Context: an optimization exercise on an open-source flow, tuned for small area, a short achievable clock period and few clock cycles per item. The choices shown serve that exercise and are no tape-out recipe. The RTL was checked by simulation tests, not by an equivalence proof against the original design. The series may have gaps, and a smaller design here may also do less where the tests do not look.

==> design.v <==
`timescale 1ns/1ps
module updateNeuron
(
	input						clk				,
	input						rst_n			,
	input						i_run			,
	input						i_init			,
	input						i_s_lern		,
	input						i_s_infr		,
	input signed 	[24:0]  	exc_current		,
	input signed 	[24:0]  	inh_current		,
	output 						o_s_init		,
	output						o_spike			,
	output						o_valid			,
	output			[4:0]		o_neuron_idx	,
	output			[49:0]		d_c				,
	output			[4:0]		addr_c			,
	output						ce_c			,
	output						we_c			,
	input			[49:0]		q_c				,
	output			[54:0]		d_m				,
	output			[4:0]		addr_m			,
	output						ce_m			,
	output						we_m			,
	input			[54:0]		q_m
);
wire 					s_idle					;
wire 					s_init					;
wire 					s_read					;
wire 					s_calc					;
wire 					s_wrte					;
wire 					s_done					;
reg 			[3:0] 	fsm						;
reg 			[2:0] 	c_state					;
reg 			[2:0] 	n_state					;
reg 			[4:0] 	neuron_idx				;
reg signed 		[24:0] 	exc_cur_buf				;
reg signed 		[24:0] 	inh_cur_buf				;
wire signed 	[24:0] 	c_ge					;
wire signed 	[24:0] 	c_gi					;
wire signed 	[24:0] 	c_vm					;
wire signed 	[24:0] 	c_vt					;
wire 					c_ref_check				;
wire 			[3:0] 	c_ref_count				;
wire signed 	[24:0] 	e_rest = 25'd5242880	;		 
wire signed 	[24:0] 	e_exc = 25'd6881280		;		 
wire signed 	[24:0] 	e_inh = 25'd3604480		;		 
wire signed 	[24:0] 	thresh_add  = 25'd11240	;	 
wire signed 	[24:0] 	inh_max = 25'd655360	;		 
reg signed 		[24:0] 	mult_1_in_1				;
reg signed 		[17:0] 	mult_1_in_2				;
reg signed 		[24:0] 	mult_2_in_1				;
reg signed 		[17:0] 	mult_2_in_2				;
reg signed 		[24:0] 	add_max					;	
reg signed 		[42:0] 	mult_1_out				;
reg signed 		[42:0] 	mult_2_out				;
reg signed 		[24:0] 	n_ge					;
reg signed 		[24:0] 	n_gi					;
reg signed 		[24:0] 	n_vm					;
reg signed 		[24:0] 	n_vt					;
reg 					n_ref_check				;
reg 			[3:0] 	n_ref_count				;
reg 					fire					;
localparam S_IDLE = 3'b000;
localparam S_READ = 3'b001;
localparam S_CALC = 3'b010;
localparam S_WRTE = 3'b011;
localparam S_INIT = 3'b111;
localparam S_DONE = 3'b100;
always @(posedge clk or negedge rst_n) begin
	if(!rst_n) begin
		exc_cur_buf <= 25'd0;
		inh_cur_buf <= 25'd0;
	end else if(i_run) begin
		exc_cur_buf <= exc_current;
		inh_cur_buf <= inh_current;
	end
end
always @(*) begin
	n_state = c_state;
	case(c_state)
		S_IDLE: begin
			if(i_run)
				n_state = S_READ;
			if(i_init)
				n_state = S_INIT;
		end 
		S_INIT:
			if(neuron_idx == 5'd17) 
				n_state = S_IDLE;
		S_READ:
			n_state = S_CALC;
		S_CALC:
			if(fsm == 4'd9)
				n_state = S_WRTE;
		S_WRTE:
			n_state = S_DONE;
		S_DONE:
			n_state = S_IDLE;
	endcase
end
always @(posedge clk or negedge rst_n) begin
	if(!rst_n) begin
		c_state <= S_IDLE;
	end else begin
		c_state <= n_state;
	end
end
assign s_idle = (c_state == S_IDLE);
assign s_init = (c_state == S_INIT);
assign s_read = (c_state == S_READ);
assign s_calc = (c_state == S_CALC);
assign s_wrte = (c_state == S_WRTE);
assign s_done = (c_state == S_DONE);
always @(posedge clk or negedge rst_n) begin
	if(!rst_n) begin
		fsm <= 4'd0;
	end else begin
		if(s_calc) begin
			fsm <= fsm + 4'd1;
		end else begin
			fsm <= 4'd0;
		end
	end
end
always @(posedge clk or negedge rst_n) begin
	if(!rst_n) begin
		neuron_idx <= 5'd0;
	end else begin
		if(s_done || s_init) begin
			if(neuron_idx == 5'd17) begin
				neuron_idx <= 5'd0;
			end else begin
				neuron_idx <= neuron_idx + 5'd1;
			end
		end else begin
			neuron_idx <= neuron_idx;
		end
	end
end
reg signed [24:0] add2_1_in_1;
reg signed [24:0] add2_1_in_2;
reg signed [24:0] add2_2_in_1;
reg signed [24:0] add2_2_in_2;
reg signed [24:0] add3_1_in_1;
reg signed [24:0] add3_1_in_2;
reg signed [24:0] add3_1_in_3;
reg signed [24:0] add3_2_in_1;
reg signed [24:0] add3_2_in_2;
reg signed [24:0] add3_2_in_3;
(* dont_touch = "true" *) wire signed [24:0] add2_1_out;
(* dont_touch = "true" *) wire signed [24:0] add2_2_out;
(* dont_touch = "true" *) wire signed [24:0] add3_1_out;
(* dont_touch = "true" *) wire signed [24:0] add3_2_out;
always @(posedge clk or negedge rst_n) begin
	if(!rst_n) begin
		add2_1_in_1 <= 25'd0;
		add2_1_in_2 <= 25'd0;
		add2_2_in_1 <= 25'd0;
		add2_2_in_2 <= 25'd0;
		add3_1_in_1 <= 25'd0;
		add3_1_in_2 <= 25'd0;
		add3_1_in_3 <= 25'd0;
		add3_2_in_1 <= 25'd0;
		add3_2_in_2 <= 25'd0;
		add3_2_in_3 <= 25'd0;
	end else begin
		case (fsm)
			4'd0: begin
				add2_1_in_1 <= 25'd0;
				add2_1_in_2 <= 25'd0;
				add2_2_in_1 <= 25'd0;
				add2_2_in_2 <= 25'd0;
				add3_1_in_1 <= 25'd0;
				add3_1_in_2 <= 25'd0;
				add3_1_in_3 <= 25'd0;
				add3_2_in_1 <= 25'd0;
				add3_2_in_2 <= 25'd0;
				add3_2_in_3 <= 25'd0;
			end
			4'd1: begin
				add2_1_in_1 <= 25'd0;		
				add2_1_in_2 <= 25'd0;
				add2_2_in_1 <= 25'd0;		
				add2_2_in_2 <= 25'd0;
				add3_1_in_1 <= 25'd0;
				add3_1_in_2 <= 25'd0;
				add3_1_in_3 <= 25'd0;
				add3_2_in_1 <= c_ref_check ? 25'd0 : c_gi;
				add3_2_in_2 <= c_ref_check ? 25'd0 : inh_cur_buf;
				add3_2_in_3 <= c_ref_check ? 25'd0 : -(c_gi >>> 4);
			end
			4'd2: begin
				if(!c_ref_check) begin
					add2_1_in_1 <= e_exc;		 
					add2_1_in_2 <= -c_vm;
					add2_2_in_1 <= e_inh;		 
					add2_2_in_2 <= -c_vm;
					add3_1_in_1 <= c_ge;
					add3_1_in_2 <= exc_cur_buf;
					add3_1_in_3 <= -(c_ge >>> 3);
					add3_2_in_1 <= add3_2_in_1;
					add3_2_in_2 <= add3_2_in_2;
					add3_2_in_3 <= add3_2_in_3;
				end else begin
					add2_1_in_1 <= 25'd0;		 
					add2_1_in_2 <= 25'd0;
					add2_2_in_1 <= 25'd0;		 
					add2_2_in_2 <= 25'd0;
					add3_1_in_1 <= 25'd0;
					add3_1_in_2 <= 25'd0;
					add3_1_in_3 <= 25'd0;
					add3_2_in_1 <= 25'd0;
					add3_2_in_2 <= 25'd0;
					add3_2_in_3 <= 25'd0;
				end
			end
			4'd3: begin
				add2_1_in_1 <= add2_1_in_1;		
				add2_1_in_2 <= add2_1_in_2;
				add2_2_in_1 <= add2_2_in_1;		
				add2_2_in_2 <= add2_2_in_2;
				add3_1_in_1 <= add3_1_in_1;
				add3_1_in_2 <= add3_1_in_2;
				add3_1_in_3 <= add3_1_in_3;
				add3_2_in_1 <= add3_2_in_1;
				add3_2_in_2 <= add3_2_in_2;
				add3_2_in_3 <= add3_2_in_3;
			end
			4'd4: begin
				if(!c_ref_check) begin
					add2_1_in_1 <= e_rest;		 
					add2_1_in_2 <= -c_vm;
					add2_2_in_1 <= add2_2_in_1;		
					add2_2_in_2 <= add2_2_in_2;
					add3_1_in_1 <= add3_1_in_1;
					add3_1_in_2 <= add3_1_in_2;
					add3_1_in_3 <= add3_1_in_3;
					add3_2_in_1 <= add3_2_in_1;
					add3_2_in_2 <= add3_2_in_2;
					add3_2_in_3 <= add3_2_in_3;
				end else begin
					add2_1_in_1 <= 25'd0;		
					add2_1_in_2 <= 25'd0;
					add2_2_in_1 <= add2_2_in_1;		
					add2_2_in_2 <= add2_2_in_2;
					add3_1_in_1 <= add3_1_in_1;
					add3_1_in_2 <= add3_1_in_2;
					add3_1_in_3 <= add3_1_in_3;
					add3_2_in_1 <= add3_2_in_1;
					add3_2_in_2 <= add3_2_in_2;
					add3_2_in_3 <= add3_2_in_3;
				end
			end
			4'd5: begin
				add2_1_in_1 <= i_s_lern ? e_rest : 25'd0;		 
				add2_1_in_2 <= i_s_lern ? -c_vt : 25'd0;
				add2_2_in_1 <= add2_2_in_1;		
				add2_2_in_2 <= add2_2_in_2;
				add3_1_in_1 <= mult_1_out >>> 10;
				add3_1_in_2 <= mult_2_out >>> 10;
				add3_1_in_3 <= add2_1_out >>> 1;
				add3_2_in_1 <= add3_2_in_1;
				add3_2_in_2 <= add3_2_in_2;
				add3_2_in_3 <= add3_2_in_3;
			end
			4'd6: begin
				if(!c_ref_check) begin
					add2_1_in_1 <= c_vm;
					add2_1_in_2 <= add3_1_out >>> 7;
					add2_2_in_1 <= c_vt;
					add2_2_in_2 <= add2_1_out >>> 17;
					add3_1_in_1 <= add3_1_in_1;
					add3_1_in_2 <= add3_1_in_2;
					add3_1_in_3 <= add3_1_in_3;
					add3_2_in_1 <= add3_2_in_1;
					add3_2_in_2 <= add3_2_in_2;
					add3_2_in_3 <= add3_2_in_3;
				end else begin
					add2_1_in_1 <= c_vm;
					add2_1_in_2 <= 25'd0;
					add2_2_in_1 <= c_vt;
					add2_2_in_2 <= add2_1_out >>> 17;
					add3_1_in_1 <= add3_1_in_1;
					add3_1_in_2 <= add3_1_in_2;
					add3_1_in_3 <= add3_1_in_3;
					add3_2_in_1 <= add3_2_in_1;
					add3_2_in_2 <= add3_2_in_2;
					add3_2_in_3 <= add3_2_in_3;
				end
			end
			4'd7: begin
				add2_1_in_1 <= add2_1_in_1;
				add2_1_in_2 <= add2_1_in_2;
				add2_2_in_1 <= add2_2_in_1;
				add2_2_in_2 <= add2_2_in_2;
				add3_1_in_1 <= add3_1_in_1;
				add3_1_in_2 <= add3_1_in_2;
				add3_1_in_3 <= add3_1_in_3;
				add3_2_in_1 <= add3_2_in_1;
				add3_2_in_2 <= add3_2_in_2;
				add3_2_in_3 <= add3_2_in_3;
			end
			4'd8: begin
				if(fire) begin
					add2_1_in_1 <= i_s_infr ? 25'd0 : thresh_add;		 
					add2_1_in_2 <= n_vt;
					add2_2_in_1 <= add2_2_in_1;		
					add2_2_in_2 <= add2_2_in_2;
					add3_1_in_1 <= add3_1_in_1;
					add3_1_in_2 <= add3_1_in_2;
					add3_1_in_3 <= add3_1_in_3;
					add3_2_in_1 <= add3_2_in_1;
					add3_2_in_2 <= add3_2_in_2;
					add3_2_in_3 <= add3_2_in_3;
				end else begin
					add2_1_in_1 <= add2_1_in_1;		
					add2_1_in_2 <= add2_1_in_2;
					add2_2_in_1 <= add2_2_in_1;		
					add2_2_in_2 <= add2_2_in_2;
					add3_1_in_1 <= add3_1_in_1;
					add3_1_in_2 <= add3_1_in_2;
					add3_1_in_3 <= add3_1_in_3;
					add3_2_in_1 <= add3_2_in_1;
					add3_2_in_2 <= add3_2_in_2;
					add3_2_in_3 <= add3_2_in_3;
				end
			end
			default: begin
				add2_1_in_1 <= add2_1_in_1;
				add2_1_in_2 <= add2_1_in_2;
				add2_2_in_1 <= add2_2_in_1;
				add2_2_in_2 <= add2_2_in_2;
				add3_1_in_1 <= add3_1_in_1;
				add3_1_in_2 <= add3_1_in_2;
				add3_1_in_3 <= add3_1_in_3;
				add3_2_in_1 <= add3_2_in_1;
				add3_2_in_2 <= add3_2_in_2;
				add3_2_in_3 <= add3_2_in_3;
			end
		endcase
	end
end
assign add2_1_out = add2_1_in_1 + add2_1_in_2;
assign add2_2_out = add2_2_in_1 + add2_2_in_2;
assign add3_1_out = add3_1_in_1 + add3_1_in_2 + add3_1_in_3;
assign add3_2_out = add3_2_in_1 + add3_2_in_2 + add3_2_in_3;
always @(posedge clk or negedge rst_n) begin
	if(!rst_n) begin
		add_max <= 25'd0;
	end else begin
		if(fsm == 4'd2) begin
			add_max <= (inh_max < add3_2_out) ? inh_max : add3_2_out;
		end else if(fsm == 4'd8) begin
			add_max <= 25'd0;
		end else begin
			add_max <= add_max;
		end
	end
end
always @(posedge clk) begin
	mult_1_out <= mult_1_in_1 * mult_1_in_2;
	mult_2_out <= mult_2_in_1 * mult_2_in_2;
end
always @(posedge clk or negedge rst_n) begin
	if(!rst_n) begin
		mult_1_in_1 <= 25'd0;  
		mult_1_in_2 <= 18'd0; 
		mult_2_in_1 <= 25'd0; 
		mult_2_in_2 <= 18'd0; 
	end else begin
		if(fsm == 4'd3) begin
			mult_1_in_1 <= add3_1_out;  
			mult_1_in_2 <= add2_1_out >>> 7; 
			mult_2_in_1 <= add_max; 
			mult_2_in_2 <= add2_2_out >>> 7; 
		end else begin
			mult_1_in_1 <= 25'd0;  
			mult_1_in_2 <= 18'd0; 
			mult_2_in_1 <= 25'd0; 
			mult_2_in_2 <= 18'd0; 
		end
	end
end
always @(posedge clk or negedge rst_n) begin
	if(!rst_n) begin
		n_ge <= 25'd0;
		n_gi <= 25'd0;
		n_vm <= 25'd0;
		n_vt <= 25'd0;
		fire <= 1'd0;
		n_ref_check <= 1'b0;
		n_ref_count <= 4'd0;
	end else begin 
		case (fsm)
			4'd3: begin
				n_ge <= add3_1_out;
				n_gi <= add_max;
				fire <= 1'b0;
			end
			4'd5: begin
				if(c_ref_check) begin
					n_ref_count <= c_ref_count + 4'd1;
				end else begin
					n_ref_count <= c_ref_count;
				end
				n_ref_check <= c_ref_check;
			end
			4'd7: begin
				n_vm <= add2_1_out;
				n_vt <= add2_2_out;
				if(add2_1_out > add2_2_out) begin
					fire <= 1'b1;
					n_ref_check <= 1'b1;
					n_ge <= 25'd0;
					n_gi <= 25'd0;
				end
			end
			4'd9: begin
				if(fire) begin
					n_vm <= e_rest;		 
					n_vt <= add2_1_out;
				end
				if(n_ref_count == 4'd11) begin
					n_ref_check <= 1'b0;
					n_ref_count <= 4'd0;
				end
			end
		endcase
	end
end
assign ce_c 		= 		s_init || s_read || s_wrte;
assign we_c 		= 		s_init || s_wrte; 
assign ce_m 		= 		s_init || s_read || s_wrte;
assign we_m 		= 		s_init || s_wrte;
assign addr_c 		= 		neuron_idx;
assign addr_m 		= 		neuron_idx;
assign d_c 			= 		s_init ? 50'd0 : {n_ge, n_gi};
assign d_m 			= 		s_init ? {1'b0, 4'd0, e_rest, 25'd5406720} : {n_ref_check, n_ref_count, n_vm, n_vt};
assign c_ge 		= 		q_c[49:25];
assign c_gi 		= 		q_c[24:0];
assign c_vm 		= 		q_m[49:25];
assign c_vt 		= 		q_m[24:0];
assign c_ref_check 	= 		q_m[54];
assign c_ref_count 	= 		q_m[53:50];
assign o_s_init 	=	 	s_init;
assign o_spike 		= 		fire;
assign o_valid 		= 		s_done;
assign o_neuron_idx = 		neuron_idx;
endmodule
==> run.sh <==
#!/bin/bash
# synth_recipe.tcl (not shown) runs the flow's synth.tcl, then flattens the netlist and writes it again
# the make line also repeats each setting of config.mk as NAME=value (left out here)
make -C /OpenROAD-flow-scripts/flow DESIGN_CONFIG=/design/flow/config.mk WORK_HOME=/design/flow/orfs CLKGATE_MAP_FILE= SYNTH_SCRIPT=/design/flow/synth_recipe.tcl finish
==> config.mk <==
export PLATFORM = sky130hd
export DESIGN_NAME = updateNeuron
export DESIGN_NICKNAME = updateNeuron
export VERILOG_FILES = /design/flow/design.v
export SDC_FILE = /design/flow/constraint.sdc
export NUM_CORES = 4
export LEC_CHECK = 0
export CAP_MARGIN = 20
export CORE_MARGIN = 2
export CORE_UTILIZATION = 40
export SLEW_MARGIN = 20
==> constraint.sdc <==
create_clock -name core_clock -period 7.2 [get_ports {clk}]
set_input_delay 1.4400 -clock core_clock [delete_from_list [all_inputs] [get_ports {clk}]]
set_output_delay 1.4400 -clock core_clock [all_outputs]
set_load 0.01 [all_outputs]
==> summary.txt, run 1 <==
Hold path
  – HP Class: reg -> reg
  – Hold path start: n_gi[16]$_DFFE_PN0P_
  – Hold Path End: n_gi[16]$_DFFE_PN0P_
  – Hold Path Depth: 1

Drt
  – Drt first pass iters: 10
  – Residual DRC count: 0
  – Initial DRC count: 3462
  – Vias per inst: 5.33
  – Antenna Nets Post-Route: 0
  – Routed Wire Length: roughly 170000 um

Setup path
  – CP Capture Type: register
  – RR Startpoint: mult_1_in_2[7]$_DFF_PN0_
  – Crit-path max cell delay: 810 ps
  – Worst-path fanout max: 17
  – Worst r2r dst: mult_1_out[34]$_DFF_P_
  – Worst path arrival time: 7270 ps
  – CP max-delay cell: dfrtp_1
  – CP most frequent cell: fa_1
  – Cell Chain, Critical Path: buf_4 -> and2_1 -> fa_1 -> inv_1 -> fa_1 -> fa_1 -> inv_1 -> fa_1 -> fa_1 -> inv_1 -> fa_1 -> inv_1 -> ha_1 -> a21o_1 -> a21oi_1 -> o21ai_0 -> a32oi_1 -> o21ai_1 -> a221o_1 -> a211o_1 -> a21oi_1 -> xnor2_1
  – Crit path kind: reg -> reg
  – Setup crit start kind: register
  – Crit-path leading delay family: adder cells
  – R2R setup slack: 530 ps
  – Worst reg2reg path depth: 22
  – CP required: 7800 ps
  – Buf/Inv on CP: 5

Layout
  – Most frequent cells in the layout: inv_1, fa_1, nand2_1, dfrtp_1, and2_1
  – Layout area overhead: 13.6%
  – Nets: 7191
  – Share of layout cells above drive strength 1: 0.0578
  – Filler cells: 13.3k

Floorplanning
  – Die Wd: 378 um
  – Row cnt: 137
  – Die height: 378 um
  – Core ar.: 0.139 mm2
  – Starting Density: 0.401
  – Die area: 0.143 mm2

Timing
  – Period utilization: 0.926
  – Setup TNS: 0 ps
  – Minimum clock period: about 6700 ps
  – Slew Viols, Final: 0
  – Final hold violations: 0
  – Worst-margin pin slew: 1140 ps
  – Max Freq: roughly 150 MHz
  – RSZ-0062 raised after global routing: no
  – # setup viols final: 0
  – Max_slew headroom: 0.239

Logic synthesis
  – Cell variety after synth: 88
  – Yosys reg bits: 578
  – Post-Syn Area: around 0.056 mm2
  – Yosys Warn Count: 1
  – Number of flops mapped to enable cells by yosys: 0
  – Syn_nets: 6993
  – Sequential area share after synthesis: 0.255
  – Post-synthesis async set-or-reset flop share: 0.913
  – Syn Area/Cell: 9.73 um2
  – Synthesized instance count: between 5k and 6k
  – Ys flop type: dfrtp_1

Place
  – Placed instance count: 7729
  – Final estimated routing congestion in global placement: approximately 0.91
  – DP HPWL: roughly 130000 um

Global route
  – Tot GR Track Use: 0.243
  – Largest net degree at the start of global routing: roughly 190
  – Vias in the first global route: approximately 44k
  – First-pass GRT wire length: 264000 um
  – Grt total ovfl: 0
  – Antenna violations before repair: 20

Clocking
  – Htree depth: 3
  – Total clock sinks: 578
  – Root Buffer Master: clkbuf_16
  – CTS Buf Count: 73
  – Gates resized, CTS repair: 0
  – CTS Hold Bufs: 0
  – CTS tree: done
  – Post-CTS Setup Bufs: 0
  – CTS max path bufs: 3
  – Clock-pin slew on the worst setup and hold paths: 60 ps

Flow run
  – MaxCap Viol Count: 0

Outcome
  – Status: finished clean
Testbench counts for the RTL of run 1, summed over its fixed seeds: cycles 36,288, items 2,592.
## run 1: cell usage after synthesis, types with 15 or more instances
library cell  count  area (um2)
a21o_1          103         773
a21oi_1         121         606
a221o_1          38         380
a222oi_1         68         681
a22o_1          116        1020
a22oi_1          26         195
a31oi_1          18         113
and2_1          384        2400
and3_1           51         319
clkbuf_1        250         938
dfrtp_1         528       13200
dfxtp_1          50        1000
fa_1            782       15700
ha_1            317        3970
inv_1          1008        3780
mux2_2           50         563
nand2_1         597        2240
nand2b_1         23         144
nand3_1          51         255
nor2_1          201         754
nor2b_1         120         751
nor3_1           61         305
nor4_1           15        93.8
o21a_1           23         173
o21ai_0         157         786
o21bai_1         16         120
o221ai_1         27         236
or2_2            19         119
or3_1            34         213
xnor2_1         143        1250
xor2_1          102         893
## run 1: metal layers
metal / part of all wire / GRT usage / vias up
met3: 0.076 / 0.0494 / 331
met5: 0.00068 / 0 / -
met4: 0.041 / 0.0956 / 20
met2: 0.45 / 0.378 / 1530
met1: 0.43 / 0.334 / 21300
li1: - / - / 18800
## run 1: worst max-delay path by stage
| stage | startpoint | end | slack (ps) | cells past startpoint |
|---|---|---|---|---|
| detailed placement | mult_1_in_2[7]$_DFF_PN0_ | mult_1_out[34]$_DFF_P_ | 560 | 22 |
| CTS | mult_1_in_2[7]$_DFF_PN0_ | mult_1_out[34]$_DFF_P_ | 520 | 22 |
| floorplan | mult_1_in_2[9]$_DFF_PN0_ | mult_1_out[34]$_DFF_P_ | 1190 | 24 |
| global placement | mult_1_in_1[6]$_DFF_PN0_ | mult_1_out[34]$_DFF_P_ | 690 | 21 |
| global route | mult_1_in_1[5]$_DFF_PN0_ | mult_1_out[34]$_DFF_P_ | 190 | 22 |
| finish | mult_1_in_2[7]$_DFF_PN0_ | mult_1_out[34]$_DFF_P_ | 530 | 22 |
## run 1: stage by stage
step,cell area [um2],setup WS [ps],utilization,hold slack (ps)
after floorplan,55800,1190,-,431
after global placement,60900,685,0.438,443
after detailed placement,60900,562,0.438,451
after CTS,63400,525,0.456,467
after global routing,63400,194,0.456,480
final,63400,532,0.456,468
## run 1: cell families after synthesis
logic type               share of synthesized area
AO/OA/AOI/OAI                                0.111
XOR/XNOR                                    0.0384
adder cells (fa/ha/maj)                      0.352
buffers and inverters                       0.0877
flip-flops                                   0.255
multiplexers                                0.0108
AND/OR/NAND/NOR                              0.146
## run 1: area by class of cell
class                           instances  area [um2]  share of cell area
Multi-Input combinational cell       3868       36900               0.581
Sequential cell                       578       14200               0.224
Inverter                             1008        3780              0.0597
Timing Repair Buffer                  402        3780              0.0596
Tap cell                             1876        2350              0.0370
Clock buffer                           99        1990              0.0314
Clock inverter                         34         429             0.00677
Antenna cell                            6        15.0            0.000237
**Run 1: wires at chosen ports, followed through buffers**

The bar under the picture is 100 um long.
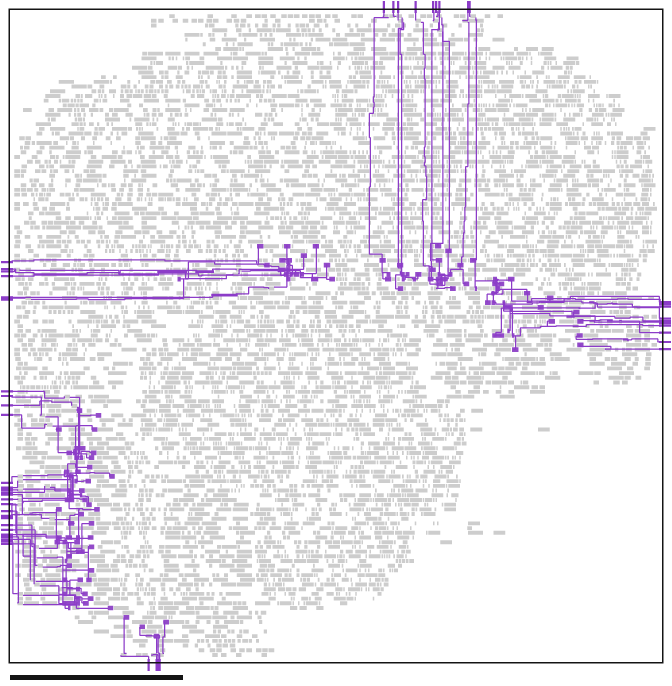
legend:
  purple:
    port: q_c
    bits: 50
    direction: input
    edge: 27 left, 10 right, 9 top, 4 bottom
    end_cells: 139
    buffers: 50
    wire: 5630 um
Port Buffers: 287
IO Pins: 288

**Run 1: logic cells by family**

The bar under the picture is 100 um long.
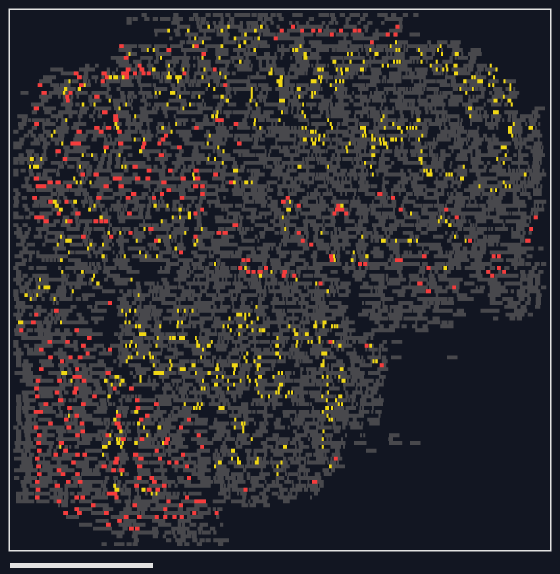
legend:
  red:
    family: non-inverting ao/oa cells
    cells: 321
    most_used: a22o_1
  yellow:
    family: nand cells
    cells: 700
    most_used: nand2_1
    where: spread over the die
fraction of area in multi-input gates: 0.581
most common cell after layout, fill and taps aside: inv_1
Non-Filler Instances: 7871

**Run 1: clock routing**

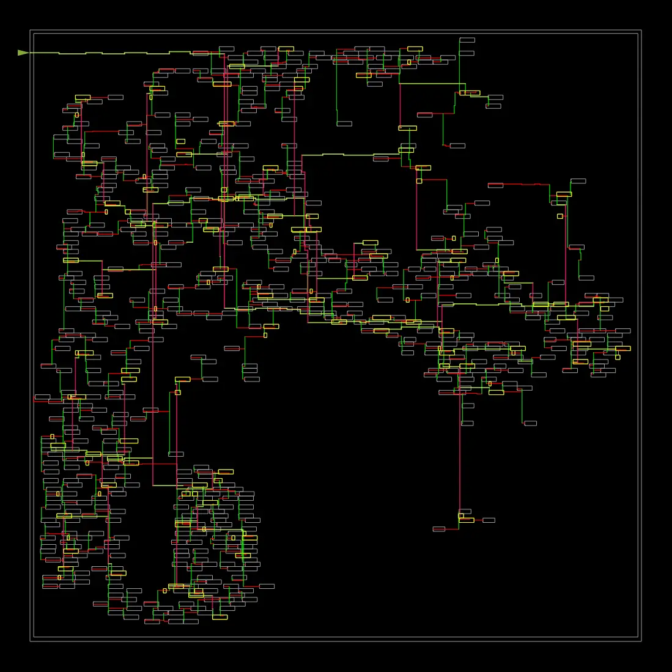
worst skew pair latency: 690 ps
worst clock skew: 36.6 ps

**Run 1: routed metal, one color a layer**

The bar under the picture is 100 um long.
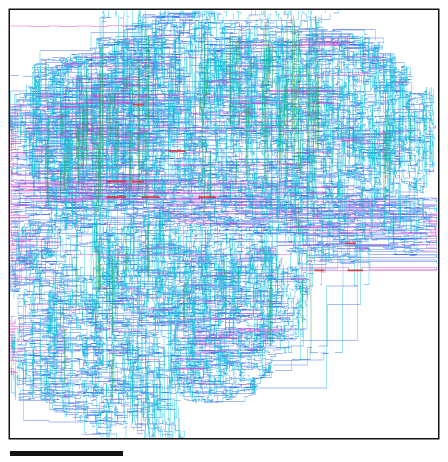
legend:
  green:
    layer: M4
    wire_length: 6960 um
  blue:
    layer: M1
    wire_length: 73.3 mm
  red:
    layer: M5
    wire_length: 117 um
  cyan:
    layer: M2
    wire_length: 77.1 mm
  magenta:
    layer: M3
    wire_length: 13000 um
Vias: 42.0k
routed length per instance: 21.7 um

**Run 1: the metal 1 layer**

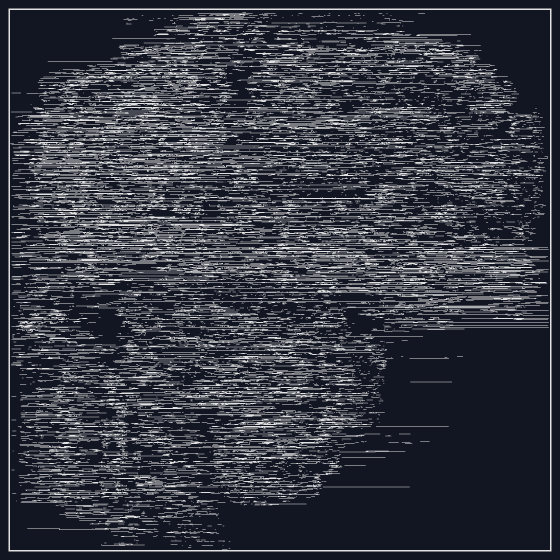

## Run 2: files that changed since run 1, shown whole
==> design.v <==
`timescale 1ns/1ps
module updateNeuron
(
	input						clk				,
	input						rst_n			,
	input						i_run			,
	input						i_init			,
	input						i_s_lern		,
	input						i_s_infr		,
	input signed 	[24:0]  	exc_current		,
	input signed 	[24:0]  	inh_current		,
	output 						o_s_init		,
	output						o_spike			,
	output						o_valid			,
	output			[4:0]		o_neuron_idx	,
	output			[49:0]		d_c				,
	output			[4:0]		addr_c			,
	output						ce_c			,
	output						we_c			,
	input			[49:0]		q_c				,
	output			[54:0]		d_m				,
	output			[4:0]		addr_m			,
	output						ce_m			,
	output						we_m			,
	input			[54:0]		q_m
);
localparam [24:0] E_REST     = 25'd5242880;	 
localparam [24:0] E_EXC      = 25'd6881280;	 
localparam [24:0] E_INH      = 25'd3604480;	 
localparam [24:0] THRESH_ADD = 25'd11240;
localparam [24:0] INH_MAX    = 25'd655360;
localparam [24:0] VT_INIT    = 25'd5406720;
reg			busy2;		 
reg			busy;		 
reg			initing;	 
reg			init_rd;	 
reg	[4:0]	idx;
wire idle       = !busy2 && !busy && !initing;
wire run        = idle && i_run;
wire init_start = idle && i_init;
wire [4:0] idx_nx = (idx == 5'd17) ? 5'd0 : idx + 5'd1;
always @(posedge clk or negedge rst_n) begin
	if (!rst_n) begin
		busy2   <= 1'b0;
		busy    <= 1'b0;
		initing <= 1'b0;
		init_rd <= 1'b0;
		idx     <= 5'd0;
	end else begin
		busy2 <= run;
		busy  <= busy2;
		if (init_start) begin
			initing <= 1'b1;
			init_rd <= 1'b1;
		end else if (initing) begin
			init_rd <= 1'b0;
			if (idx == 5'd17)
				initing <= 1'b0;
			idx <= idx_nx;
		end else if (busy) begin
			idx <= idx_nx;
		end
	end
end
wire		mem_ce   = busy2 || busy || init_start || initing;
wire		mem_we   = busy || init_start || (initing && !init_rd);
wire [4:0]	mem_addr = busy2 ? idx_nx : init_rd ? 5'd0 : idx;
wire	[24:0]	q_ge = q_c[49:25];
wire	[24:0]	q_gi = q_c[24:0];
wire	[24:0]	q_vt = q_m[24:0];
wire	[24:0]	q_dvt = E_REST - q_vt;
reg		[24:0]	pf_g, pf_gi, pf_vm, pf_vt, pf_vtl;
reg				pf_ref;
reg		[3:0]	pf_cnt;
always @(posedge clk) begin
	pf_g   <= q_ge - {{3{q_ge[24]}}, q_ge[24:3]};
	pf_gi  <= q_gi - {4'd0, q_gi[24:4]};
	pf_vm  <= q_m[49:25];
	pf_vt  <= q_vt;
	pf_vtl <= q_vt + {{17{q_dvt[24]}}, q_dvt[24:17]};	 
	pf_ref <= q_m[54];
	pf_cnt <= q_m[53:50];
end
wire	[24:0]	ge_n = pf_g + exc_current;
wire	[24:0]	gi_v = pf_gi[23:0] + inh_current[23:0];
wire	[25:0]	gi_w = pf_gi[23:0] + inh_current[23:0] + (25'd16777216 - 25'd655361);
wire	[24:0]	gi_t = {pf_gi[24] ^ inh_current[24] ^ gi_v[24], gi_v[23:0]};
wire			gi_big = !gi_t[24] && (gi_v[24] ? gi_w[25] : (gi_w[25] | gi_w[24]));
wire	[24:0]	gi_n = gi_big ? INH_MAX : gi_t;
wire	[24:0]	d_exc = E_EXC - pf_vm;
wire	[24:0]	d_inh = E_INH - pf_vm;
wire	[17:0]	ma = pf_ref ? 18'd0 : d_exc[24:7];
wire	[17:0]	mb = pf_ref ? 18'd0 : d_inh[24:7];
wire	[24:0]	d_rest = E_REST - pf_vm;
wire	[24:0]	rr = pf_ref ? 25'd0 : {d_rest[24], d_rest[24:1]};
function [26:0] bz;
	input [24:0] x;
	input [2:0]  m;		 
	reg one, two, neg;
	reg [25:0] w;
	begin
		one = m[1] ^ m[0];
		two = (m[2] & ~m[1] & ~m[0]) | (~m[2] & m[1] & m[0]);
		neg = m[2];
		w = (one ? {x[24], x} : two ? {x, 1'b0} : 26'd0) ^ {26{neg}};
		bz = {~w[25], w};
	end
endfunction
wire [18:0] ma_x = {ma, 1'b0};
wire [18:0] mb_x = {mb, 1'b0};
wire [34:0] r1 [0:8];
wire [34:0] r2 [0:8];
wire [8:0]  n1, n2;
genvar gv;
generate for (gv = 0; gv < 9; gv = gv + 1) begin : g_pp
	assign r1[gv] = {8'd0, bz(ge_n, ma_x[2*gv+2:2*gv])} << (2*gv);
	assign r2[gv] = {8'd0, bz(gi_n, mb_x[2*gv+2:2*gv])} << (2*gv);
	assign n1[gv] = ma_x[2*gv+2];
	assign n2[gv] = mb_x[2*gv+2];
end endgenerate
wire [12:0] lo1 = r1[0][9:0] + r1[1][9:0] + r1[2][9:0] + r1[3][9:0] + r1[4][9:0]
				+ {n1[4], 1'b0, n1[3], 1'b0, n1[2], 1'b0, n1[1], 1'b0, n1[0]};
wire [12:0] lo2 = r2[0][9:0] + r2[1][9:0] + r2[2][9:0] + r2[3][9:0] + r2[4][9:0]
				+ {n2[4], 1'b0, n2[3], 1'b0, n2[2], 1'b0, n2[1], 1'b0, n2[0]};
localparam [34:0] KOFF = 35'h2AC000000;
localparam [24:0] KHI  = (KOFF >> 10) + (KOFF >> 10);
wire [25:0] h [0:18];
generate for (gv = 0; gv < 9; gv = gv + 1) begin : g_hi
	if (gv >= 6) begin : g_n
		assign h[gv]     = {1'b0, r1[gv][34:10]} | ({24'd0, n1[gv-1]} << (2*gv-12));
		assign h[gv + 9] = {1'b0, r2[gv][34:10]} | ({24'd0, n2[gv-1]} << (2*gv-12));
	end else begin : g_p
		assign h[gv]     = {1'b0, r1[gv][34:10]};
		assign h[gv + 9] = {1'b0, r2[gv][34:10]};
	end
end endgenerate
assign h[18] = {1'b0, rr + KHI + ({23'd0, n1[8]} << 6) + ({23'd0, n2[8]} << 6)};
function [51:0] csa;	 
	input [25:0] x, y, z;
	begin
		csa[25:0]  = x ^ y ^ z;
		csa[51:26] = {((x & y) | (x & z) | (y & z)), 1'b0};
	end
endfunction
wire [25:0] l1 [0:12];
wire [25:0] l2 [0:8];
wire [25:0] l3 [0:5];
generate for (gv = 0; gv < 6; gv = gv + 1) begin : g_l1
	assign {l1[2*gv+1], l1[2*gv]} = csa(h[3*gv], h[3*gv+1], h[3*gv+2]);
end endgenerate
assign l1[12] = h[18];
generate for (gv = 0; gv < 4; gv = gv + 1) begin : g_l2
	assign {l2[2*gv+1], l2[2*gv]} = csa(l1[3*gv], l1[3*gv+1], l1[3*gv+2]);
end endgenerate
assign l2[8] = l1[12];
generate for (gv = 0; gv < 3; gv = gv + 1) begin : g_l3
	assign {l3[2*gv+1], l3[2*gv]} = csa(l2[3*gv], l2[3*gv+1], l2[3*gv+2]);
end endgenerate
reg [25:0] s1_u [0:5];
reg [2:0]  s1_k1, s1_k2;
reg [24:0] s1_ge, s1_gi;
integer ii;
always @(posedge clk) begin
	for (ii = 0; ii < 6; ii = ii + 1)
		s1_u[ii] <= l3[ii];
	s1_k1 <= lo1[12:10];
	s1_k2 <= lo2[12:10];
	if (run) begin
		s1_ge <= ge_n;
		s1_gi <= gi_n;
	end
end
wire [28:0] qs = s1_u[0] + s1_u[1] + s1_u[2] + s1_u[3] + s1_u[4] + s1_u[5] + s1_k1 + s1_k2;
wire [31:0] ms = {pf_vm, 7'd0} + s1_u[0] + s1_u[1] + s1_u[2] + s1_u[3] + s1_u[4] + s1_u[5] + s1_k1 + s1_k2;
wire [6:0]  corr = {3'd0, qs[28:25]} + {6'd0, qs[24]};
wire [24:0] vm_c = {ms[31:25] - corr, ms[24:7]};
reg [24:0] s2_vm;
always @(posedge clk)
	s2_vm <= vm_c;
wire [24:0] vm_n = s2_vm;
function sgt;
	input [24:0] a, b;
	reg [24:0] g, e;
	reg r;
	integer i;
	begin
		g = a & ~b;
		e = a | ~b;
		g[24] = ~a[24] & b[24];
		e[24] = ~a[24] | b[24];
		r = 1'b0;
		for (i = 0; i < 25; i = i + 1)
			r = g[i] | (e[i] & r);
		sgt = r;
	end
endfunction
wire [24:0] vt_n = i_s_lern ? pf_vtl : pf_vt;
wire [24:0] vt_f = vt_n + (i_s_infr ? 25'd0 : THRESH_ADD);
wire        fire = sgt(vm_n, vt_n);
wire [3:0]  rc1    = pf_ref ? pf_cnt + 4'd1 : pf_cnt;
wire        eleven = (rc1 == 4'd11);
wire [49:0] c_out = (fire || pf_ref) ? 50'd0 : {s1_ge, s1_gi};
wire [54:0] m_out = {(pf_ref | fire) & ~eleven, eleven ? 4'd0 : rc1,
					 fire ? E_REST : vm_n, fire ? vt_f : vt_n};
assign ce_c   = mem_ce;
assign ce_m   = mem_ce;
assign we_c   = mem_we;
assign we_m   = mem_we;
assign addr_c = mem_addr;
assign addr_m = mem_addr;
assign d_c    = busy ? c_out : 50'd0;
assign d_m    = busy ? m_out : {1'b0, 4'd0, E_REST, VT_INIT};
assign o_s_init     = initing;
assign o_spike      = fire;
assign o_valid      = busy;
assign o_neuron_idx = idx;
endmodule
**Run 2: the metal 1 layer**

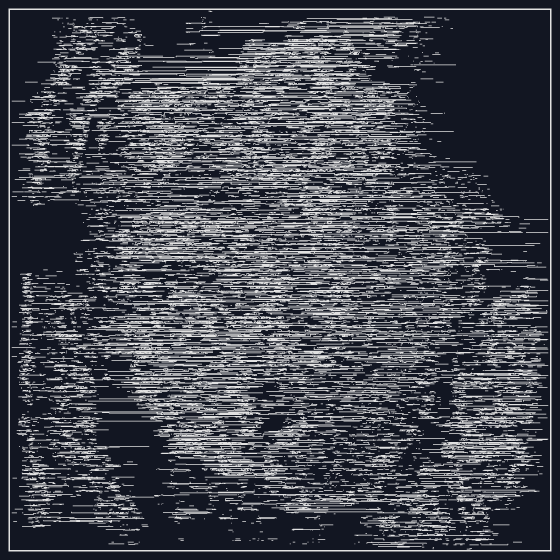
longest straight run: 126 um
main direction: horizontal
nets with wire on the layer: 6078
GR Util met1: 0.357
Routed Wire Length: 161000 um
Vias: 39.8k

==> run 2 against run 1 <==
Net effect: largest cell class unchanged; synthesized cell count fell by 10%; core utilization rose by 2.1 points; clock skew rose by 7.8 ps; register-to-register slack got worse by 120 ps; die area fell by 20%; via count fell by 5.2%; synthesized area fell by 20%; still clean on timing, DRC and antenna; count of clock-buffer cells in the layout fell by 35; setup slack got worse by 300 ps; highest routed layer unchanged.
==> summary.txt, run 2 <==
Drt
  – Antenna Nets Post-Route: 0 (unchanged)
  – Vias per inst: 5.66 (+6.1%)
  – Drt first pass iters: 8 (-2)
  – Initial DRC count: 3834 (+11%)
  – Residual DRC count: 0 (unchanged)

Timing
  – Period utilization: 0.967 (+0.0413)
  – # setup viols final: 0 (unchanged)
  – Fin worst setup slack: 235 ps (-297 ps)
  – Worst clock skew: 44.4 ps (+7.84 ps)
  – Slew Viols, Final: 0 (unchanged)
  – Worst-margin pin slew: 1170 ps (+29.2 ps)
  – Minimum clock period: 6970 ps (+297 ps)
  – Final hold violations: 0 (unchanged)
  – Max Freq: 144 MHz (-4.3%)
  – Fin Hold WS: 588 ps (+120 ps)
  – Max_slew headroom: 0.216 (-0.0224)
  – Setup TNS: 0 ps (unchanged)

Layout
  – Most frequent cells in the layout: inv_1, fa_1, buf_4, ha_1, dfxtp_1
  – Share of layout cells above drive strength 1: 0.106 (+0.0480)
  – Number of flip-flops under the largest register name: 152
  – Layout area overhead: 18.1%
  – Reg with most FFs: s1_u
  – Most common cell after layout, fill and taps aside: inv_1
  – Nets: 6498 (-9.6%)

Global route
  – Grt total ovfl: 0 (unchanged)
  – Largest net degree at the start of global routing: 65 (-65%)
  – Antenna violations before repair: 1 (-95%)
  – Vias in the first global route: 39.3k (-9.9%)
  – First-pass GRT wire length: 243000 um (-8.0%)

Place
  – Final estimated routing congestion in global placement: 0.982 (+7.9%)
  – DP HPWL: 128000 um (-4.5%)
  – Port Buffers: 287 (unchanged)
  – Setup Slack @ Placement: -570 ps (-1130 ps)

Logic synthesis
  – Syn_nets: 6127 (-12%)
  – Syn Area/Cell: 8.72 um2 (-10%)
  – Sequential area share after synthesis: 0.179 (-0.0761)
  – Number of flops mapped to enable cells by yosys: 50 (+50)
  – Ys flop type: dfxtp_1
  – Cell variety after synth: 110 (+25%)
  – Yosys reg bits: 372 (-36%)
  – Mux contribution to synthesized area: 0.0111 (+0.000319)
  – Most area-hungry cell type in the Yosys netlist: fa_1
  – Post-synthesis async set-or-reset flop share: 0.0242 (-0.889)
  – Adder-Cell Fraction of Synth Area: 0.321 (-0.0304)
  – Synthesized instance count: 5133 (-10%)
  – Yosys Warn Count: 2 (+1)
  – Compound-Gate Fraction of Synth Area: 0.208 (+0.0967)
  – Synth area leaders: fa_1, dfxtp_1, ha_1, inv_1, xnor2_1
  – Simple-gate area share of the yosys netlist: 0.0973 (-0.0483)
  – Most frequently used cell type in the post-synthesis netlist: inv_1
  – Post-Syn Area: 0.0448 mm2 (-20%)
  – Synth Area in XOR/XNOR: 0.0831 (+0.0447)
  – Top post-synthesis cells by count: inv_1, fa_1, ha_1
  – Main combinational cell family by area after synthesis: adder cells
  – Top-area cell type share of the netlist area: 0.224 (-0.0564)

Floorplanning
  – Die Wd: 339 um (-10%)
  – Die height: 339 um (-10%)
  – IO Pins: 288 (unchanged)
  – Row cnt: 122 (-11%)
  – Die area: 0.115 mm2 (-20%)
  – Starting Density: 0.404 (+0.00244)
  – Core ar.: 0.111 mm2 (-20%)

Clocking
  – CTS Buf Count: 48 (-34%)
  – CTS tree: done
  – CTS max path bufs: 3 (unchanged)
  – Root Buffer Master: clkbuf_16
  – Worst skew pair latency: 670 ps (-20 ps)
  – Total clock sinks: 372 (-36%)
  – Htree depth: 2 (-1)
  – Clock-pin slew on the worst setup and hold paths: 60 ps (about the same)

Outcome
  – Status: finished clean

Setup path
  – Worst path arrival time: 7540 ps (+270 ps)
  – Crit path kind: in -> reg
  – Worst-path fanout max: 5 (-12)
  – Setup crit start kind: input pin
  – CP required: 7780 ps (-20 ps)
  – R2R setup slack: 410 ps (-120 ps)
  – CP Capture Type: register

Hold path
  – HP Class: reg -> reg

Flow run
  – MaxCap Viol Count: 0 (unchanged)
Testbench counts for the RTL of run 2, summed over its fixed seeds: cycles 7,776, items 2,592.
**Run 2: routed metal, one color a layer**

The bar under the picture is 100 um long.
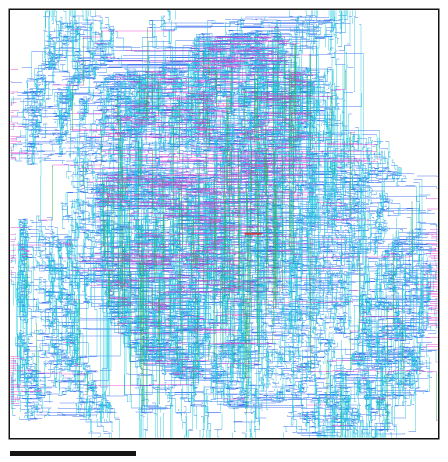
legend:
  cyan:
    layer: M2
    wire_length: 73.0 mm
  red:
    layer: M5
    wire_length: 12.0 um
  magenta:
    layer: M3
    wire_length: 14300 um
  blue:
    layer: M1
    wire_length: 65.5 mm
  green:
    layer: M4
    wire_length: 8200 um
routed length per instance: 22.9 um
Tot GR Track Use: 0.275

run 2: metrics by stage:
| stage | cells | cell area, um2 | utilization |
|---|---|---|---|
| 2_1_floorplan | 5133 | 44800 | - |
| 3_3_place_gp | 6937 | 51100 | 0.461 |
| 3_5_place_dp | 6937 | 51100 | 0.461 |
| 4_1_cts | 7025 | 52700 | 0.476 |
| 5_1_grt | 7030 | 52800 | 0.477 |
| 6_report | 7032 | 52900 | 0.477 |
run 2: area by class of cell:
class                      count  area, um2
inverter                     822       3090
timing repair buffer         661       5830
antenna                        2       5.00
fill                       10800      58000
clock buffer                  64       1380
sequential                   372       7990
clock inverter                24        262
multi-input combinational   3599      32400
tap                         1488       1860
run 2: logic make-up (layout without fill, tap and decap cells):
logic type	count (synthesis)	after routing
xor gates and xnor gates	424	424
AOI/OAI and AO/OA	1416	1416
muxes	44	44
DFF	372	372
adders and majority gates	852	852
other	0	2
and+or+nand+nor	863	863
buffers and inverters	1162	1571
run 2: timing repair:
action	4_1_cts	5_1_grt
gates resized for setup	0	18
hold buffers	0	0
buffers inserted	0	4
endpoints found under the setup margin	0	15
endpoints found under the hold margin	0	0
run 2: path summary, 6_finish.rpt:
kind                                     start                  end  cells after the start
max                             inh_current[0]     s1_k2[1]$_DFF_P_                     26
min                        init_rd$_DFFE_PN0P_  init_rd$_DFFE_PN0P_                      2
max reg2reg                 s1_u[1][2]$_DFF_P_    s2_vm[24]$_DFF_P_                     28
min reg2reg                init_rd$_DFFE_PN0P_  init_rd$_DFFE_PN0P_                      2
max in group asynchronous                rst_n   idx[0]$_DFFE_PN0P_                      1
min in group asynchronous                rst_n   idx[2]$_DFFE_PN0P_                      1
run 2: layer usage:
layer,wire (um),part of all wire,vias up,global-route usage
met5,11,0.000068,-,0
met2,73000,0.45,1871,0.442
li1,-,-,18300,-
met3,14300,0.089,383,0.0579
met1,65500,0.41,19300,0.357
met4,8200,0.051,2,0.121
run 2: critical path, cell delays in order:
cell,delay (ps)
clkdlybuf4s50_1,420
ha_1,240
fa_1,390
a211o_1,260
o211ai_1,160
a211o_1,210
nand4b_1,190
a21oi_2,250
o41ai_4,100
or3_4,450
buf_4,170
o211ai_1,200
nor2_1,100
a211oi_2,230
a31oi_1,80
fa_1,480
fa_1,500
inv_1,60
fa_1,440
ha_1,280
nand3_1,150
o22ai_1,120
nor2_2,140
o41ai_4,100
a21oi_2,190
xor2_1,170
**Run 2: logic cells by family**

The bar under the picture is 100 um long.
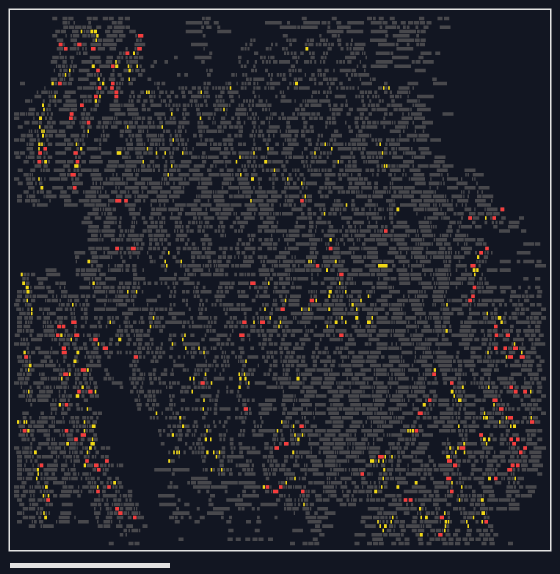

==> inputs of run 3 (changes only) <==
--- a/design.v
+++ b/design.v
@@ -120,8 +120,15 @@
 end endgenerate
 wire [12:0] lo1 = r1[0][9:0] + r1[1][9:0] + r1[2][9:0] + r1[3][9:0] + r1[4][9:0]
 				+ {n1[4], 1'b0, n1[3], 1'b0, n1[2], 1'b0, n1[1], 1'b0, n1[0]};
-wire [12:0] lo2 = r2[0][9:0] + r2[1][9:0] + r2[2][9:0] + r2[3][9:0] + r2[4][9:0]
+wire [26:0] r2t [0:4];
+generate for (gv = 0; gv < 5; gv = gv + 1) begin : g_pp2t
+	assign r2t[gv] = bz(gi_t, mb_x[2*gv+2:2*gv]);
+end endgenerate
+wire [12:0] lo2 = r2t[0][9:0] + {r2t[1][7:0], 2'd0} + {r2t[2][5:0], 4'd0}
+				+ {r2t[3][3:0], 6'd0} + {r2t[4][1:0], 8'd0}
 				+ {n2[4], 1'b0, n2[3], 1'b0, n2[2], 1'b0, n2[1], 1'b0, n2[0]};
+wire [2:0]  k2_big = {2'd0, n2[0]} + {2'd0, n2[1]} + {2'd0, n2[2]} + {2'd0, n2[3]} + {2'd0, n2[4]};
+wire [2:0]  k2 = gi_big ? k2_big : lo2[12:10];
 localparam [34:0] KOFF = 35'h2AC000000;
 localparam [24:0] KHI  = (KOFF >> 10) + (KOFF >> 10);
 wire [25:0] h [0:18];
@@ -164,7 +171,7 @@
 	for (ii = 0; ii < 6; ii = ii + 1)
 		s1_u[ii] <= l3[ii];
 	s1_k1 <= lo1[12:10];
-	s1_k2 <= lo2[12:10];
+	s1_k2 <= k2;
 	if (run) begin
 		s1_ge <= ge_n;
 		s1_gi <= gi_n;
**Run 3: logic cells by family**

The bar under the picture is 100 um long.
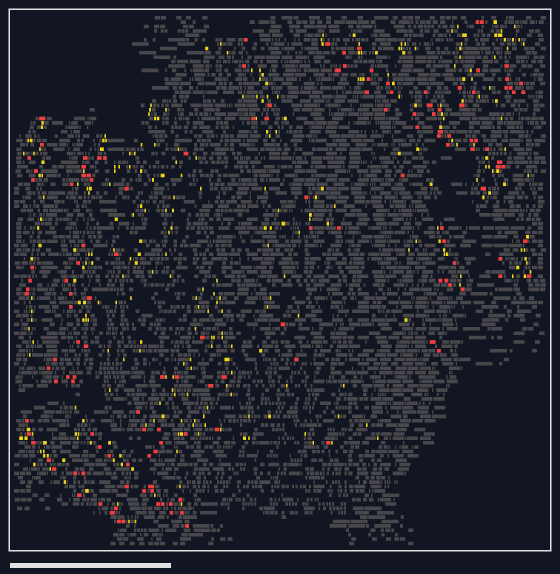
legend:
  yellow:
    family: nand cells
    cells: 301
    most_used: nand2_1
    where: spread over the die
  red:
    family: non-inverting ao/oa cells
    cells: 142
    most_used: a21o_1
    where: spread over the die
fraction of area in multi-input gates: 0.610
Non-Filler Instances: 6902

==> run 3 against run 2 <==
Net effect: setup slack improved by 32 ps; maximum frequency grew 0.45%; synthesized cell count shrank 1.5%; critical path depth up 4; routed wire length is 3.4% lower; design area is 1.5% lower; critical path type is now reg -> reg; highest routed layer unchanged.
==> summary.txt, run 3 <==
Global route
  – Largest net degree at the start of global routing: 52 (-20%)
  – Antenna violations before repair: 6 (+5)
  – Tot GR Track Use: 0.273 (-0.00182)
  – Grt total ovfl: 0 (unchanged)
  – First-pass GRT wire length: 234000 um (-3.9%)
  – Vias in the first global route: 38.0k (-3.5%)

Place
  – DP HPWL: 125000 um (-2.0%)
  – Final estimated routing congestion in global placement: 1.04 (+5.5%)
  – Placed Area: 0.0503 mm2 (-1.6%)
  – Port Buffers: 287 (unchanged)

Floorplanning
  – Core ar.: 0.109 mm2 (-1.8%)
  – Row cnt: 121 (-0.82%)
  – Die height: 335 um (-0.95%)
  – Die Wd: 335 um (-0.95%)
  – Starting Density: 0.403 (-0.000536)
  – Die area: 0.112 mm2 (-1.9%)
  – IO Pins: 288 (unchanged)

Timing
  – # setup viols final: 0 (unchanged)
  – Period utilization: 0.963 (-0.00438)
  – Max Freq: 144 MHz (+0.45%)
  – Fin Hold WS: 577 ps (-11.1 ps)
  – Final hold violations: 0 (unchanged)
  – Worst clock skew: 41.5 ps (-2.89 ps)
  – Minimum clock period: 6930 ps (-31.6 ps)
  – Worst-margin pin slew: 1130 ps (-40.1 ps)
  – Slew Viols, Final: 0 (unchanged)
  – RSZ-0062 raised after global routing: yes
  – Max_slew headroom: 0.245 (+0.0288)

Logic synthesis
  – Syn Area/Cell: 8.69 um2 (-0.37%)
  – Syn_nets: 6049 (-1.3%)
  – Synth area leaders: fa_1, dfxtp_1, ha_1, inv_1, xnor2_1
  – Post-synthesis async set-or-reset flop share: 0.0242 (unchanged)
  – Sequential area share after synthesis: 0.182 (+0.00347)
  – Top-area cell type share of the netlist area: 0.229 (+0.00481)
  – Number of flops mapped to enable cells by yosys: 50 (unchanged)
  – Yosys reg bits: 372 (unchanged)
  – Yosys Warn Count: 2 (unchanged)
  – Top post-synthesis cells by count: inv_1, fa_1, ha_1
  – Ys flop type: dfxtp_1
  – Most frequently used cell type in the post-synthesis netlist: inv_1
  – Post-Syn Area: 0.0439 mm2 (-1.9%)
  – Cell variety after synth: 97 (-12%)
  – Most area-hungry cell type in the Yosys netlist: fa_1
  – Synthesized instance count: 5054 (-1.5%)

Clocking
  – Total clock sinks: 372 (unchanged)
  – Clock-pin slew on the worst setup and hold paths: 60 ps (about the same)
  – Htree depth: 2 (unchanged)
  – Worst skew pair latency: 660 ps (about the same)
  – CTS Hold Bufs: 0 (unchanged)
  – CTS tree: done
  – CTS Buf Count: 47 (-2.1%)
  – CTS max path bufs: 3 (unchanged)
  – Root Buffer Master: clkbuf_16

Setup path
  – CP max-delay cell: or4b_2
  – Crit path kind: reg -> reg
  – CP Capture Type: register
  – Worst-path fanout max: 4 (-1)
  – CP most frequent cell: inv_1
  – CP required: 7770 ps (about the same)
  – Worst path arrival time: 7500 ps (-40 ps)
  – Setup crit start kind: register
  – Crit-path max cell delay: 630 ps (+130 ps)

Drt
  – Drt first pass iters: 6 (-2)
  – Routed length per instance: 22.5 um (-1.5%)
  – Vias per inst: 5.54 (-2.0%)
  – Initial DRC count: 3370 (-12%)
  – Residual DRC count: 0 (unchanged)
  – Vias: 38.3k (-3.8%)
  – Routed Wire Length: 156000 um (-3.4%)
  – Antenna Nets Post-Route: 0 (unchanged)

Layout
  – Reg with most FFs: s1_u
  – Most common cell after layout, fill and taps aside: inv_1
  – Number of flip-flops under the largest register name: 152 (unchanged)
  – Layout area overhead: 18.6%
  – Share of layout cells above drive strength 1: 0.0986 (-0.00716)
  – Fin area: 0.0521 mm2 (-1.5%)
  – Most frequent cells in the layout: inv_1, fa_1, buf_4, ha_1, xnor2_1
  – Nets: 6444 (-0.83%)
  – Antenna cells: 0 (-2)

Flow run
  – MaxCap Viol Count: 0 (unchanged)

Outcome
  – Status: finished clean

Hold path
  – HP Class: reg -> reg
Testbench counts for the RTL of run 3, summed over its fixed seeds: cycles 7,776, items 2,592.
**Run 3: wires at chosen ports, followed through buffers**

The bar under the picture is 100 um long.
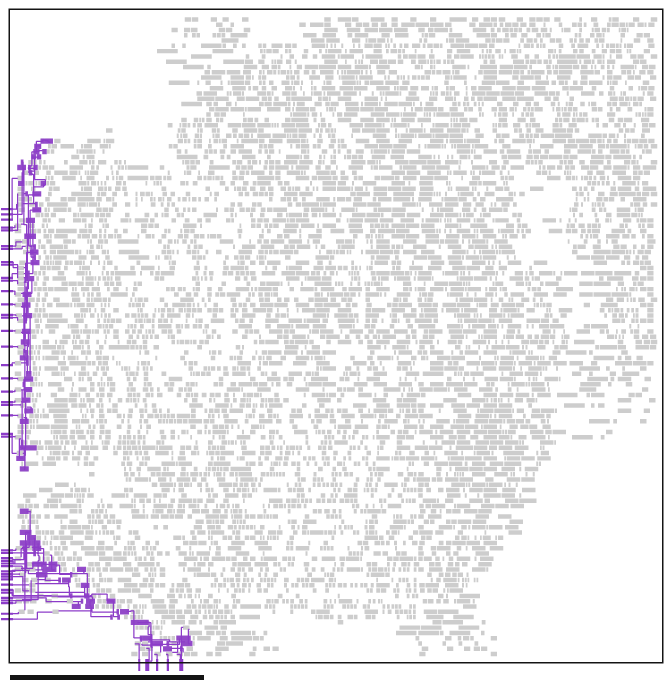
legend:
  purple:
    port: q_c
    bits: 50
    direction: input
    edge: 43 left, 7 bottom
    end_cells: 104
    buffers: 50
    wire: 1700 um

run 3: layout make-up:
cell class                 count  area (um2)
timing repair buffer         647        5800
inverter                     819        3070
sequential                   372        7990
multi-input combinational   3562       31800
clock buffer                  62        1350
fill                       10400       56800
tap                         1414        1770
clock inverter                26         305
run 3: logic make-up (layout without fill, tap and decap cells):
| family | Yosys count | in the layout | synth area share |
|---|---|---|---|
| buffers and inverters | 1120 | 1554 | 0.0988 |
| AND/OR/NAND/NOR | 914 | 914 | 0.102 |
| flip-flops | 372 | 372 | 0.182 |
| multiplexers | 44 | 44 | 0.0104 |
| XOR/XNOR | 478 | 478 | 0.0955 |
| adder cells (fa/ha/maj) | 842 | 842 | 0.325 |
| AO/OA/AOI/OAI | 1284 | 1284 | 0.186 |
run 3: critical path, delay by kind of cell, from the launching register on:
kind / cells / cell delay (ps)
compound gates: 11 / 2100
xor+xnor: 1 / 160
fa+ha+maj: 7 / 2650
buf+inv: 7 / 600
flops: 1 / 340
simple gates: 4 / 1010
run 3: final timing paths:
path / startpoint / end / slack (ps) / cells after the start
max: s1_u[2][1]$_DFF_P_ / s2_vm[23]$_DFF_P_ / 270 / 30
min: init_rd$_DFFE_PN0P_ / init_rd$_DFFE_PN0P_ / 580 / 2
max reg2reg: s1_u[2][1]$_DFF_P_ / s2_vm[23]$_DFF_P_ / 270 / 30
min reg2reg: init_rd$_DFFE_PN0P_ / init_rd$_DFFE_PN0P_ / 580 / 2
max in group asynchronous: rst_n / idx[3]$_DFFE_PN0P_ / 5780 / 1
min in group asynchronous: rst_n / init_rd$_DFFE_PN0P_ / 1100 / 1
run 3: metal layers:
metal | share of wire | track usage | wire [um] | vias up
met1 | 0.42 | 0.362 | 65300 | 18400
met2 | 0.44 | 0.431 | 68400 | 1804
met5 | 0.000084 | 0 | 13 | -
met3 | 0.085 | 0.0463 | 13300 | 373
li1 | - | - | - | 17700
met4 | 0.055 | 0.136 | 8630 | 2
run 3: timing repair:
action,4_1_cts,5_1_grt
endpoints found under the setup margin,91,87
setup buffers,0,2
cloned,0,1
gates resized for setup,5,17
pin swaps,0,7
run 3: metrics by stage:
step	utilization	TNS (ps)	setup WS [ps]	std cells
2_1_floorplan	-	0	392	5054
3_3_place_gp	0.462	-10150	-233	6810
3_5_place_dp	0.462	-13810	-294	6810
4_1_cts	0.477	0	12.9	6898
5_1_grt	0.478	-183	-174	6902
6_report	0.478	0	267	6902
**Run 3: clock routing**

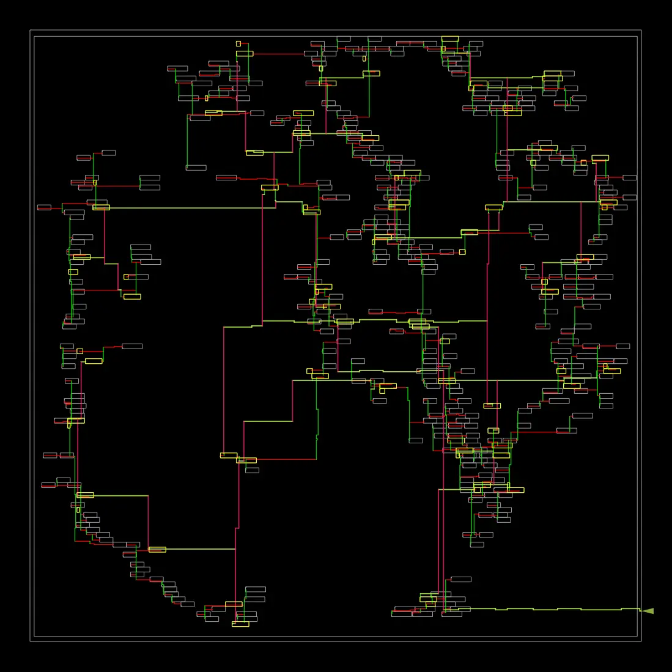

==> inputs of run 4 (changes only) <==
--- a/design.v
+++ b/design.v
@@ -69,13 +69,22 @@
 wire	[24:0]	q_gi = q_c[24:0];
 wire	[24:0]	q_vt = q_m[24:0];
 wire	[24:0]	q_dvt = E_REST - q_vt;
-reg		[24:0]	pf_g, pf_gi, pf_vm, pf_vt, pf_vtl;
+wire	[24:0]	q_vm = q_m[49:25];
+wire			q_ref = q_m[54];
+wire	[24:0]	q_dexc = E_EXC - q_vm;
+wire	[24:0]	q_dinh = E_INH - q_vm;
+wire	[24:0]	q_drest = E_REST - q_vm;
+reg		[24:0]	pf_g, pf_gi, pf_vm, pf_vt, pf_vtl, pf_rr;
+reg		[17:0]	pf_ma, pf_mb;
 reg				pf_ref;
 reg		[3:0]	pf_cnt;
 always @(posedge clk) begin
 	pf_g   <= q_ge - {{3{q_ge[24]}}, q_ge[24:3]};
 	pf_gi  <= q_gi - {4'd0, q_gi[24:4]};
-	pf_vm  <= q_m[49:25];
+	pf_vm  <= q_vm;
+	pf_ma  <= q_ref ? 18'd0 : q_dexc[24:7];
+	pf_mb  <= q_ref ? 18'd0 : q_dinh[24:7];
+	pf_rr  <= q_ref ? 25'd0 : {q_drest[24], q_drest[24:1]};
 	pf_vt  <= q_vt;
 	pf_vtl <= q_vt + {{17{q_dvt[24]}}, q_dvt[24:17]};	 
 	pf_ref <= q_m[54];
@@ -87,12 +96,9 @@
 wire	[24:0]	gi_t = {pf_gi[24] ^ inh_current[24] ^ gi_v[24], gi_v[23:0]};
 wire			gi_big = !gi_t[24] && (gi_v[24] ? gi_w[25] : (gi_w[25] | gi_w[24]));
 wire	[24:0]	gi_n = gi_big ? INH_MAX : gi_t;
-wire	[24:0]	d_exc = E_EXC - pf_vm;
-wire	[24:0]	d_inh = E_INH - pf_vm;
-wire	[17:0]	ma = pf_ref ? 18'd0 : d_exc[24:7];
-wire	[17:0]	mb = pf_ref ? 18'd0 : d_inh[24:7];
-wire	[24:0]	d_rest = E_REST - pf_vm;
-wire	[24:0]	rr = pf_ref ? 25'd0 : {d_rest[24], d_rest[24:1]};
+wire	[17:0]	ma = pf_ma;
+wire	[17:0]	mb = pf_mb;
+wire	[24:0]	rr = pf_rr;
 function [26:0] bz;
 	input [24:0] x;
 	input [2:0]  m;		 
@@ -180,29 +186,38 @@
 wire [28:0] qs = s1_u[0] + s1_u[1] + s1_u[2] + s1_u[3] + s1_u[4] + s1_u[5] + s1_k1 + s1_k2;
 wire [31:0] ms = {pf_vm, 7'd0} + s1_u[0] + s1_u[1] + s1_u[2] + s1_u[3] + s1_u[4] + s1_u[5] + s1_k1 + s1_k2;
 wire [6:0]  corr = {3'd0, qs[28:25]} + {6'd0, qs[24]};
-wire [24:0] vm_c = {ms[31:25] - corr, ms[24:7]};
-reg [24:0] s2_vm;
-always @(posedge clk)
-	s2_vm <= vm_c;
-wire [24:0] vm_n = s2_vm;
+reg        lern_r, infr_r;
+reg [24:0] s2_y;
+reg [3:0]  s2_corr;
+always @(posedge clk) begin
+	if (run) begin
+		lern_r <= i_s_lern;
+		infr_r <= i_s_infr;
+	end
+	s2_y    <= ms[31:7];
+	s2_corr <= corr[3:0];
+end
+wire [24:0] vm_n = {s2_y[24:18] - {3'd0, s2_corr}, s2_y[17:0]};
 function sgt;
 	input [24:0] a, b;
-	reg [24:0] g, e;
-	reg r;
-	integer i;
+	reg [31:0] g, e;
+	integer i, l;
 	begin
-		g = a & ~b;
-		e = a | ~b;
+		g = {7'd0, a & ~b};
+		e = {7'd0, a | ~b};
 		g[24] = ~a[24] & b[24];
 		e[24] = ~a[24] | b[24];
-		r = 1'b0;
-		for (i = 0; i < 25; i = i + 1)
-			r = g[i] | (e[i] & r);
-		sgt = r;
+		for (l = 1; l < 32; l = l * 2)
+			for (i = 31; i >= 0; i = i - 1)
+				if (i % (2 * l) >= l) begin
+					e[i] = g[i] | (e[i] & e[i - (i % (2 * l)) + l - 1]);
+					g[i] = g[i] | (e[i] & g[i - (i % (2 * l)) + l - 1]);
+				end
+		sgt = g[24];
 	end
 endfunction
-wire [24:0] vt_n = i_s_lern ? pf_vtl : pf_vt;
-wire [24:0] vt_f = vt_n + (i_s_infr ? 25'd0 : THRESH_ADD);
+wire [24:0] vt_n = lern_r ? pf_vtl : pf_vt;
+wire [24:0] vt_f = vt_n + (infr_r ? 25'd0 : THRESH_ADD);
 wire        fire = sgt(vm_n, vt_n);
 wire [3:0]  rc1    = pf_ref ? pf_cnt + 4'd1 : pf_cnt;
 wire        eleven = (rc1 == 4'd11);
**Run 4: clock routing**

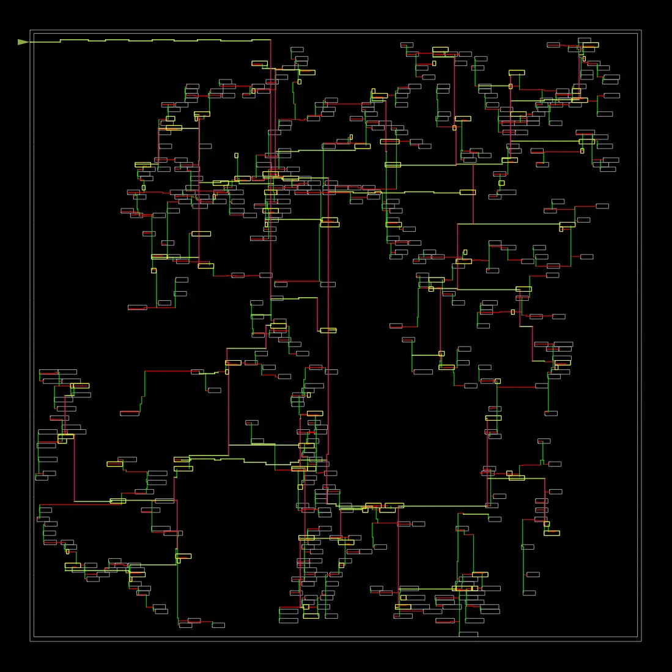
worst clock skew: 70.9 ps
total clock sinks: 419
CTS Buf Count: 56
num sequential: 419

**Run 4: wires at chosen ports, followed through buffers**

The bar under the picture is 100 um long.
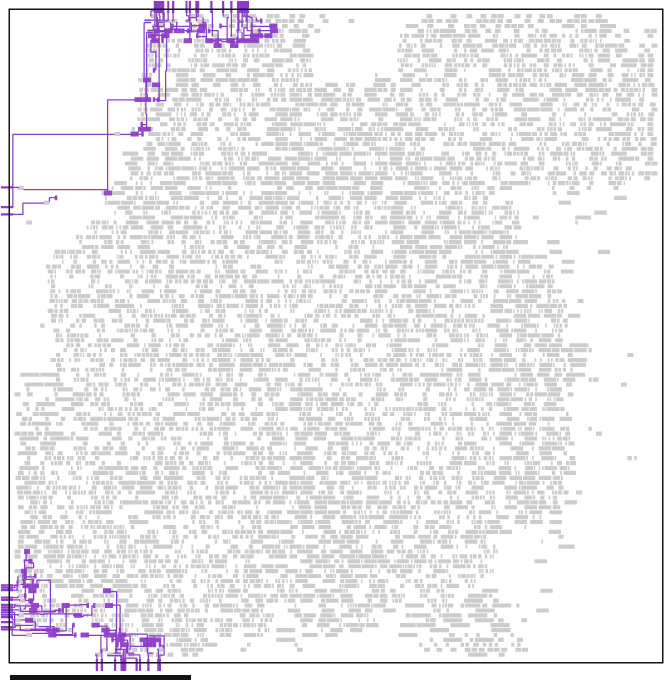
legend:
  purple:
    port: q_c
    bits: 50
    direction: input
    edge: 22 top, 17 left, 11 bottom
    end_cells: 96
    buffers: 50
    wire: 1810 um

==> run 4 against run 3 <==
Net effect: still clean on timing, DRC and antenna; flip-flop and latch count increased by 47; core utilization down 1.9 points; synthesized cell count rose by 23%; non-clock buffer count decreased by 81; design area increased by 12%; sequential share of layout area grew 0.091 points; via count rose by 21%; routed wire length up 16%; critical path type is now reg -> out.
==> summary.txt, run 4 <==
Clocking
  – CTS Hold Bufs: 0 (unchanged)
  – Root Buffer Master: clkbuf_16
  – CTS tree: done
  – Htree depth: 2 (unchanged)
  – CTS max path bufs: 3 (unchanged)
  – Clock-pin slew on the worst setup and hold paths: 60 ps (about the same)
  – Worst skew pair latency: 720 ps (+60 ps)

Layout
  – Reg with most FFs: s1_u
  – Filler cells: 12.4k (+19%)
  – Number of flip-flops under the largest register name: 152 (unchanged)
  – Layout area overhead: 14.3%
  – Nets: 7332 (+14%)
  – Share of layout cells above drive strength 1: 0.0824 (-0.0162)
  – Most frequent cells in the layout: inv_1, fa_1, a21oi_1, nor2_1, nand2_1
  – Most common cell after layout, fill and taps aside: inv_1
  – Fin area: 0.0583 mm2 (+12%)

Outcome
  – Status: finished clean

Place
  – Setup Slack @ Placement: -43.6 ps (+251 ps)
  – Placed Area: 0.0564 mm2 (+12%)
  – DP HPWL: 140000 um (+12%)
  – Final estimated routing congestion in global placement: 0.949 (-8.3%)
  – Port Buffers: 287 (unchanged)

Logic synthesis
  – Top-area cell type share of the netlist area: 0.196 (-0.0330)
  – Post-Syn Area: 0.0510 mm2 (+16%)
  – Syn_nets: 7222 (+19%)
  – Synthesized instance count: 6230 (+23%)
  – Most frequently used cell type in the post-synthesis netlist: inv_1
  – Yosys Warn Count: 2 (unchanged)
  – Cell variety after synth: 100 (+3.1%)
  – Yosys reg bits: 419 (+13%)
  – Post-synthesis async set-or-reset flop share: 0.0215 (-0.00271)
  – Sequential area share after synthesis: 0.176 (-0.00649)
  – Number of flops mapped to enable cells by yosys: 52 (+4.0%)
  – Most area-hungry cell type in the Yosys netlist: fa_1
  – Syn Area/Cell: 8.19 um2 (-5.8%)
  – Synth area leaders: fa_1, dfxtp_1, ha_1, inv_1, xnor2_1
  – Top post-synthesis cells by count: inv_1, fa_1, a21oi_1
  – Ys flop type: dfxtp_1

Floorplanning
  – Starting Density: 0.402 (-0.00183)
  – Row cnt: 131 (+8.3%)
  – Die Wd: 361 um (+7.7%)
  – Core ar.: 0.127 mm2 (+17%)
  – IO Pins: 288 (unchanged)
  – Die height: 361 um (+7.7%)
  – Die area: 0.130 mm2 (+16%)

Setup path
  – Crit path kind: reg -> out
  – Worst path arrival time: 5220 ps (-2280 ps)
  – Worst reg2reg path depth: 23 (-23%)
  – R2R setup slack: 910 ps (+640 ps)
  – Worst r2r dst: s2_corr[3]$_DFF_P_
  – Worst-path fanout max: 30 (+26)
  – RR Startpoint: s1_u[1][2]$_DFF_P_
  – Setup crit start kind: register
  – CP Capture Type: output pin
  – CP required: 5760 ps (-2010 ps)

Hold path
  – Hold Path End: s2_y[24]$_DFF_P_
  – Hold Path Depth: 1 (-1)
  – HP Class: reg -> reg
  – Hold path start: pf_vm[24]$_DFF_P_

Flow run
  – MaxCap Viol Count: 0 (unchanged)

Timing
  – Fin worst setup slack: 541 ps (+275 ps)
  – Max_slew headroom: 0.262 (+0.0167)
  – Minimum clock period: 6660 ps (-275 ps)
  – Slew Viols, Final: 0 (unchanged)
  – RSZ-0062 raised after global routing: no
  – Period utilization: 0.925 (-0.0382)
  – Worst-margin pin slew: 1080 ps (-51.9 ps)
  – Final hold violations: 0 (unchanged)
  – # setup viols final: 0 (unchanged)
  – Max Freq: 150 MHz (+4.1%)

Drt
  – Antenna Nets Post-Route: 0 (unchanged)
  – Vias: 46.3k (+21%)
  – Initial DRC count: 4847 (+44%)
  – Drt first pass iters: 7 (+1)
  – Residual DRC count: 0 (unchanged)
  – Routed Wire Length: 181000 um (+16%)
  – Routed length per instance: 22.5 um (-0.21%)
  – Vias per inst: 5.75 (+3.8%)

Global route
  – Antenna violations before repair: 8 (+2)
  – Largest net degree at the start of global routing: 101 (+94%)
  – Vias in the first global route: 43.9k (+16%)
  – First-pass GRT wire length: 272000 um (+16%)
  – Tot GR Track Use: 0.271 (-0.00244)
  – Grt total ovfl: 0 (unchanged)
Testbench counts for the RTL of run 4, summed over its fixed seeds: cycles 7,776, items 2,592.
==> run 4: area by class of cell <==
type / instances / area [um2] / share of cell area
inverters: 819 / 3070 / 0.0527
well taps: 1662 / 2080 / 0.0357
repair buffers: 566 / 5230 / 0.0896
multi-input cells: 4478 / 37000 / 0.635
flip-flops and latches: 419 / 9000 / 0.154
clock inverters: 37 / 370 / 0.00635
diodes: 2 / 5.00 / 0.0000858
clock buffers: 68 / 1510 / 0.0259
==> run 4: logic make-up (layout without fill, tap and decap cells) <==
| logic type | count (synthesis) | in the layout | synth area share |
|---|---|---|---|
| mux | 45 | 45 | 0.00922 |
| xor+xnor | 366 | 366 | 0.0634 |
| buf+inv | 1333 | 1490 | 0.101 |
| other cells | 0 | 2 | 0 |
| flops | 419 | 419 | 0.176 |
| simple gates | 1394 | 1394 | 0.128 |
| fa+ha+maj | 958 | 958 | 0.302 |
| compound gates | 1715 | 1715 | 0.221 |
==> run 4: worst max-delay path by stage <==
stage / end / slack [ps] / from / cells after the start
2_1_floorplan: s1_u[2][8]$_DFF_P_ / 750 / inh_current[20] / 21
3_3_place_gp: s1_u[0][15]$_DFF_P_ / 80 / exc_current[0] / 22
3_5_place_dp: s1_u[2][13]$_DFF_P_ / -40 / inh_current[13] / 21
4_1_cts: d_m[12] / 230 / lern_r$_DFFE_PP_ / 12
5_1_grt: d_c[4] / 200 / s2_y[18]$_DFF_P_ / 15
6_report: d_m[12] / 540 / lern_r$_DFFE_PP_ / 13
==> run 4: stage by stage <==
step	setup TNS (ps)	utilization	instances	hold WS, ps
6_report	0	0.459	8051	411
5_1_grt	0	0.459	8051	439
4_1_cts	0	0.459	8045	400
3_5_place_dp	-43.6	0.444	7940	444
3_3_place_gp	0	0.444	7940	427
2_1_floorplan	0	-	6230	377
==> run 4: critical path: stages, from the launching register on <==
cell	delay, ps
edfxtp_1	490
buf_4	210
buf_4	170
mux2_4	340
and2_4	140
maj3_2	290
maj3_2	300
maj3_2	350
maj3_2	320
or2_1	320
buf_4	270
or3_1	370
a21oi_1	300
clkdlybuf4s50_1	610
==> run 4: repair_timing <==
item,4_1_cts,5_1_grt
gates resized for setup,0,0
setup buffers,0,4
hold endpoints to repair,0,0
endpoints found under the setup margin,0,1
==> run 4: routing by layer <==
metal | wire (um) | GRT usage
met5 | 22 | 0
met4 | 8100 | 0.111
met3 | 16500 | 0.0539
met2 | 81700 | 0.435
met1 | 74900 | 0.356
**Run 4: the metal 1 layer**

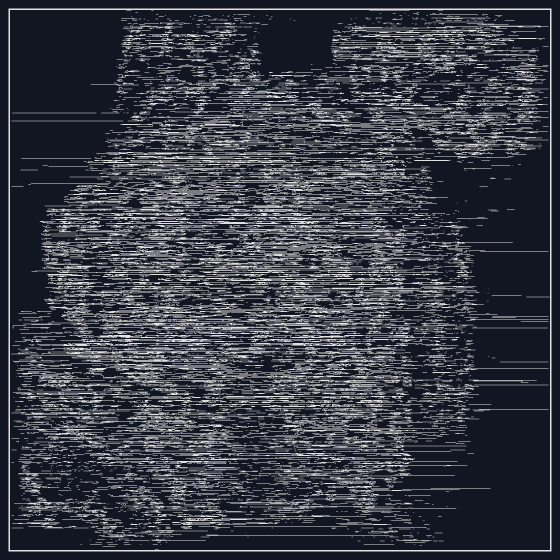

==> inputs of run 5 (changes only) <==
--- a/config.mk
+++ b/config.mk
@@ -5,6 +5,7 @@
 export SDC_FILE = /design/flow/constraint.sdc
 export NUM_CORES = 4
 export LEC_CHECK = 0
+export ABC_AREA = 1
 export CAP_MARGIN = 20
 export CORE_MARGIN = 2
 export CORE_UTILIZATION = 40
**Run 5: the metal 1 layer**

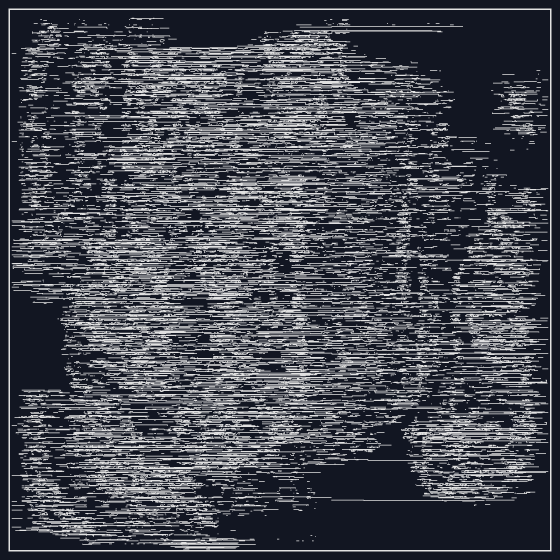
longest straight run: 93.4 um
nets with wire on the layer: 7023
share of all routed wire: 41%
main direction: horizontal
wire length on this layer: 69.5 mm
Vias: 42.8k
Routed Wire Length: 168000 um
GR Util met1: 0.349

==> run 5 against run 4 <==
Net effect: still clean on timing, DRC and antenna; synthesized cell count is 0.88% higher; via count is 7.6% lower; critical path depth up 11; design area down 8.0%; register-to-register slack better by 620 ps; flip-flop and latch count did not move; first-iteration DRC count fell by 28%; routed wire length is 7.4% lower; non-clock buffer count shrank 169; count of clock-buffer cells in the layout down 3; highest routed layer unchanged.
==> summary.txt, run 5 <==
Place
  – Placed Area: 0.0518 mm2 (-8.2%)
  – Setup Slack @ Placement: 367 ps (+410 ps)
  – DP HPWL: 136000 um (-3.2%)
  – Final estimated routing congestion in global placement: 0.968 (+2.0%)
  – Placed instance count: 7973 (+0.42%)
  – Port Buffers: 287 (unchanged)

Logic synthesis
  – Synth area leaders: fa_1, dfxtp_1, nand2_1, inv_1, ha_1
  – Syn_nets: 7277 (+0.76%)
  – Most area-hungry cell type in the Yosys netlist: fa_1
  – Sequential area share after synthesis: 0.190 (+0.0143)
  – Yosys reg bits: 419 (unchanged)
  – Ys flop type: dfxtp_1
  – Syn Area/Cell: 7.50 um2 (-8.3%)
  – Most frequently used cell type in the post-synthesis netlist: nand2_1
  – Top-area cell type share of the netlist area: 0.212 (+0.0160)
  – Cell variety after synth: 60 (-40%)
  – Post-synthesis async set-or-reset flop share: 0.0215 (unchanged)
  – Top post-synthesis cells by count: nand2_1, inv_1, fa_1
  – Number of flops mapped to enable cells by yosys: 52 (unchanged)
  – Yosys Warn Count: 2 (unchanged)
  – Post-Syn Area: 0.0472 mm2 (-7.5%)
  – Synthesized instance count: 6285 (+0.88%)

Layout
  – Share of layout cells above drive strength 1: 0.0425 (-0.0399)
  – Most frequent cells in the layout: nand2_1, inv_1, fa_1, xor2_1, nor2_1
  – Non-Filler Instances: 8070 (+0.24%)
  – Post-layout util: 0.460 (+0.00150)
  – Fin area: 0.0536 mm2 (-8.0%)
  – Nets: 7495 (+2.2%)
  – Layout area overhead: 13.8%
  – Number of flip-flops under the largest register name: 152 (unchanged)

Timing
  – Worst-margin pin slew: 1130 ps (+52.3 ps)
  – Final hold violations: 0 (unchanged)
  – Fin Hold WS: 377 ps (-34.5 ps)
  – Slew Viols, Final: 0 (unchanged)
  – Fin worst setup slack: 938 ps (+396 ps)
  – Period utilization: 0.870 (-0.0550)
  – # setup viols final: 0 (unchanged)
  – Max Freq: 160 MHz (+6.3%)
  – Max_slew headroom: 0.246 (-0.0163)
  – Setup TNS: 0 ps (unchanged)
  – RSZ-0062 raised after global routing: no
  – Minimum clock period: 6260 ps (-396 ps)

Setup path
  – CP Capture Type: register
  – Setup crit start kind: input pin
  – Crit path kind: in -> reg
  – Worst-path fanout max: 11 (-63%)
  – Worst path arrival time: 6810 ps (+1590 ps)

Outcome
  – Status: finished clean

Drt
  – Drt first pass iters: 7 (unchanged)
  – Initial DRC count: 3472 (-28%)
  – Residual DRC count: 0 (unchanged)
  – Antenna Nets Post-Route: 0 (unchanged)
  – Vias per inst: 5.31 (-7.8%)
  – Routed length per instance: 20.8 um (-7.6%)

Global route
  – Vias in the first global route: 42.5k (-3.2%)
  – Grt total ovfl: 0 (unchanged)
  – Tot GR Track Use: 0.273 (+0.00181)
  – M3 GR Usage: 0.0429 (-0.0111)
  – Met2 usage: 0.450 (+0.0153)
  – First-pass GRT wire length: 253000 um (-7.1%)
  – Antenna violations before repair: 6 (-2)
  – Global route hottest layer: met2
  – Largest net degree at the start of global routing: 75 (-26%)

Floorplanning
  – Core ar.: 0.117 mm2 (-8.3%)
  – Die Wd: 347 um (-3.8%)
  – IO Pins: 288 (unchanged)
  – Die height: 347 um (-3.8%)
  – Die area: 0.121 mm2 (-7.5%)
  – Row cnt: 125 (-4.6%)
  – Starting Density: 0.405 (+0.00323)

Clocking
  – Gates resized, CTS repair: 0 (unchanged)
  – CTS max path bufs: 3 (unchanged)
  – Post-CTS Setup Bufs: 0 (unchanged)
  – Htree depth: 2 (unchanged)
  – Root Buffer Master: clkbuf_16
  – Total clock sinks: 419 (unchanged)
  – CTS Buf Count: 52 (-7.1%)
  – Clock-pin slew on the worst setup and hold paths: 60 ps (about the same)
  – CTS tree: done
  – CTS Hold Bufs: 0 (unchanged)

Hold path
  – HP Class: reg -> reg

Flow run
  – MaxCap Viol Count: 0 (unchanged)
**Run 5: clock routing**

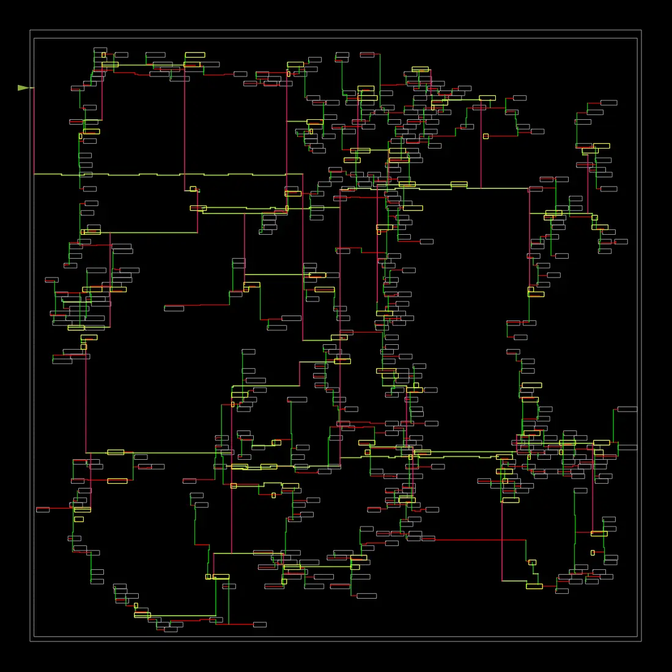
worst clock skew: 38.8 ps
worst skew pair latency: 670 ps

[run 5: cell count changes after synthesis, moves of 148 or more]
cell	delta
xor2_1	+316
a21oi_1	-148
clkbuf_1	-236
xnor2_1	-250
nand2_1	+973
inv_1	+393
[run 5: kinds of logic (layout without fill, tap and decap cells)]
| logic type | count (synthesis) | count (layout) | synth area share |
|---|---|---|---|
| AND/OR/NAND/NOR | 2193 | 2193 | 0.192 |
| XOR/XNOR | 430 | 430 | 0.0799 |
| buffers and inverters | 1455 | 1716 | 0.119 |
| multiplexers | 5 | 5 | 0.00106 |
| flip-flops | 419 | 419 | 0.190 |
| AO/OA/AOI/OAI | 952 | 952 | 0.118 |
| adder cells (fa/ha/maj) | 831 | 831 | 0.300 |
[run 5: critical path, cell delays in order]
cell             delay (ps)
clkdlybuf4s50_1         480
ha_1                    230
inv_1                    70
fa_1                    420
inv_1                    80
nand3_1                  60
nand2_1                 200
nand2_1                  80
nand2_1                 150
a21oi_1                 130
o21ai_0                 420
xor2_1                  400
inv_1                   210
nand2_2                 220
inv_1                   260
nand2_1                 110
o21ai_0                 110
nand2_1                  80
nand2_1                  70
fa_1                    480
inv_1                    50
fa_1                    520
inv_1                    50
fa_1                    450
[run 5: area by class of cell]
type,instances,area (um2)
Fill cell,11800,62900
Multi-Input combinational cell,4411,32600
Sequential cell,419,8960
Inverter,1222,4590
Timing Repair Buffer,397,3710
Tap cell,1524,1910
Clock buffer,65,1450
Clock inverter,32,448
[run 5: final timing paths]
check,cells after the start,to,slack [ps],from
setup reg to reg,20,s1_k2[1]$_DFF_P_,1530,pf_mb[7]$_SDFF_PP0_
hold reg to reg,0,busy$_DFF_PN0_,380,busy2$_DFF_PN0_
hold / removal,0,busy$_DFF_PN0_,380,busy2$_DFF_PN0_
max in group asynchronous,1,initing$_DFF_PN0_,5820,rst_n
min in group asynchronous,1,idx[3]$_DFFE_PN0P_,1090,rst_n
setup / recovery,24,s1_u[2][9]$_DFF_P_,940,inh_current[0]
[run 5: layer usage]
metal  wire length [um]  share of wire
met1              69500           0.41
met2              76300           0.46
met3              13100          0.078
met4               8810          0.052
met5                 13       0.000077
**Run 5: routed metal, one color a layer**

The bar under the picture is 100 um long.
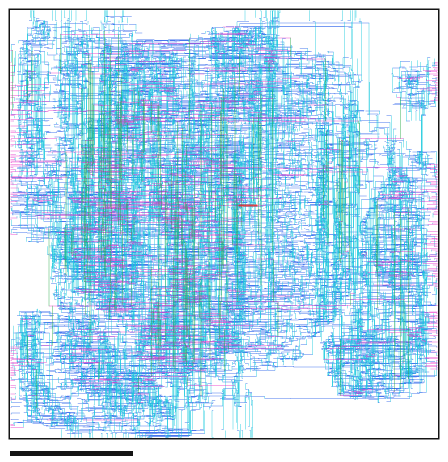

==> inputs of run 6 (changes only) <==
--- a/design.v
+++ b/design.v
@@ -30,25 +30,22 @@
 localparam [24:0] THRESH_ADD = 25'd11240;
 localparam [24:0] INH_MAX    = 25'd655360;
 localparam [24:0] VT_INIT    = 25'd5406720;
-reg			busy2;		 
 reg			busy;		 
 reg			initing;	 
 reg			init_rd;	 
 reg	[4:0]	idx;
-wire idle       = !busy2 && !busy && !initing;
+wire idle       = !busy && !initing;
 wire run        = idle && i_run;
 wire init_start = idle && i_init;
 wire [4:0] idx_nx = (idx == 5'd17) ? 5'd0 : idx + 5'd1;
 always @(posedge clk or negedge rst_n) begin
 	if (!rst_n) begin
-		busy2   <= 1'b0;
 		busy    <= 1'b0;
 		initing <= 1'b0;
 		init_rd <= 1'b0;
 		idx     <= 5'd0;
 	end else begin
-		busy2 <= run;
-		busy  <= busy2;
+		busy <= run;
 		if (init_start) begin
 			initing <= 1'b1;
 			init_rd <= 1'b1;
@@ -62,9 +59,9 @@
 		end
 	end
 end
-wire		mem_ce   = busy2 || busy || init_start || initing;
+wire		mem_ce   = run || busy || init_start || initing;
 wire		mem_we   = busy || init_start || (initing && !init_rd);
-wire [4:0]	mem_addr = busy2 ? idx_nx : init_rd ? 5'd0 : idx;
+wire [4:0]	mem_addr = run ? idx_nx : init_rd ? 5'd0 : idx;
 wire	[24:0]	q_ge = q_c[49:25];
 wire	[24:0]	q_gi = q_c[24:0];
 wire	[24:0]	q_vt = q_m[24:0];
@@ -158,6 +155,8 @@
 wire [25:0] l1 [0:12];
 wire [25:0] l2 [0:8];
 wire [25:0] l3 [0:5];
+wire [25:0] l4 [0:3];
+wire [25:0] l5 [0:2];
 generate for (gv = 0; gv < 6; gv = gv + 1) begin : g_l1
 	assign {l1[2*gv+1], l1[2*gv]} = csa(h[3*gv], h[3*gv+1], h[3*gv+2]);
 end endgenerate
@@ -169,35 +168,27 @@
 generate for (gv = 0; gv < 3; gv = gv + 1) begin : g_l3
 	assign {l3[2*gv+1], l3[2*gv]} = csa(l2[3*gv], l2[3*gv+1], l2[3*gv+2]);
 end endgenerate
-reg [25:0] s1_u [0:5];
+generate for (gv = 0; gv < 2; gv = gv + 1) begin : g_l4
+	assign {l4[2*gv+1], l4[2*gv]} = csa(l3[3*gv], l3[3*gv+1], l3[3*gv+2]);
+end endgenerate
+assign {l5[1], l5[0]} = csa(l4[0], l4[1], l4[2]);
+assign l5[2] = l4[3];
+reg [25:0] s1_u0, s1_u1, s1_u2;
 reg [2:0]  s1_k1, s1_k2;
 reg [24:0] s1_ge, s1_gi;
-integer ii;
 always @(posedge clk) begin
-	for (ii = 0; ii < 6; ii = ii + 1)
-		s1_u[ii] <= l3[ii];
+	s1_u0 <= l5[0];
+	s1_u1 <= l5[1];
+	s1_u2 <= l5[2];
 	s1_k1 <= lo1[12:10];
 	s1_k2 <= k2;
-	if (run) begin
-		s1_ge <= ge_n;
-		s1_gi <= gi_n;
-	end
+	s1_ge <= ge_n;
+	s1_gi <= gi_n;
 end
-wire [28:0] qs = s1_u[0] + s1_u[1] + s1_u[2] + s1_u[3] + s1_u[4] + s1_u[5] + s1_k1 + s1_k2;
-wire [31:0] ms = {pf_vm, 7'd0} + s1_u[0] + s1_u[1] + s1_u[2] + s1_u[3] + s1_u[4] + s1_u[5] + s1_k1 + s1_k2;
-wire [6:0]  corr = {3'd0, qs[28:25]} + {6'd0, qs[24]};
-reg        lern_r, infr_r;
-reg [24:0] s2_y;
-reg [3:0]  s2_corr;
-always @(posedge clk) begin
-	if (run) begin
-		lern_r <= i_s_lern;
-		infr_r <= i_s_infr;
-	end
-	s2_y    <= ms[31:7];
-	s2_corr <= corr[3:0];
-end
-wire [24:0] vm_n = {s2_y[24:18] - {3'd0, s2_corr}, s2_y[17:0]};
+wire [27:0] qs = s1_u0 + s1_u1 + s1_u2 + s1_k1 + s1_k2;
+wire [31:0] ms = {pf_vm, 7'd0} + s1_u0 + s1_u1 + s1_u2 + s1_k1 + s1_k2;
+wire [6:0]  corr = {4'd0, qs[27:25]} + {6'd0, qs[24]};
+wire [24:0] vm_n = {ms[31:25] - corr, ms[24:7]};
 function sgt;
 	input [24:0] a, b;
 	reg [31:0] g, e;
@@ -216,6 +207,12 @@
 		sgt = g[24];
 	end
 endfunction
+reg         lern_r, infr_r;
+always @(posedge clk)
+	if (run) begin
+		lern_r <= i_s_lern;
+		infr_r <= i_s_infr;
+	end
 wire [24:0] vt_n = lern_r ? pf_vtl : pf_vt;
 wire [24:0] vt_f = vt_n + (infr_r ? 25'd0 : THRESH_ADD);
 wire        fire = sgt(vm_n, vt_n);
**Run 6: routed metal, one color a layer**

The bar under the picture is 100 um long.
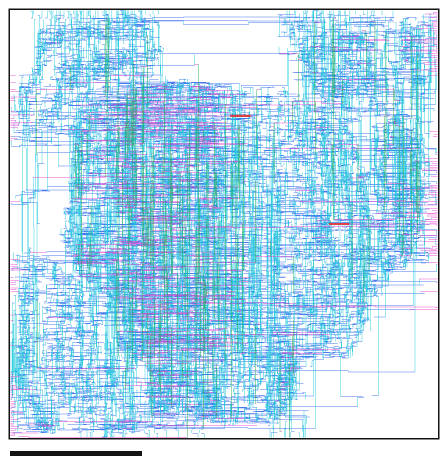
legend:
  red:
    layer: M5
    wire_length: 27.6 um
  green:
    layer: M4
    wire_length: 8190 um
  blue:
    layer: M1
    wire_length: 59.7 mm
  magenta:
    layer: M3
    wire_length: 10600 um
  cyan:
    layer: M2
    wire_length: 68.8 mm
Routed Wire Length: 147000 um
Tot GR Track Use: 0.274
routed length per instance: 20.1 um
Vias: 37.9k

**Run 6: logic cells by family**

The bar under the picture is 100 um long.
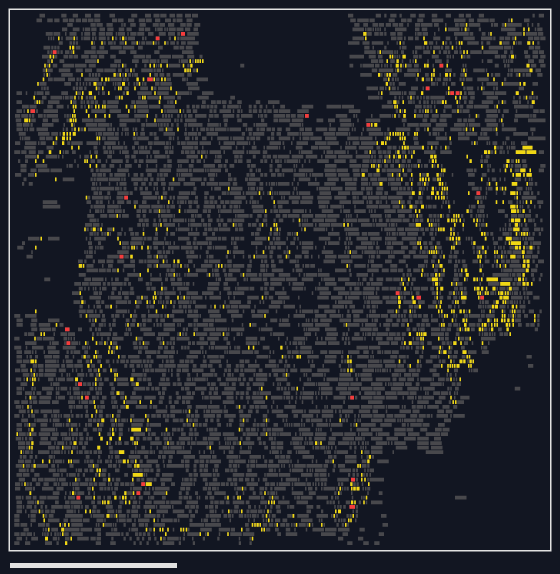
legend:
  yellow:
    family: nand cells
    cells: 985
    most_used: nand2_1
    where: spread over the die
  red:
    family: non-inverting ao/oa cells
    cells: 27
    most_used: a21o_1
    where: spread over the die
Non-Filler Instances: 7340
fraction of area in multi-input gates: 0.592

==> run 6 against run 5 <==
Net effect: now fails the layout checks on negative setup slack; maximum frequency shrank 23%; final cell count shrank 9.0%; count of clock-buffer cells in the layout shrank 15; clock skew shrank 10 ps.
==> summary.txt, run 6 <==
Outcome
  – Status: failed layout checks
  – Violated Checks: negative setup slack

Global route
  – Largest net degree at the start of global routing: 49 (-35%)
  – Vias in the first global route: 37.4k (-12%)
  – Grt total ovfl: 0 (unchanged)
  – First-pass GRT wire length: 218000 um (-14%)
  – Antenna violations before repair: 8 (+2)

Timing
  – Setup TNS: -75570 ps (-75570 ps)
  – Max Freq: 123 MHz (-23%)
  – Max_slew headroom: 0.328 (+0.0821)
  – Worst clock skew: 28.3 ps (-10.5 ps)
  – Period utilization: 1.13 (+0.258)
  – Slew Viols, Final: 0 (unchanged)
  – Fin worst setup slack: -918 ps (-1860 ps)
  – Worst-margin pin slew: 1010 ps (-126 ps)
  – Final hold violations: 0 (unchanged)
  – Minimum clock period: 8120 ps (+1860 ps)
  – # setup viols final: 99 (+99)
  – RSZ-0062 raised after global routing: yes

Hold path
  – Hold path start: idx[1]$_DFFE_PN0P_
  – HP Class: reg -> reg
  – Hold Path Depth: 2 (+2)
  – Hold Path End: idx[1]$_DFFE_PN0P_

Setup path
  – CP most frequent cell: nand2_1
  – R2R setup slack: 1170 ps (-360 ps)
  – Worst path arrival time: 6680 ps (-130 ps)
  – RR Startpoint: pf_gi[0]$_DFF_P_
  – Crit path kind: reg -> out
  – Worst-path fanout max: 5 (-6)
  – Setup crit start kind: register
  – Worst r2r dst: s1_u0[5]$_DFF_P_
  – CP max-delay cell: fa_1
  – CP Capture Type: output pin
  – CP required: 5760 ps
  – Worst reg2reg path depth: 28 (+40%)
  – Crit-path max cell delay: 540 ps (+20 ps)

Logic synthesis
  – Syn_nets: 6262 (-14%)
  – Most frequently used cell type in the post-synthesis netlist: inv_1
  – Top post-synthesis cells by count: inv_1, nand2_1, xor2_1
  – Synth area leaders: fa_1, dfxtp_1, ha_1, xor2_1, inv_1
  – Yosys Warn Count: 1 (-1)
  – Synthesized instance count: 5294 (-16%)
  – Sequential area share after synthesis: 0.155 (-0.0349)
  – Most area-hungry cell type in the Yosys netlist: fa_1
  – Ys flop type: dfxtp_1
  – Post-synthesis async set-or-reset flop share: 0.0256 (+0.00416)
  – Top-area cell type share of the netlist area: 0.214 (+0.00210)
  – Yosys reg bits: 312 (-26%)
  – Post-Syn Area: 0.0407 mm2 (-14%)
  – Syn Area/Cell: 7.69 um2 (+2.5%)
  – Cell variety after synth: 61 (+1.7%)
  – Number of flops mapped to enable cells by yosys: 2 (-96%)

Floorplanning
  – IO Pins: 288 (unchanged)
  – Row cnt: 117 (-6.4%)
  – Core ar.: 0.101 mm2 (-13%)
  – Die height: 323 um (-7.0%)
  – Die area: 0.104 mm2 (-14%)
  – Die Wd: 323 um (-7.0%)
  – Starting Density: 0.402 (-0.00290)

Layout
  – Layout area overhead: 25.8%
  – Post-layout util: 0.506 (+0.0451)
  – Most common cell after layout, fill and taps aside: inv_1
  – Nets: 6906 (-7.9%)
  – Number of flip-flops under the largest register name: 26 (-83%)
  – Most frequent cells in the layout: inv_1, nand2_1, xor2_1, buf_4, fa_1
  – Reg with most FFs: s1_u0
  – Share of layout cells above drive strength 1: 0.153 (+0.111)

Flow run
  – MaxCap Viol Count: 0 (unchanged)

Drt
  – Vias per inst: 5.16 (-2.8%)
  – Drt first pass iters: 6 (-1)
  – Antenna Nets Post-Route: 0 (unchanged)
  – Residual DRC count: 0 (unchanged)
  – Initial DRC count: 3051 (-12%)

Clocking
  – Root Buffer Master: clkbuf_16
  – Worst skew pair latency: 610 ps (-60 ps)
  – Clock-pin slew on the worst setup and hold paths: 60 ps (about the same)
  – CTS tree: done
  – CTS Hold Bufs: 0 (unchanged)
  – Htree depth: 2 (unchanged)
  – CTS max path bufs: 3 (unchanged)
  – CTS Buf Count: 39 (-25%)
  – Total clock sinks: 312 (-26%)

Place
  – Final estimated routing congestion in global placement: 1.00 (+3.5%)
  – Setup Slack @ Placement: -679 ps (-1050 ps)
  – Port Buffers: 287 (unchanged)
  – DP HPWL: 115000 um (-15%)
Testbench counts for the RTL of run 6, summed over its fixed seeds: cycles 5,184, items 2,592.
run 6: timing repair:
action                                  4_1_cts  5_1_grt
pin swaps                                    19       57
endpoints found under the setup margin       99      144
gates cloned                                  4       10
gates resized for setup                     411      267
buffers inserted                             31       15
run 6: worst max-delay path: cells and delay by family, from the launching register on:
family	cells	cell delay (ps)
compound gates	6	1030
xor+xnor	1	150
fa+ha+maj	5	2030
buf+inv	11	1160
flops	1	320
simple gates	17	1360
run 6: final cells by class:
class	count	area, um2
tap	1368	1710
multi-input combinational	3689	30300
timing repair buffer	808	7390
clock inverter	22	289
clock buffer	50	1090
inverter	1088	4090
antenna	3	7.51
sequential	312	6320
fill	9936	50100
run 6: cells by family after synthesis:
family,share of synthesized area
AND/OR/NAND/NOR,0.139
buffers and inverters,0.122
AO/OA/AOI/OAI,0.133
adder cells (fa/ha/maj),0.328
XOR/XNOR,0.121
flip-flops,0.155
multiplexers,0.000984
run 6: how the worst max path moves through the flow:
stage                           startpoint      end  slack, ps  cells past startpoint
after floorplan           s1_u0[2]$_DFF_P_  d_m[38]        330                     39
after global placement    s1_u0[2]$_DFF_P_  d_m[46]       -640                     39
after detailed placement  s1_u0[2]$_DFF_P_  d_c[11]       -680                     40
after CTS                 s1_u2[2]$_DFF_P_  d_c[39]       -830                     40
after global routing      s1_u0[2]$_DFF_P_  d_m[31]      -1330                     40
final                     s1_u0[2]$_DFF_P_  d_m[31]       -920                     40
run 6: metrics by stage:
step                      hold slack (ps)  cell area (um2)  cells
after detailed placement              565            48500   7214
after CTS                             578            50400   7318
after floorplan                       528            40700   5294
after global placement                549            48500   7214
after global routing                  615            51200   7338
final                                 571            51200   7340
run 6: metal layers:
metal,up-vias,global-route usage,routed length (um),part of all wire
li1,18000,-,-,-
met1,17900,0.342,59700,0.41
met2,1562,0.462,68800,0.47
met3,366,0.0427,10600,0.072
met4,4,0.133,8190,0.056
met5,-,0,27,0.00018
**Run 6: clock routing**

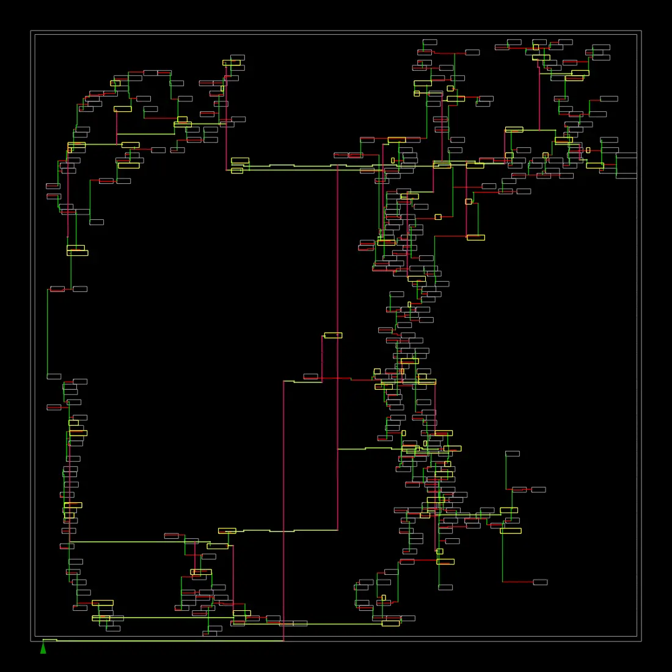

==> inputs of run 7 (changes only) <==
--- a/design.v
+++ b/design.v
@@ -173,20 +173,28 @@
 end endgenerate
 assign {l5[1], l5[0]} = csa(l4[0], l4[1], l4[2]);
 assign l5[2] = l4[3];
-reg [25:0] s1_u0, s1_u1, s1_u2;
-reg [2:0]  s1_k1, s1_k2;
+wire [25:0] l6 [0:1];
+assign {l6[1], l6[0]} = csa(l5[0], l5[1], l5[2]);
+reg [25:0] s1_u0, s1_u1;
+reg [3:0]  s1_k;
 reg [24:0] s1_ge, s1_gi;
 always @(posedge clk) begin
-	s1_u0 <= l5[0];
-	s1_u1 <= l5[1];
-	s1_u2 <= l5[2];
-	s1_k1 <= lo1[12:10];
-	s1_k2 <= k2;
+	s1_u0 <= l6[0];
+	s1_u1 <= l6[1];
+	s1_k  <= {1'b0, lo1[12:10]} + {1'b0, k2};
 	s1_ge <= ge_n;
 	s1_gi <= gi_n;
 end
-wire [27:0] qs = s1_u0 + s1_u1 + s1_u2 + s1_k1 + s1_k2;
-wire [31:0] ms = {pf_vm, 7'd0} + s1_u0 + s1_u1 + s1_u2 + s1_k1 + s1_k2;
+wire [31:0] m_x = {6'd0, s1_u0};
+wire [31:0] m_y = {6'd0, s1_u1};
+wire [31:0] m_z = {pf_vm, 3'd0, s1_k};
+wire [31:0] m_s = m_x ^ m_y ^ m_z;
+wire [31:0] m_c = {((m_x & m_y) | (m_x & m_z) | (m_y & m_z)), 1'b0};
+wire [31:0] ms = m_s + m_c;
+wire [27:0] qq_z = {24'd0, s1_k};
+wire [27:0] qq_s = m_x[27:0] ^ m_y[27:0] ^ qq_z;
+wire [27:0] qq_c = {((m_x[26:0] & m_y[26:0]) | (m_x[26:0] & qq_z[26:0]) | (m_y[26:0] & qq_z[26:0])), 1'b0};
+wire [27:0] qs = qq_s + qq_c;
 wire [6:0]  corr = {4'd0, qs[27:25]} + {6'd0, qs[24]};
 wire [24:0] vm_n = {ms[31:25] - corr, ms[24:7]};
 function sgt;
@@ -215,7 +223,22 @@
 	end
 wire [24:0] vt_n = lern_r ? pf_vtl : pf_vt;
 wire [24:0] vt_f = vt_n + (infr_r ? 25'd0 : THRESH_ADD);
-wire        fire = sgt(vm_n, vt_n);
+wire [6:0]  yt = ms[31:25];
+wire [6:0]  vtop = vt_n[24:18];
+wire        low_gt = ms[24:7] > vt_n[17:0];
+wire [7:0]  fire_c;
+generate for (gv = 0; gv < 8; gv = gv + 1) begin : g_fire
+	wire [7:0] yb = {1'b0, yt ^ 7'h40};
+	wire [7:0] lhs = yb + ((yb < gv) ? 8'd128 : 8'd0);
+	wire [7:0] rhs = {1'b0, vtop ^ 7'h40} + gv;
+	wire [6:0] veq = vtop + gv;
+	assign fire_c[gv] = (lhs > rhs) | ((yt == veq) & low_gt);
+end endgenerate
+wire [15:0] fire_t;
+generate for (gv = 0; gv < 16; gv = gv + 1) begin : g_fire_t
+	assign fire_t[gv] = fire_c[((gv + 1) / 2) % 8];
+end endgenerate
+wire        fire = fire_t[qs[27:24]];
 wire [3:0]  rc1    = pf_ref ? pf_cnt + 4'd1 : pf_cnt;
 wire        eleven = (rc1 == 4'd11);
 wire [49:0] c_out = (fire || pf_ref) ? 50'd0 : {s1_ge, s1_gi};
**Run 7: clock routing**

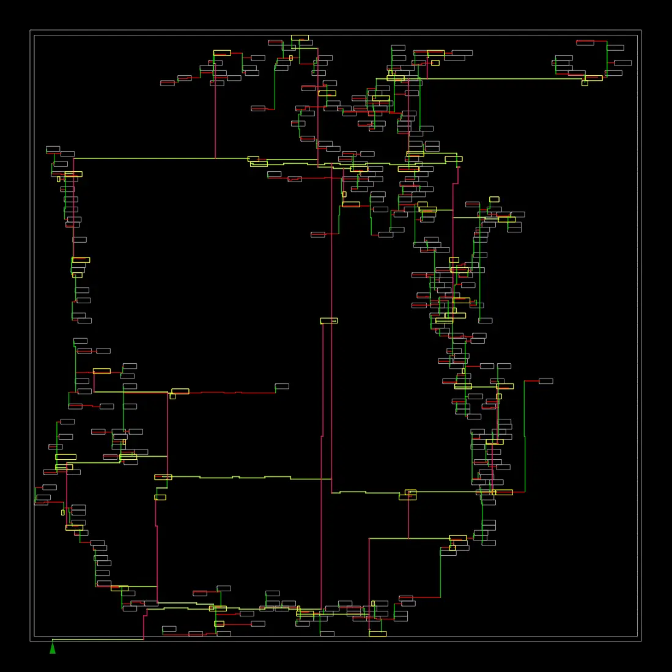
CTS Buf Count: 36
num sequential: 285
# clk buffers: 48
total clock sinks: 285

==> run 7 against run 6 <==
Net effect: now clean on timing, DRC and antenna; via count increased by 11%; first-iteration DRC count increased by 16%; flip-flop and latch count decreased by 27; count of clock-buffer cells in the layout decreased by 2; synthesized cell count increased by 9.7%; core utilization increased by 0.43 points; final cell count increased by 8.2%; setup slack improved by 960 ps; hold slack got worse by 26 ps; critical path depth decreased by 8; die area increased by 3.9%.
==> summary.txt, run 7 <==
Clocking
  – Root Buffer Master: clkbuf_16
  – CTS max path bufs: 3 (unchanged)
  – CTS tree: done
  – Worst skew pair latency: 610 ps (about the same)
  – CTS Hold Bufs: 0 (unchanged)
  – Htree depth: 2 (unchanged)
  – Clock-pin slew on the worst setup and hold paths: 60 ps (about the same)

Floorplanning
  – Core ar.: 0.105 mm2 (+3.8%)
  – Row cnt: 119 (+1.7%)
  – IO Pins: 288 (unchanged)
  – Starting Density: 0.402 (+0.000575)
  – Die Wd: 329 um (+1.9%)
  – Die height: 329 um (+1.9%)
  – Die area: 0.108 mm2 (+3.9%)

Logic synthesis
  – Top-area cell type share of the netlist area: 0.197 (-0.0171)
  – Syn_nets: 6789 (+8.4%)
  – Top post-synthesis cells by count: nand2_1, inv_1, xor2_1
  – Yosys reg bits: 285 (-8.7%)
  – Synthesized instance count: 5810 (+9.7%)
  – Ys flop type: dfxtp_1
  – Cell variety after synth: 68 (+11%)
  – Sequential area share after synthesis: 0.136 (-0.0186)
  – Synth area leaders: fa_1, dfxtp_1, ha_1, nand2_1, inv_1
  – Most area-hungry cell type in the Yosys netlist: fa_1
  – Post-Syn Area: 0.0423 mm2 (+3.9%)
  – Number of flops mapped to enable cells by yosys: 2 (unchanged)
  – Most frequently used cell type in the post-synthesis netlist: nand2_1
  – Post-synthesis async set-or-reset flop share: 0.0281 (+0.00243)
  – Syn Area/Cell: 7.28 um2 (-5.3%)
  – Yosys Warn Count: 1 (unchanged)

Drt
  – Routed length per instance: 20.7 um (+3.0%)
  – Initial DRC count: 3536 (+16%)
  – Drt first pass iters: 6 (unchanged)
  – Antenna Nets Post-Route: 0 (unchanged)
  – Vias per inst: 5.31 (+2.9%)
  – Vias: 42.2k (+11%)
  – Residual DRC count: 0 (unchanged)

Setup path
  – Crit path kind: reg -> out
  – CP max-delay cell: fa_1
  – Crit path from: s1_k[3]$_DFF_P_
  – Worst-path fanout max: 6 (+1)
  – Worst path arrival time: 5720 ps (-960 ps)
  – Crit-path max cell delay: 520 ps (-20 ps)
  – Setup crit start kind: register
  – CP most frequent cell: nand2_4
  – CP Capture Type: output pin
  – RR Startpoint: pf_gi[5]$_DFF_P_
  – CP required: 5760 ps (about the same)

Hold path
  – HP Class: reg -> reg
  – Hold path start: idx[3]$_DFFE_PN0P_

Outcome
  – Status: finished clean

Timing
  – Worst-margin pin slew: 1160 ps (+155 ps)
  – Fin Hold WS: 545 ps (-26.1 ps)
  – Worst clock skew: 32.2 ps (+3.91 ps)
  – Max_slew headroom: 0.218 (-0.110)
  – RSZ-0062 raised after global routing: yes
  – Max Freq: 140 MHz (+13%)
  – Minimum clock period: 7160 ps (-961 ps)
  – Slew Viols, Final: 0 (unchanged)
  – # setup viols final: 0 (-100%)
  – Period utilization: 0.994 (-0.133)
  – Final hold violations: 0 (unchanged)

Layout
  – Post-layout util: 0.510 (+0.00429)
  – Share of layout cells above drive strength 1: 0.180 (+0.0267)
  – Reg with most FFs: s1_u0
  – Most common cell after layout, fill and taps aside: nand2_1
  – Number of flip-flops under the largest register name: 26 (unchanged)
  – Layout area overhead: 26.7%
  – Nets: 7500 (+8.6%)
  – Most frequent cells in the layout: nand2_1, inv_1, buf_4, xor2_1, fa_1
  – Area of the multi-input gates: 0.0331 mm2 (+9.2%)
  – Sequential Area: 0.00581 mm2 (-8.0%)
  – Filler cells: 10.4k (+4.6%)

Flow run
  – MaxCap Viol Count: 0 (unchanged)

Global route
  – Tot GR Track Use: 0.290 (+0.0165)
  – First-pass GRT wire length: 241000 um (+10%)
  – Grt total ovfl: 0 (unchanged)
  – Vias in the first global route: 40.7k (+8.8%)
  – Largest net degree at the start of global routing: 47 (-4.1%)
  – Antenna violations before repair: 8 (unchanged)

Place
  – DP HPWL: 131000 um (+13%)
  – Port Buffers: 287 (unchanged)
  – Final estimated routing congestion in global placement: 0.986 (-1.7%)
Testbench counts for the RTL of run 7, summed over its fixed seeds: cycles 5,184, items 2,592.
**Run 7: the metal 1 layer**

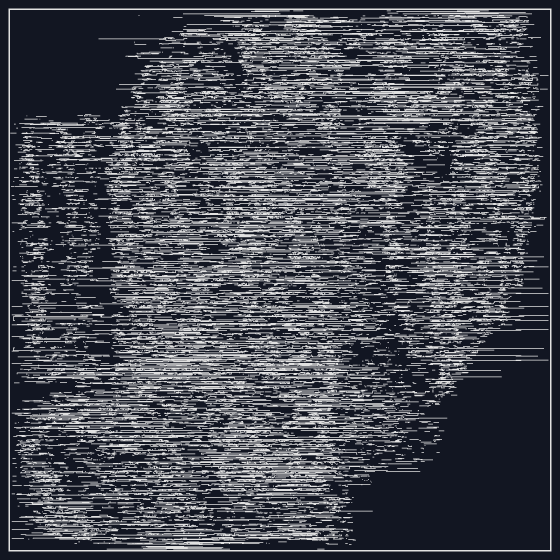
nets with wire on the layer: 7079
share of all routed wire: 42%
longest straight run: 86.5 um
main direction: horizontal
Routed Wire Length: 164000 um
GR Util met1: 0.381

run 7: kinds of logic after synthesis:
logic type                 after synthesis  share of synthesized area
AOI/OAI and AO/OA                      924                      0.128
xor gates and xnor gates               493                      0.102
adders and majority gates              818                      0.316
buffers and inverters                 1269                      0.117
DFF                                    285                      0.136
muxes                                    8                    0.00189
and+or+nand+nor                       2013                      0.198
run 7: final cells by class:
class                   instances  share of cell area
flip-flops and latches        285               0.108
repair inverters                2            0.000280
inverters                    1051              0.0742
well taps                    1391              0.0325
repair buffers                889               0.144
clock buffers                  48              0.0186
diodes                          4            0.000187
clock inverters                15             0.00378
multi-input cells            4256               0.618
run 7: routing by layer:
metal  GRT usage  wire [um]  vias to the layer above
li1            -          -                    19900
met1       0.381      68500                    20000
met2       0.464      72900                     1910
met3      0.0508      13600                      423
met4       0.136       9090                        4
met5           0         24                        -
run 7: what timing repair did:
item / in CTS / in global routing
gates cloned: 1 / 6
resized for setup: 220 / 581
buffers inserted: 13 / 48
endpoints found under the setup margin: 130 / 150
pin swaps: 15 / 125
run 7: worst paths after layout:
| kind | to | cells after the start | slack [ps] |
|---|---|---|---|
| max in group asynchronous | idx[0]$_DFFE_PN0P_ | 1 | 5800 |
| min | idx[3]$_DFFE_PN0P_ | 2 | 540 |
| max reg2reg | s1_u1[21]$_DFF_P_ | 28 | 890 |
| min reg2reg | idx[3]$_DFFE_PN0P_ | 2 | 540 |
| max | d_c[24] | 32 | 40 |
| min in group asynchronous | initing$_DFF_PN0_ | 1 | 1120 |
run 7: critical path, delay by kind of cell, from the launching register on:
kind | cells | cell delay, ps
and+or+nand+nor | 14 | 1550
adders and majority gates | 3 | 1160
xor gates and xnor gates | 1 | 160
DFF | 1 | 350
AOI/OAI and AO/OA | 7 | 910
buffers and inverters | 7 | 950
run 7: per-stage QoR:
stage                     setup slack (ps)  cell area (um2)  std cells  TNS, ps
after floorplan                        294            42300       5810        0
after global placement                -799            50300       7808   -39460
after detailed placement              -798            50300       7808   -45110
after CTS                             1.56            51800       7885        0
after global routing                  -186            53600       7940    -3390
final                                 42.6            53600       7941        0
**Run 7: routed metal, one color a layer**

The bar under the picture is 100 um long.
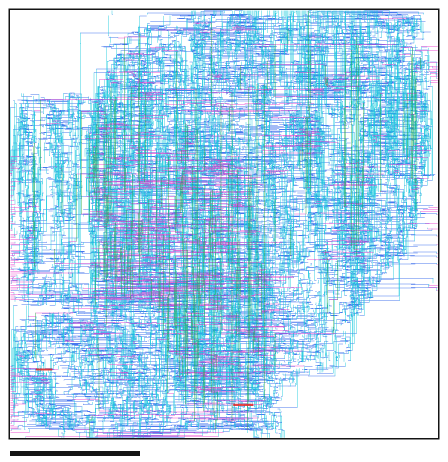

==> inputs of run 8 (changes only) <==
--- a/config.mk
+++ b/config.mk
@@ -8,5 +8,6 @@
 export ABC_AREA = 1
 export CAP_MARGIN = 20
 export CORE_MARGIN = 2
-export CORE_UTILIZATION = 40
+export CORE_UTILIZATION = 60
+export PLACE_DENSITY = 0.7
 export SLEW_MARGIN = 20
**Run 8: routed metal, one color a layer**

The bar under the picture is 100 um long.
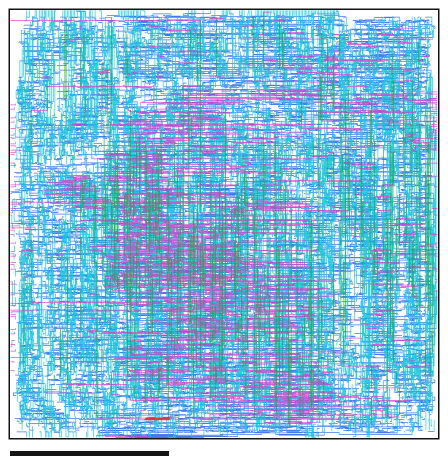
legend:
  green:
    layer: M4
    wire_length: 11300 um
  blue:
    layer: M1
    wire_length: 58.9 mm
  magenta:
    layer: M3
    wire_length: 19000 um
  cyan:
    layer: M2
    wire_length: 70.6 mm
  red:
    layer: M5
    wire_length: 13.8 um
Tot GR Track Use: 0.427
routed length per instance: 21.4 um
Vias: 43.5k

==> run 8 against run 7 <==
Net effect: the layout now fails its checks (negative setup slack); maximum frequency is 2.7% lower; via count is 3.3% higher; count of clock-buffer cells in the layout is 1 lower; core utilization is 24 points higher; global-route usage is 14 points higher; design area is 1.7% lower; routed wire length is 2.6% lower; hold slack worse by 14 ps; synthesized area stayed put.
==> summary.txt, run 8 <==
Setup path
  – Worst path arrival time: 5910 ps (+190 ps)
  – Crit-path max cell delay: 590 ps (+70 ps)
  – Crit path capture: d_m[48]
  – CP most frequent cell: nand2_1
  – Worst-path fanout max: 8 (+2)
  – RR Startpoint: pf_mb[8]$_SDFF_PP0_
  – Crit path from: s1_u0[16]$_DFF_P_
  – Worst reg2reg path depth: 24 (-14%)

Layout
  – Non-Filler Instances: 7454 (-6.1%)
  – Most frequent cells in the layout: nand2_1, inv_1, buf_4, xor2_1, fa_1
  – Reg with most FFs: s1_u0
  – Most common cell after layout, fill and taps aside: nand2_1

Logic synthesis
  – Top-area cell type share of the netlist area: 0.197 (unchanged)
  – Synthesized instance count: 5810 (unchanged)
  – Top post-synthesis cells by count: nand2_1, inv_1, xor2_1
  – Synth area leaders: fa_1, dfxtp_1, ha_1, nand2_1, inv_1
  – Syn_nets: 6789 (unchanged)
  – Post-synthesis async set-or-reset flop share: 0.0281 (unchanged)
  – Cell variety after synth: 68 (unchanged)
  – Sequential area share after synthesis: 0.136 (unchanged)
  – Number of flops mapped to enable cells by yosys: 2 (unchanged)
  – Ys flop type: dfxtp_1
  – Yosys reg bits: 285 (unchanged)
  – Most frequently used cell type in the post-synthesis netlist: nand2_1

Drt
  – Drt first pass iters: 10 (+4)
  – Routed Wire Length: 160000 um (-2.6%)
  – Vias per inst: 5.84 (+10%)
  – Antenna Nets Post-Route: 0 (unchanged)

Place
  – Port Buffers: 287 (unchanged)
  – Setup Slack @ Placement: -689 ps (+108 ps)
  – Final estimated routing congestion in global placement: 1.06 (+7.5%)
  – DP HPWL: 123000 um (-6.2%)

Outcome
  – Status: failed layout checks
  – Violated Checks: negative setup slack

Global route
  – Vias in the first global route: 43.2k (+6.2%)
  – Grt total ovfl: 0 (unchanged)
  – First-pass GRT wire length: 242000 um (+0.63%)

Clocking
  – Total clock sinks: 285 (unchanged)
  – CTS Hold Bufs: 0 (unchanged)
  – CTS Buf Count: 35 (-2.8%)
  – Worst skew pair latency: 580 ps (-30 ps)
  – Clock-pin slew on the worst setup and hold paths: 60 ps (about the same)

Timing
  – # setup viols final: 67 (+67)
  – Fin worst setup slack: -153 ps (-196 ps)
  – Max_slew headroom: 0.220 (+0.00241)
  – Minimum clock period: 7350 ps (+196 ps)
  – Max Freq: 136 MHz (-2.7%)
  – RSZ-0062 raised after global routing: yes
  – Period utilization: 1.02 (+0.0272)
  – Slew Viols, Final: 0 (unchanged)

Floorplanning
  – Die area: 0.0726 mm2 (-33%)
  – Row cnt: 97 (-18%)
  – Die Wd: 270 um (-18%)
  – Starting Density: 0.605 (+0.203)
  – Die height: 270 um (-18%)
  – IO Pins: 288 (unchanged)
**Run 8: wires at chosen ports, followed through buffers**

The bar under the picture is 100 um long.
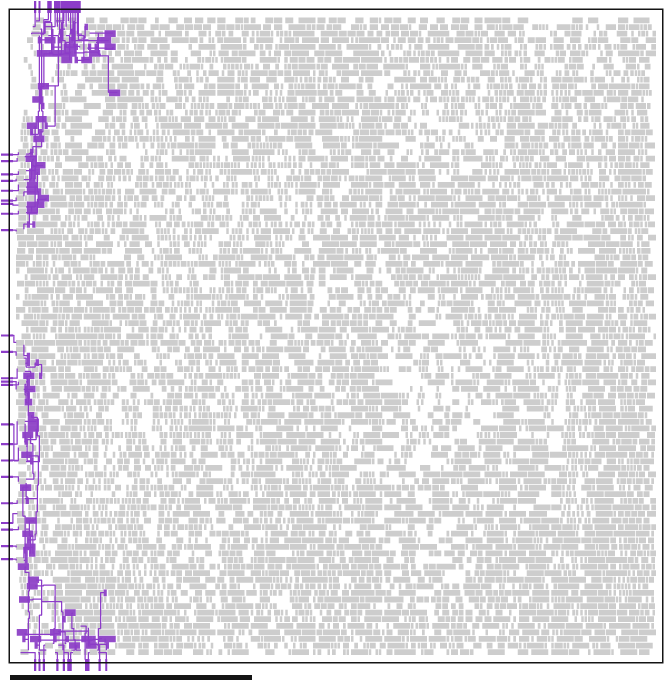
legend:
  purple:
    port: q_c
    bits: 50
    direction: input
    edge: 23 left, 16 top, 11 bottom
    end_cells: 95
    buffers: 50
    wire: 1430 um

## run 8: cells by family after synthesis
logic type,synth area share
AO/OA/AOI/OAI,0.128
multiplexers,0.00189
buffers and inverters,0.117
adder cells (fa/ha/maj),0.316
flip-flops,0.136
XOR/XNOR,0.102
AND/OR/NAND/NOR,0.198
## run 8: worst min-delay path by stage
stage / startpoint / to / cells past startpoint / slack [ps]
after floorplan: pf_g[0]$_DFF_P_ / s1_ge[0]$_DFF_P_ / 1 / 440
after global placement: idx[3]$_DFFE_PN0P_ / idx[3]$_DFFE_PN0P_ / 2 / 500
after detailed placement: idx[3]$_DFFE_PN0P_ / idx[3]$_DFFE_PN0P_ / 2 / 520
after CTS: idx[3]$_DFFE_PN0P_ / idx[3]$_DFFE_PN0P_ / 2 / 530
after global routing: idx[3]$_DFFE_PN0P_ / idx[3]$_DFFE_PN0P_ / 2 / 560
final: idx[3]$_DFFE_PN0P_ / idx[3]$_DFFE_PN0P_ / 2 / 530
## run 8: area by class of cell
cell class,instances,area (um2),share of cell area
Clock inverter,17,258,0.00489
Multi-Input combinational cell,4257,32800,0.622
Timing Repair Buffer,852,7720,0.147
Inverter,1051,3950,0.0750
Tap cell,940,1180,0.0223
Antenna cell,5,12.5,0.000237
Clock buffer,47,1020,0.0194
Sequential cell,285,5790,0.110
## run 8: stage by stage
step                      area, um2  hold WS, ps  utilization
after CTS                     51700          528        0.740
after global routing          52700          559        0.754
after floorplan               42300          439            -
after global placement        49500          502        0.708
final                         52700          531        0.754
after detailed placement      49500          515        0.709
## run 8: worst max-delay path, delay by kind of cell, from the launching register on
kind / cells / cell delay [ps]
and+or+nand+nor: 14 / 1480
buffers and inverters: 8 / 1180
AOI/OAI and AO/OA: 6 / 1170
adders and majority gates: 3 / 1140
DFF: 1 / 350
## run 8: metal layers
layer  track usage  vias up  part of all wire
met1         0.520    20300              0.37
met4         0.237        2             0.071
met3         0.116      741              0.12
li1              -    19800                 -
met5             0        -          0.000081
met2         0.687     2671              0.44
## run 8: timing repair
action	in CTS	in global routing
endpoints found under the setup margin	140	151
gates resized for setup	334	245
gates cloned	10	0
endpoints found under the hold margin	0	0
setup buffers	29	16
pin swaps	22	70
**Run 8: the metal 1 layer**

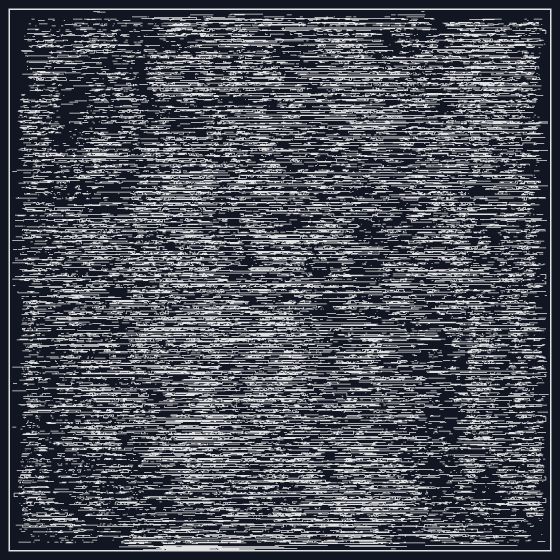

==> inputs of run 9 (changes only) <==
--- a/design.v
+++ b/design.v
@@ -195,7 +195,7 @@
 wire [27:0] qq_s = m_x[27:0] ^ m_y[27:0] ^ qq_z;
 wire [27:0] qq_c = {((m_x[26:0] & m_y[26:0]) | (m_x[26:0] & qq_z[26:0]) | (m_y[26:0] & qq_z[26:0])), 1'b0};
 wire [27:0] qs = qq_s + qq_c;
-wire [6:0]  corr = {4'd0, qs[27:25]} + {6'd0, qs[24]};
+wire [6:0]  corr = {3'd0, qs[27:25]} + {6'd0, qs[24]};
 wire [24:0] vm_n = {ms[31:25] - corr, ms[24:7]};
 function sgt;
 	input [24:0] a, b;
@@ -226,17 +226,17 @@
 wire [6:0]  yt = ms[31:25];
 wire [6:0]  vtop = vt_n[24:18];
 wire        low_gt = ms[24:7] > vt_n[17:0];
-wire [7:0]  fire_c;
-generate for (gv = 0; gv < 8; gv = gv + 1) begin : g_fire
+wire [4:0]  fire_c;
+generate for (gv = 0; gv < 5; gv = gv + 1) begin : g_fire
 	wire [7:0] yb = {1'b0, yt ^ 7'h40};
 	wire [7:0] lhs = yb + ((yb < gv) ? 8'd128 : 8'd0);
 	wire [7:0] rhs = {1'b0, vtop ^ 7'h40} + gv;
 	wire [6:0] veq = vtop + gv;
 	assign fire_c[gv] = (lhs > rhs) | ((yt == veq) & low_gt);
 end endgenerate
-wire [15:0] fire_t;
-generate for (gv = 0; gv < 16; gv = gv + 1) begin : g_fire_t
-	assign fire_t[gv] = fire_c[((gv + 1) / 2) % 8];
+wire [8:0]  fire_t;
+generate for (gv = 0; gv < 9; gv = gv + 1) begin : g_fire_t
+	assign fire_t[gv] = fire_c[(gv + 1) / 2];
 end endgenerate
 wire        fire = fire_t[qs[27:24]];
 wire [3:0]  rc1    = pf_ref ? pf_cnt + 4'd1 : pf_cnt;
--- a/config.mk
+++ b/config.mk
@@ -8,6 +8,5 @@
 export ABC_AREA = 1
 export CAP_MARGIN = 20
 export CORE_MARGIN = 2
-export CORE_UTILIZATION = 60
-export PLACE_DENSITY = 0.7
+export CORE_UTILIZATION = 40
 export SLEW_MARGIN = 20
**Run 9: the metal 1 layer**

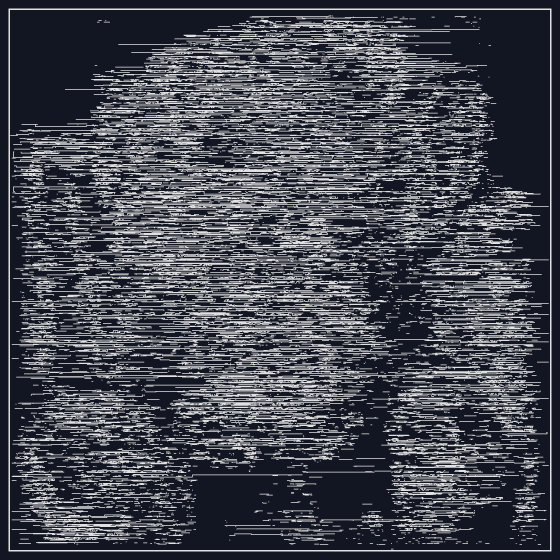
nets with wire on the layer: 6772
share of all routed wire: 40%
longest straight run: 89.7 um
Routed Wire Length: 163000 um
GR Util met1: 0.377

==> run 9 against run 8 <==
Net effect: now clean on timing, DRC and antenna; synthesized cell count is 3.3% lower; critical path depth decreased by 3; design area rose by 0.45%; non-clock buffer count is 6 higher; critical path type is now in -> reg; maximum frequency is 4.0% higher; sequential share of layout area is essentially flat.
==> summary.txt, run 9 <==
Outcome
  – Status: finished clean

Timing
  – RSZ-0062 raised after global routing: yes
  – Max_slew headroom: 0.140 (-0.0807)

Clocking
  – CTS Hold Bufs: 0 (unchanged)
  – Post-CTS Setup Bufs: 19 (-34%)
  – Gates resized, CTS repair: 304 (-9.0%)

Global route
  – Grt total ovfl: 0 (unchanged)
  – First-pass GRT wire length: 242000 um (+0.13%)

Floorplanning
  – Starting Density: 0.403 (-0.202)

Drt
  – Vias: 40.5k (-6.9%)
  – DR WL met2: 73100 um (+3.6%)

Logic synthesis
  – Post-synthesis async set-or-reset flop share: 0.0281 (unchanged)
  – Cell variety after synth: 60 (-12%)

Layout
  – Fin area: 0.0529 mm2 (+0.45%)
  – Non-clock buffer instance count of the final layout: 858 (+0.70%)
  – Non-CTS inverters: 1057 (+0.57%)
  – Reg with most FFs: s1_u0
  – Most common cell after layout, fill and taps aside: inv_1
  – Num sequential: 285 (unchanged)
  – Antenna cells: 2 (-3)

Place
  – Setup Slack @ Placement: -942 ps (-253 ps)
  – DP HPWL: 128000 um (+4.6%)
Testbench counts for the RTL of run 9, summed over its fixed seeds: cycles 5,184, items 2,592.
**Run 9: wires at chosen ports, followed through buffers**

The bar under the picture is 100 um long.
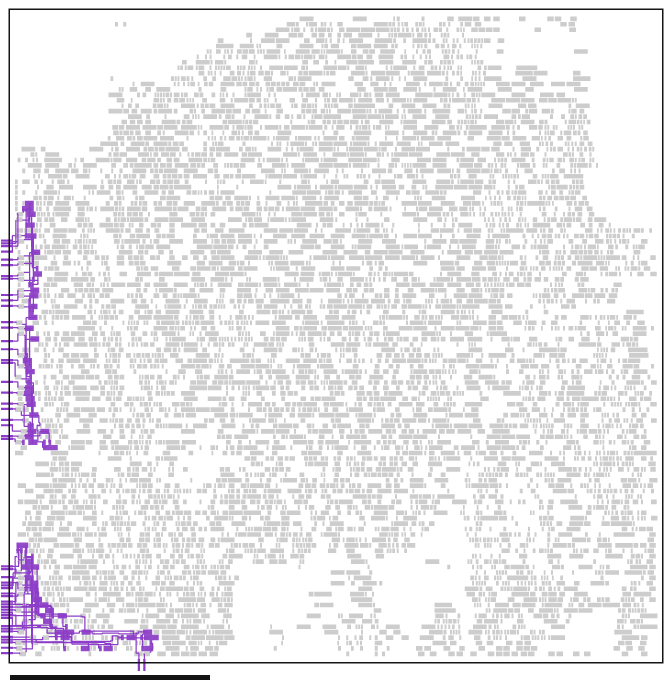
legend:
  purple:
    port: q_c
    bits: 50
    direction: input
    edge: 48 left, 2 bottom
    end_cells: 94
    buffers: 50
    wire: 1540 um

run 9: cell count changes after synthesis, sizes merged, moves of 8 or more:
cell / change
a21oi: +15
clkinv: -8
nand3: -100
o21ai: +19
buf: -12
ha: -18
nand2: -209
inv: +14
xor2: +74
xnor2: -18
o22ai: +24
run 9: path summary, 6_finish.rpt:
| kind | start | end | slack (ps) | cells after the start |
|---|---|---|---|---|
| max in group asynchronous | rst_n | busy$_DFF_PN0_ | 5820 | 1 |
| max reg2reg | pf_mb[3]$_SDFF_PP0_ | s1_u0[5]$_DFF_P_ | 380 | 15 |
| max | inh_current[4] | s1_u0[11]$_DFF_P_ | 130 | 28 |
| min | idx[3]$_DFFE_PN0P_ | idx[3]$_DFFE_PN0P_ | 530 | 2 |
| min in group asynchronous | rst_n | idx[2]$_DFFE_PN0P_ | 1120 | 1 |
| min reg2reg | idx[3]$_DFFE_PN0P_ | idx[3]$_DFFE_PN0P_ | 530 | 2 |
run 9: cell families (layout without fill, tap and decap cells):
logic type / Yosys count / count (layout) / synth area share
other: 0 / 2 / 0
xor gates and xnor gates: 549 / 549 / 0.115
buffers and inverters: 1266 / 1986 / 0.119
AOI/OAI and AO/OA: 985 / 985 / 0.137
and+or+nand+nor: 1728 / 1730 / 0.174
DFF: 285 / 285 / 0.138
adders and majority gates: 799 / 799 / 0.315
muxes: 5 / 5 / 0.00120

==> re-timing with driven ports <==
The results above use ideal ports. As a check the final layouts listed here were re-extracted and re-timed, cells and wires unchanged.
Step 1 assumes that a clkbuf_16 drives the clock port and a buf_2 every other input.
Step 2 moves the port delays by t, midway between the first and last clock arrival at a register: inputs arrive t later, outputs are due t later. That takes back most of the time a late clock gives input paths.
Three values: ideal, step 1, step 2; two values: the first two.
run | shift t [ns] | slack for setup (ns) | clock arrival spread, ns
run 1 | 0.754 | 0.532 / 0.532 / 0.532 | 0.037 / 0.036
run 2 | 0.724 | 0.235 / 0.292 / -0.432 | 0.045 / 0.045
run 3 | 0.712 | 0.267 / 0.267 / -0.237 | 0.045 / 0.045
run 4 | 0.758 | 0.541 / 0.464 / -0.081 | 0.073 / 0.072
run 5 | 0.729 | 0.938 / 0.975 / 0.246 | 0.044 / 0.044
run 6 | 0.663 | -0.918 / -0.987 / -0.452 | 0.029 / 0.029
run 7 | 0.669 | 0.043 / -0.035 / -0.543 | 0.032 / 0.033
run 8 | 0.633 | -0.153 / -0.221 / -0.626 | 0.030 / 0.030
run 9 | 0.676 | 0.129 / 0.081 / -0.498 | 0.026 / 0.026
Met with ideal ports but missed after step 2: setup timing in 5 of these runs. For run 5, which loses most, drivers alone change the setup slack by +0.037 ns; drivers and shift together by -0.692 ns.
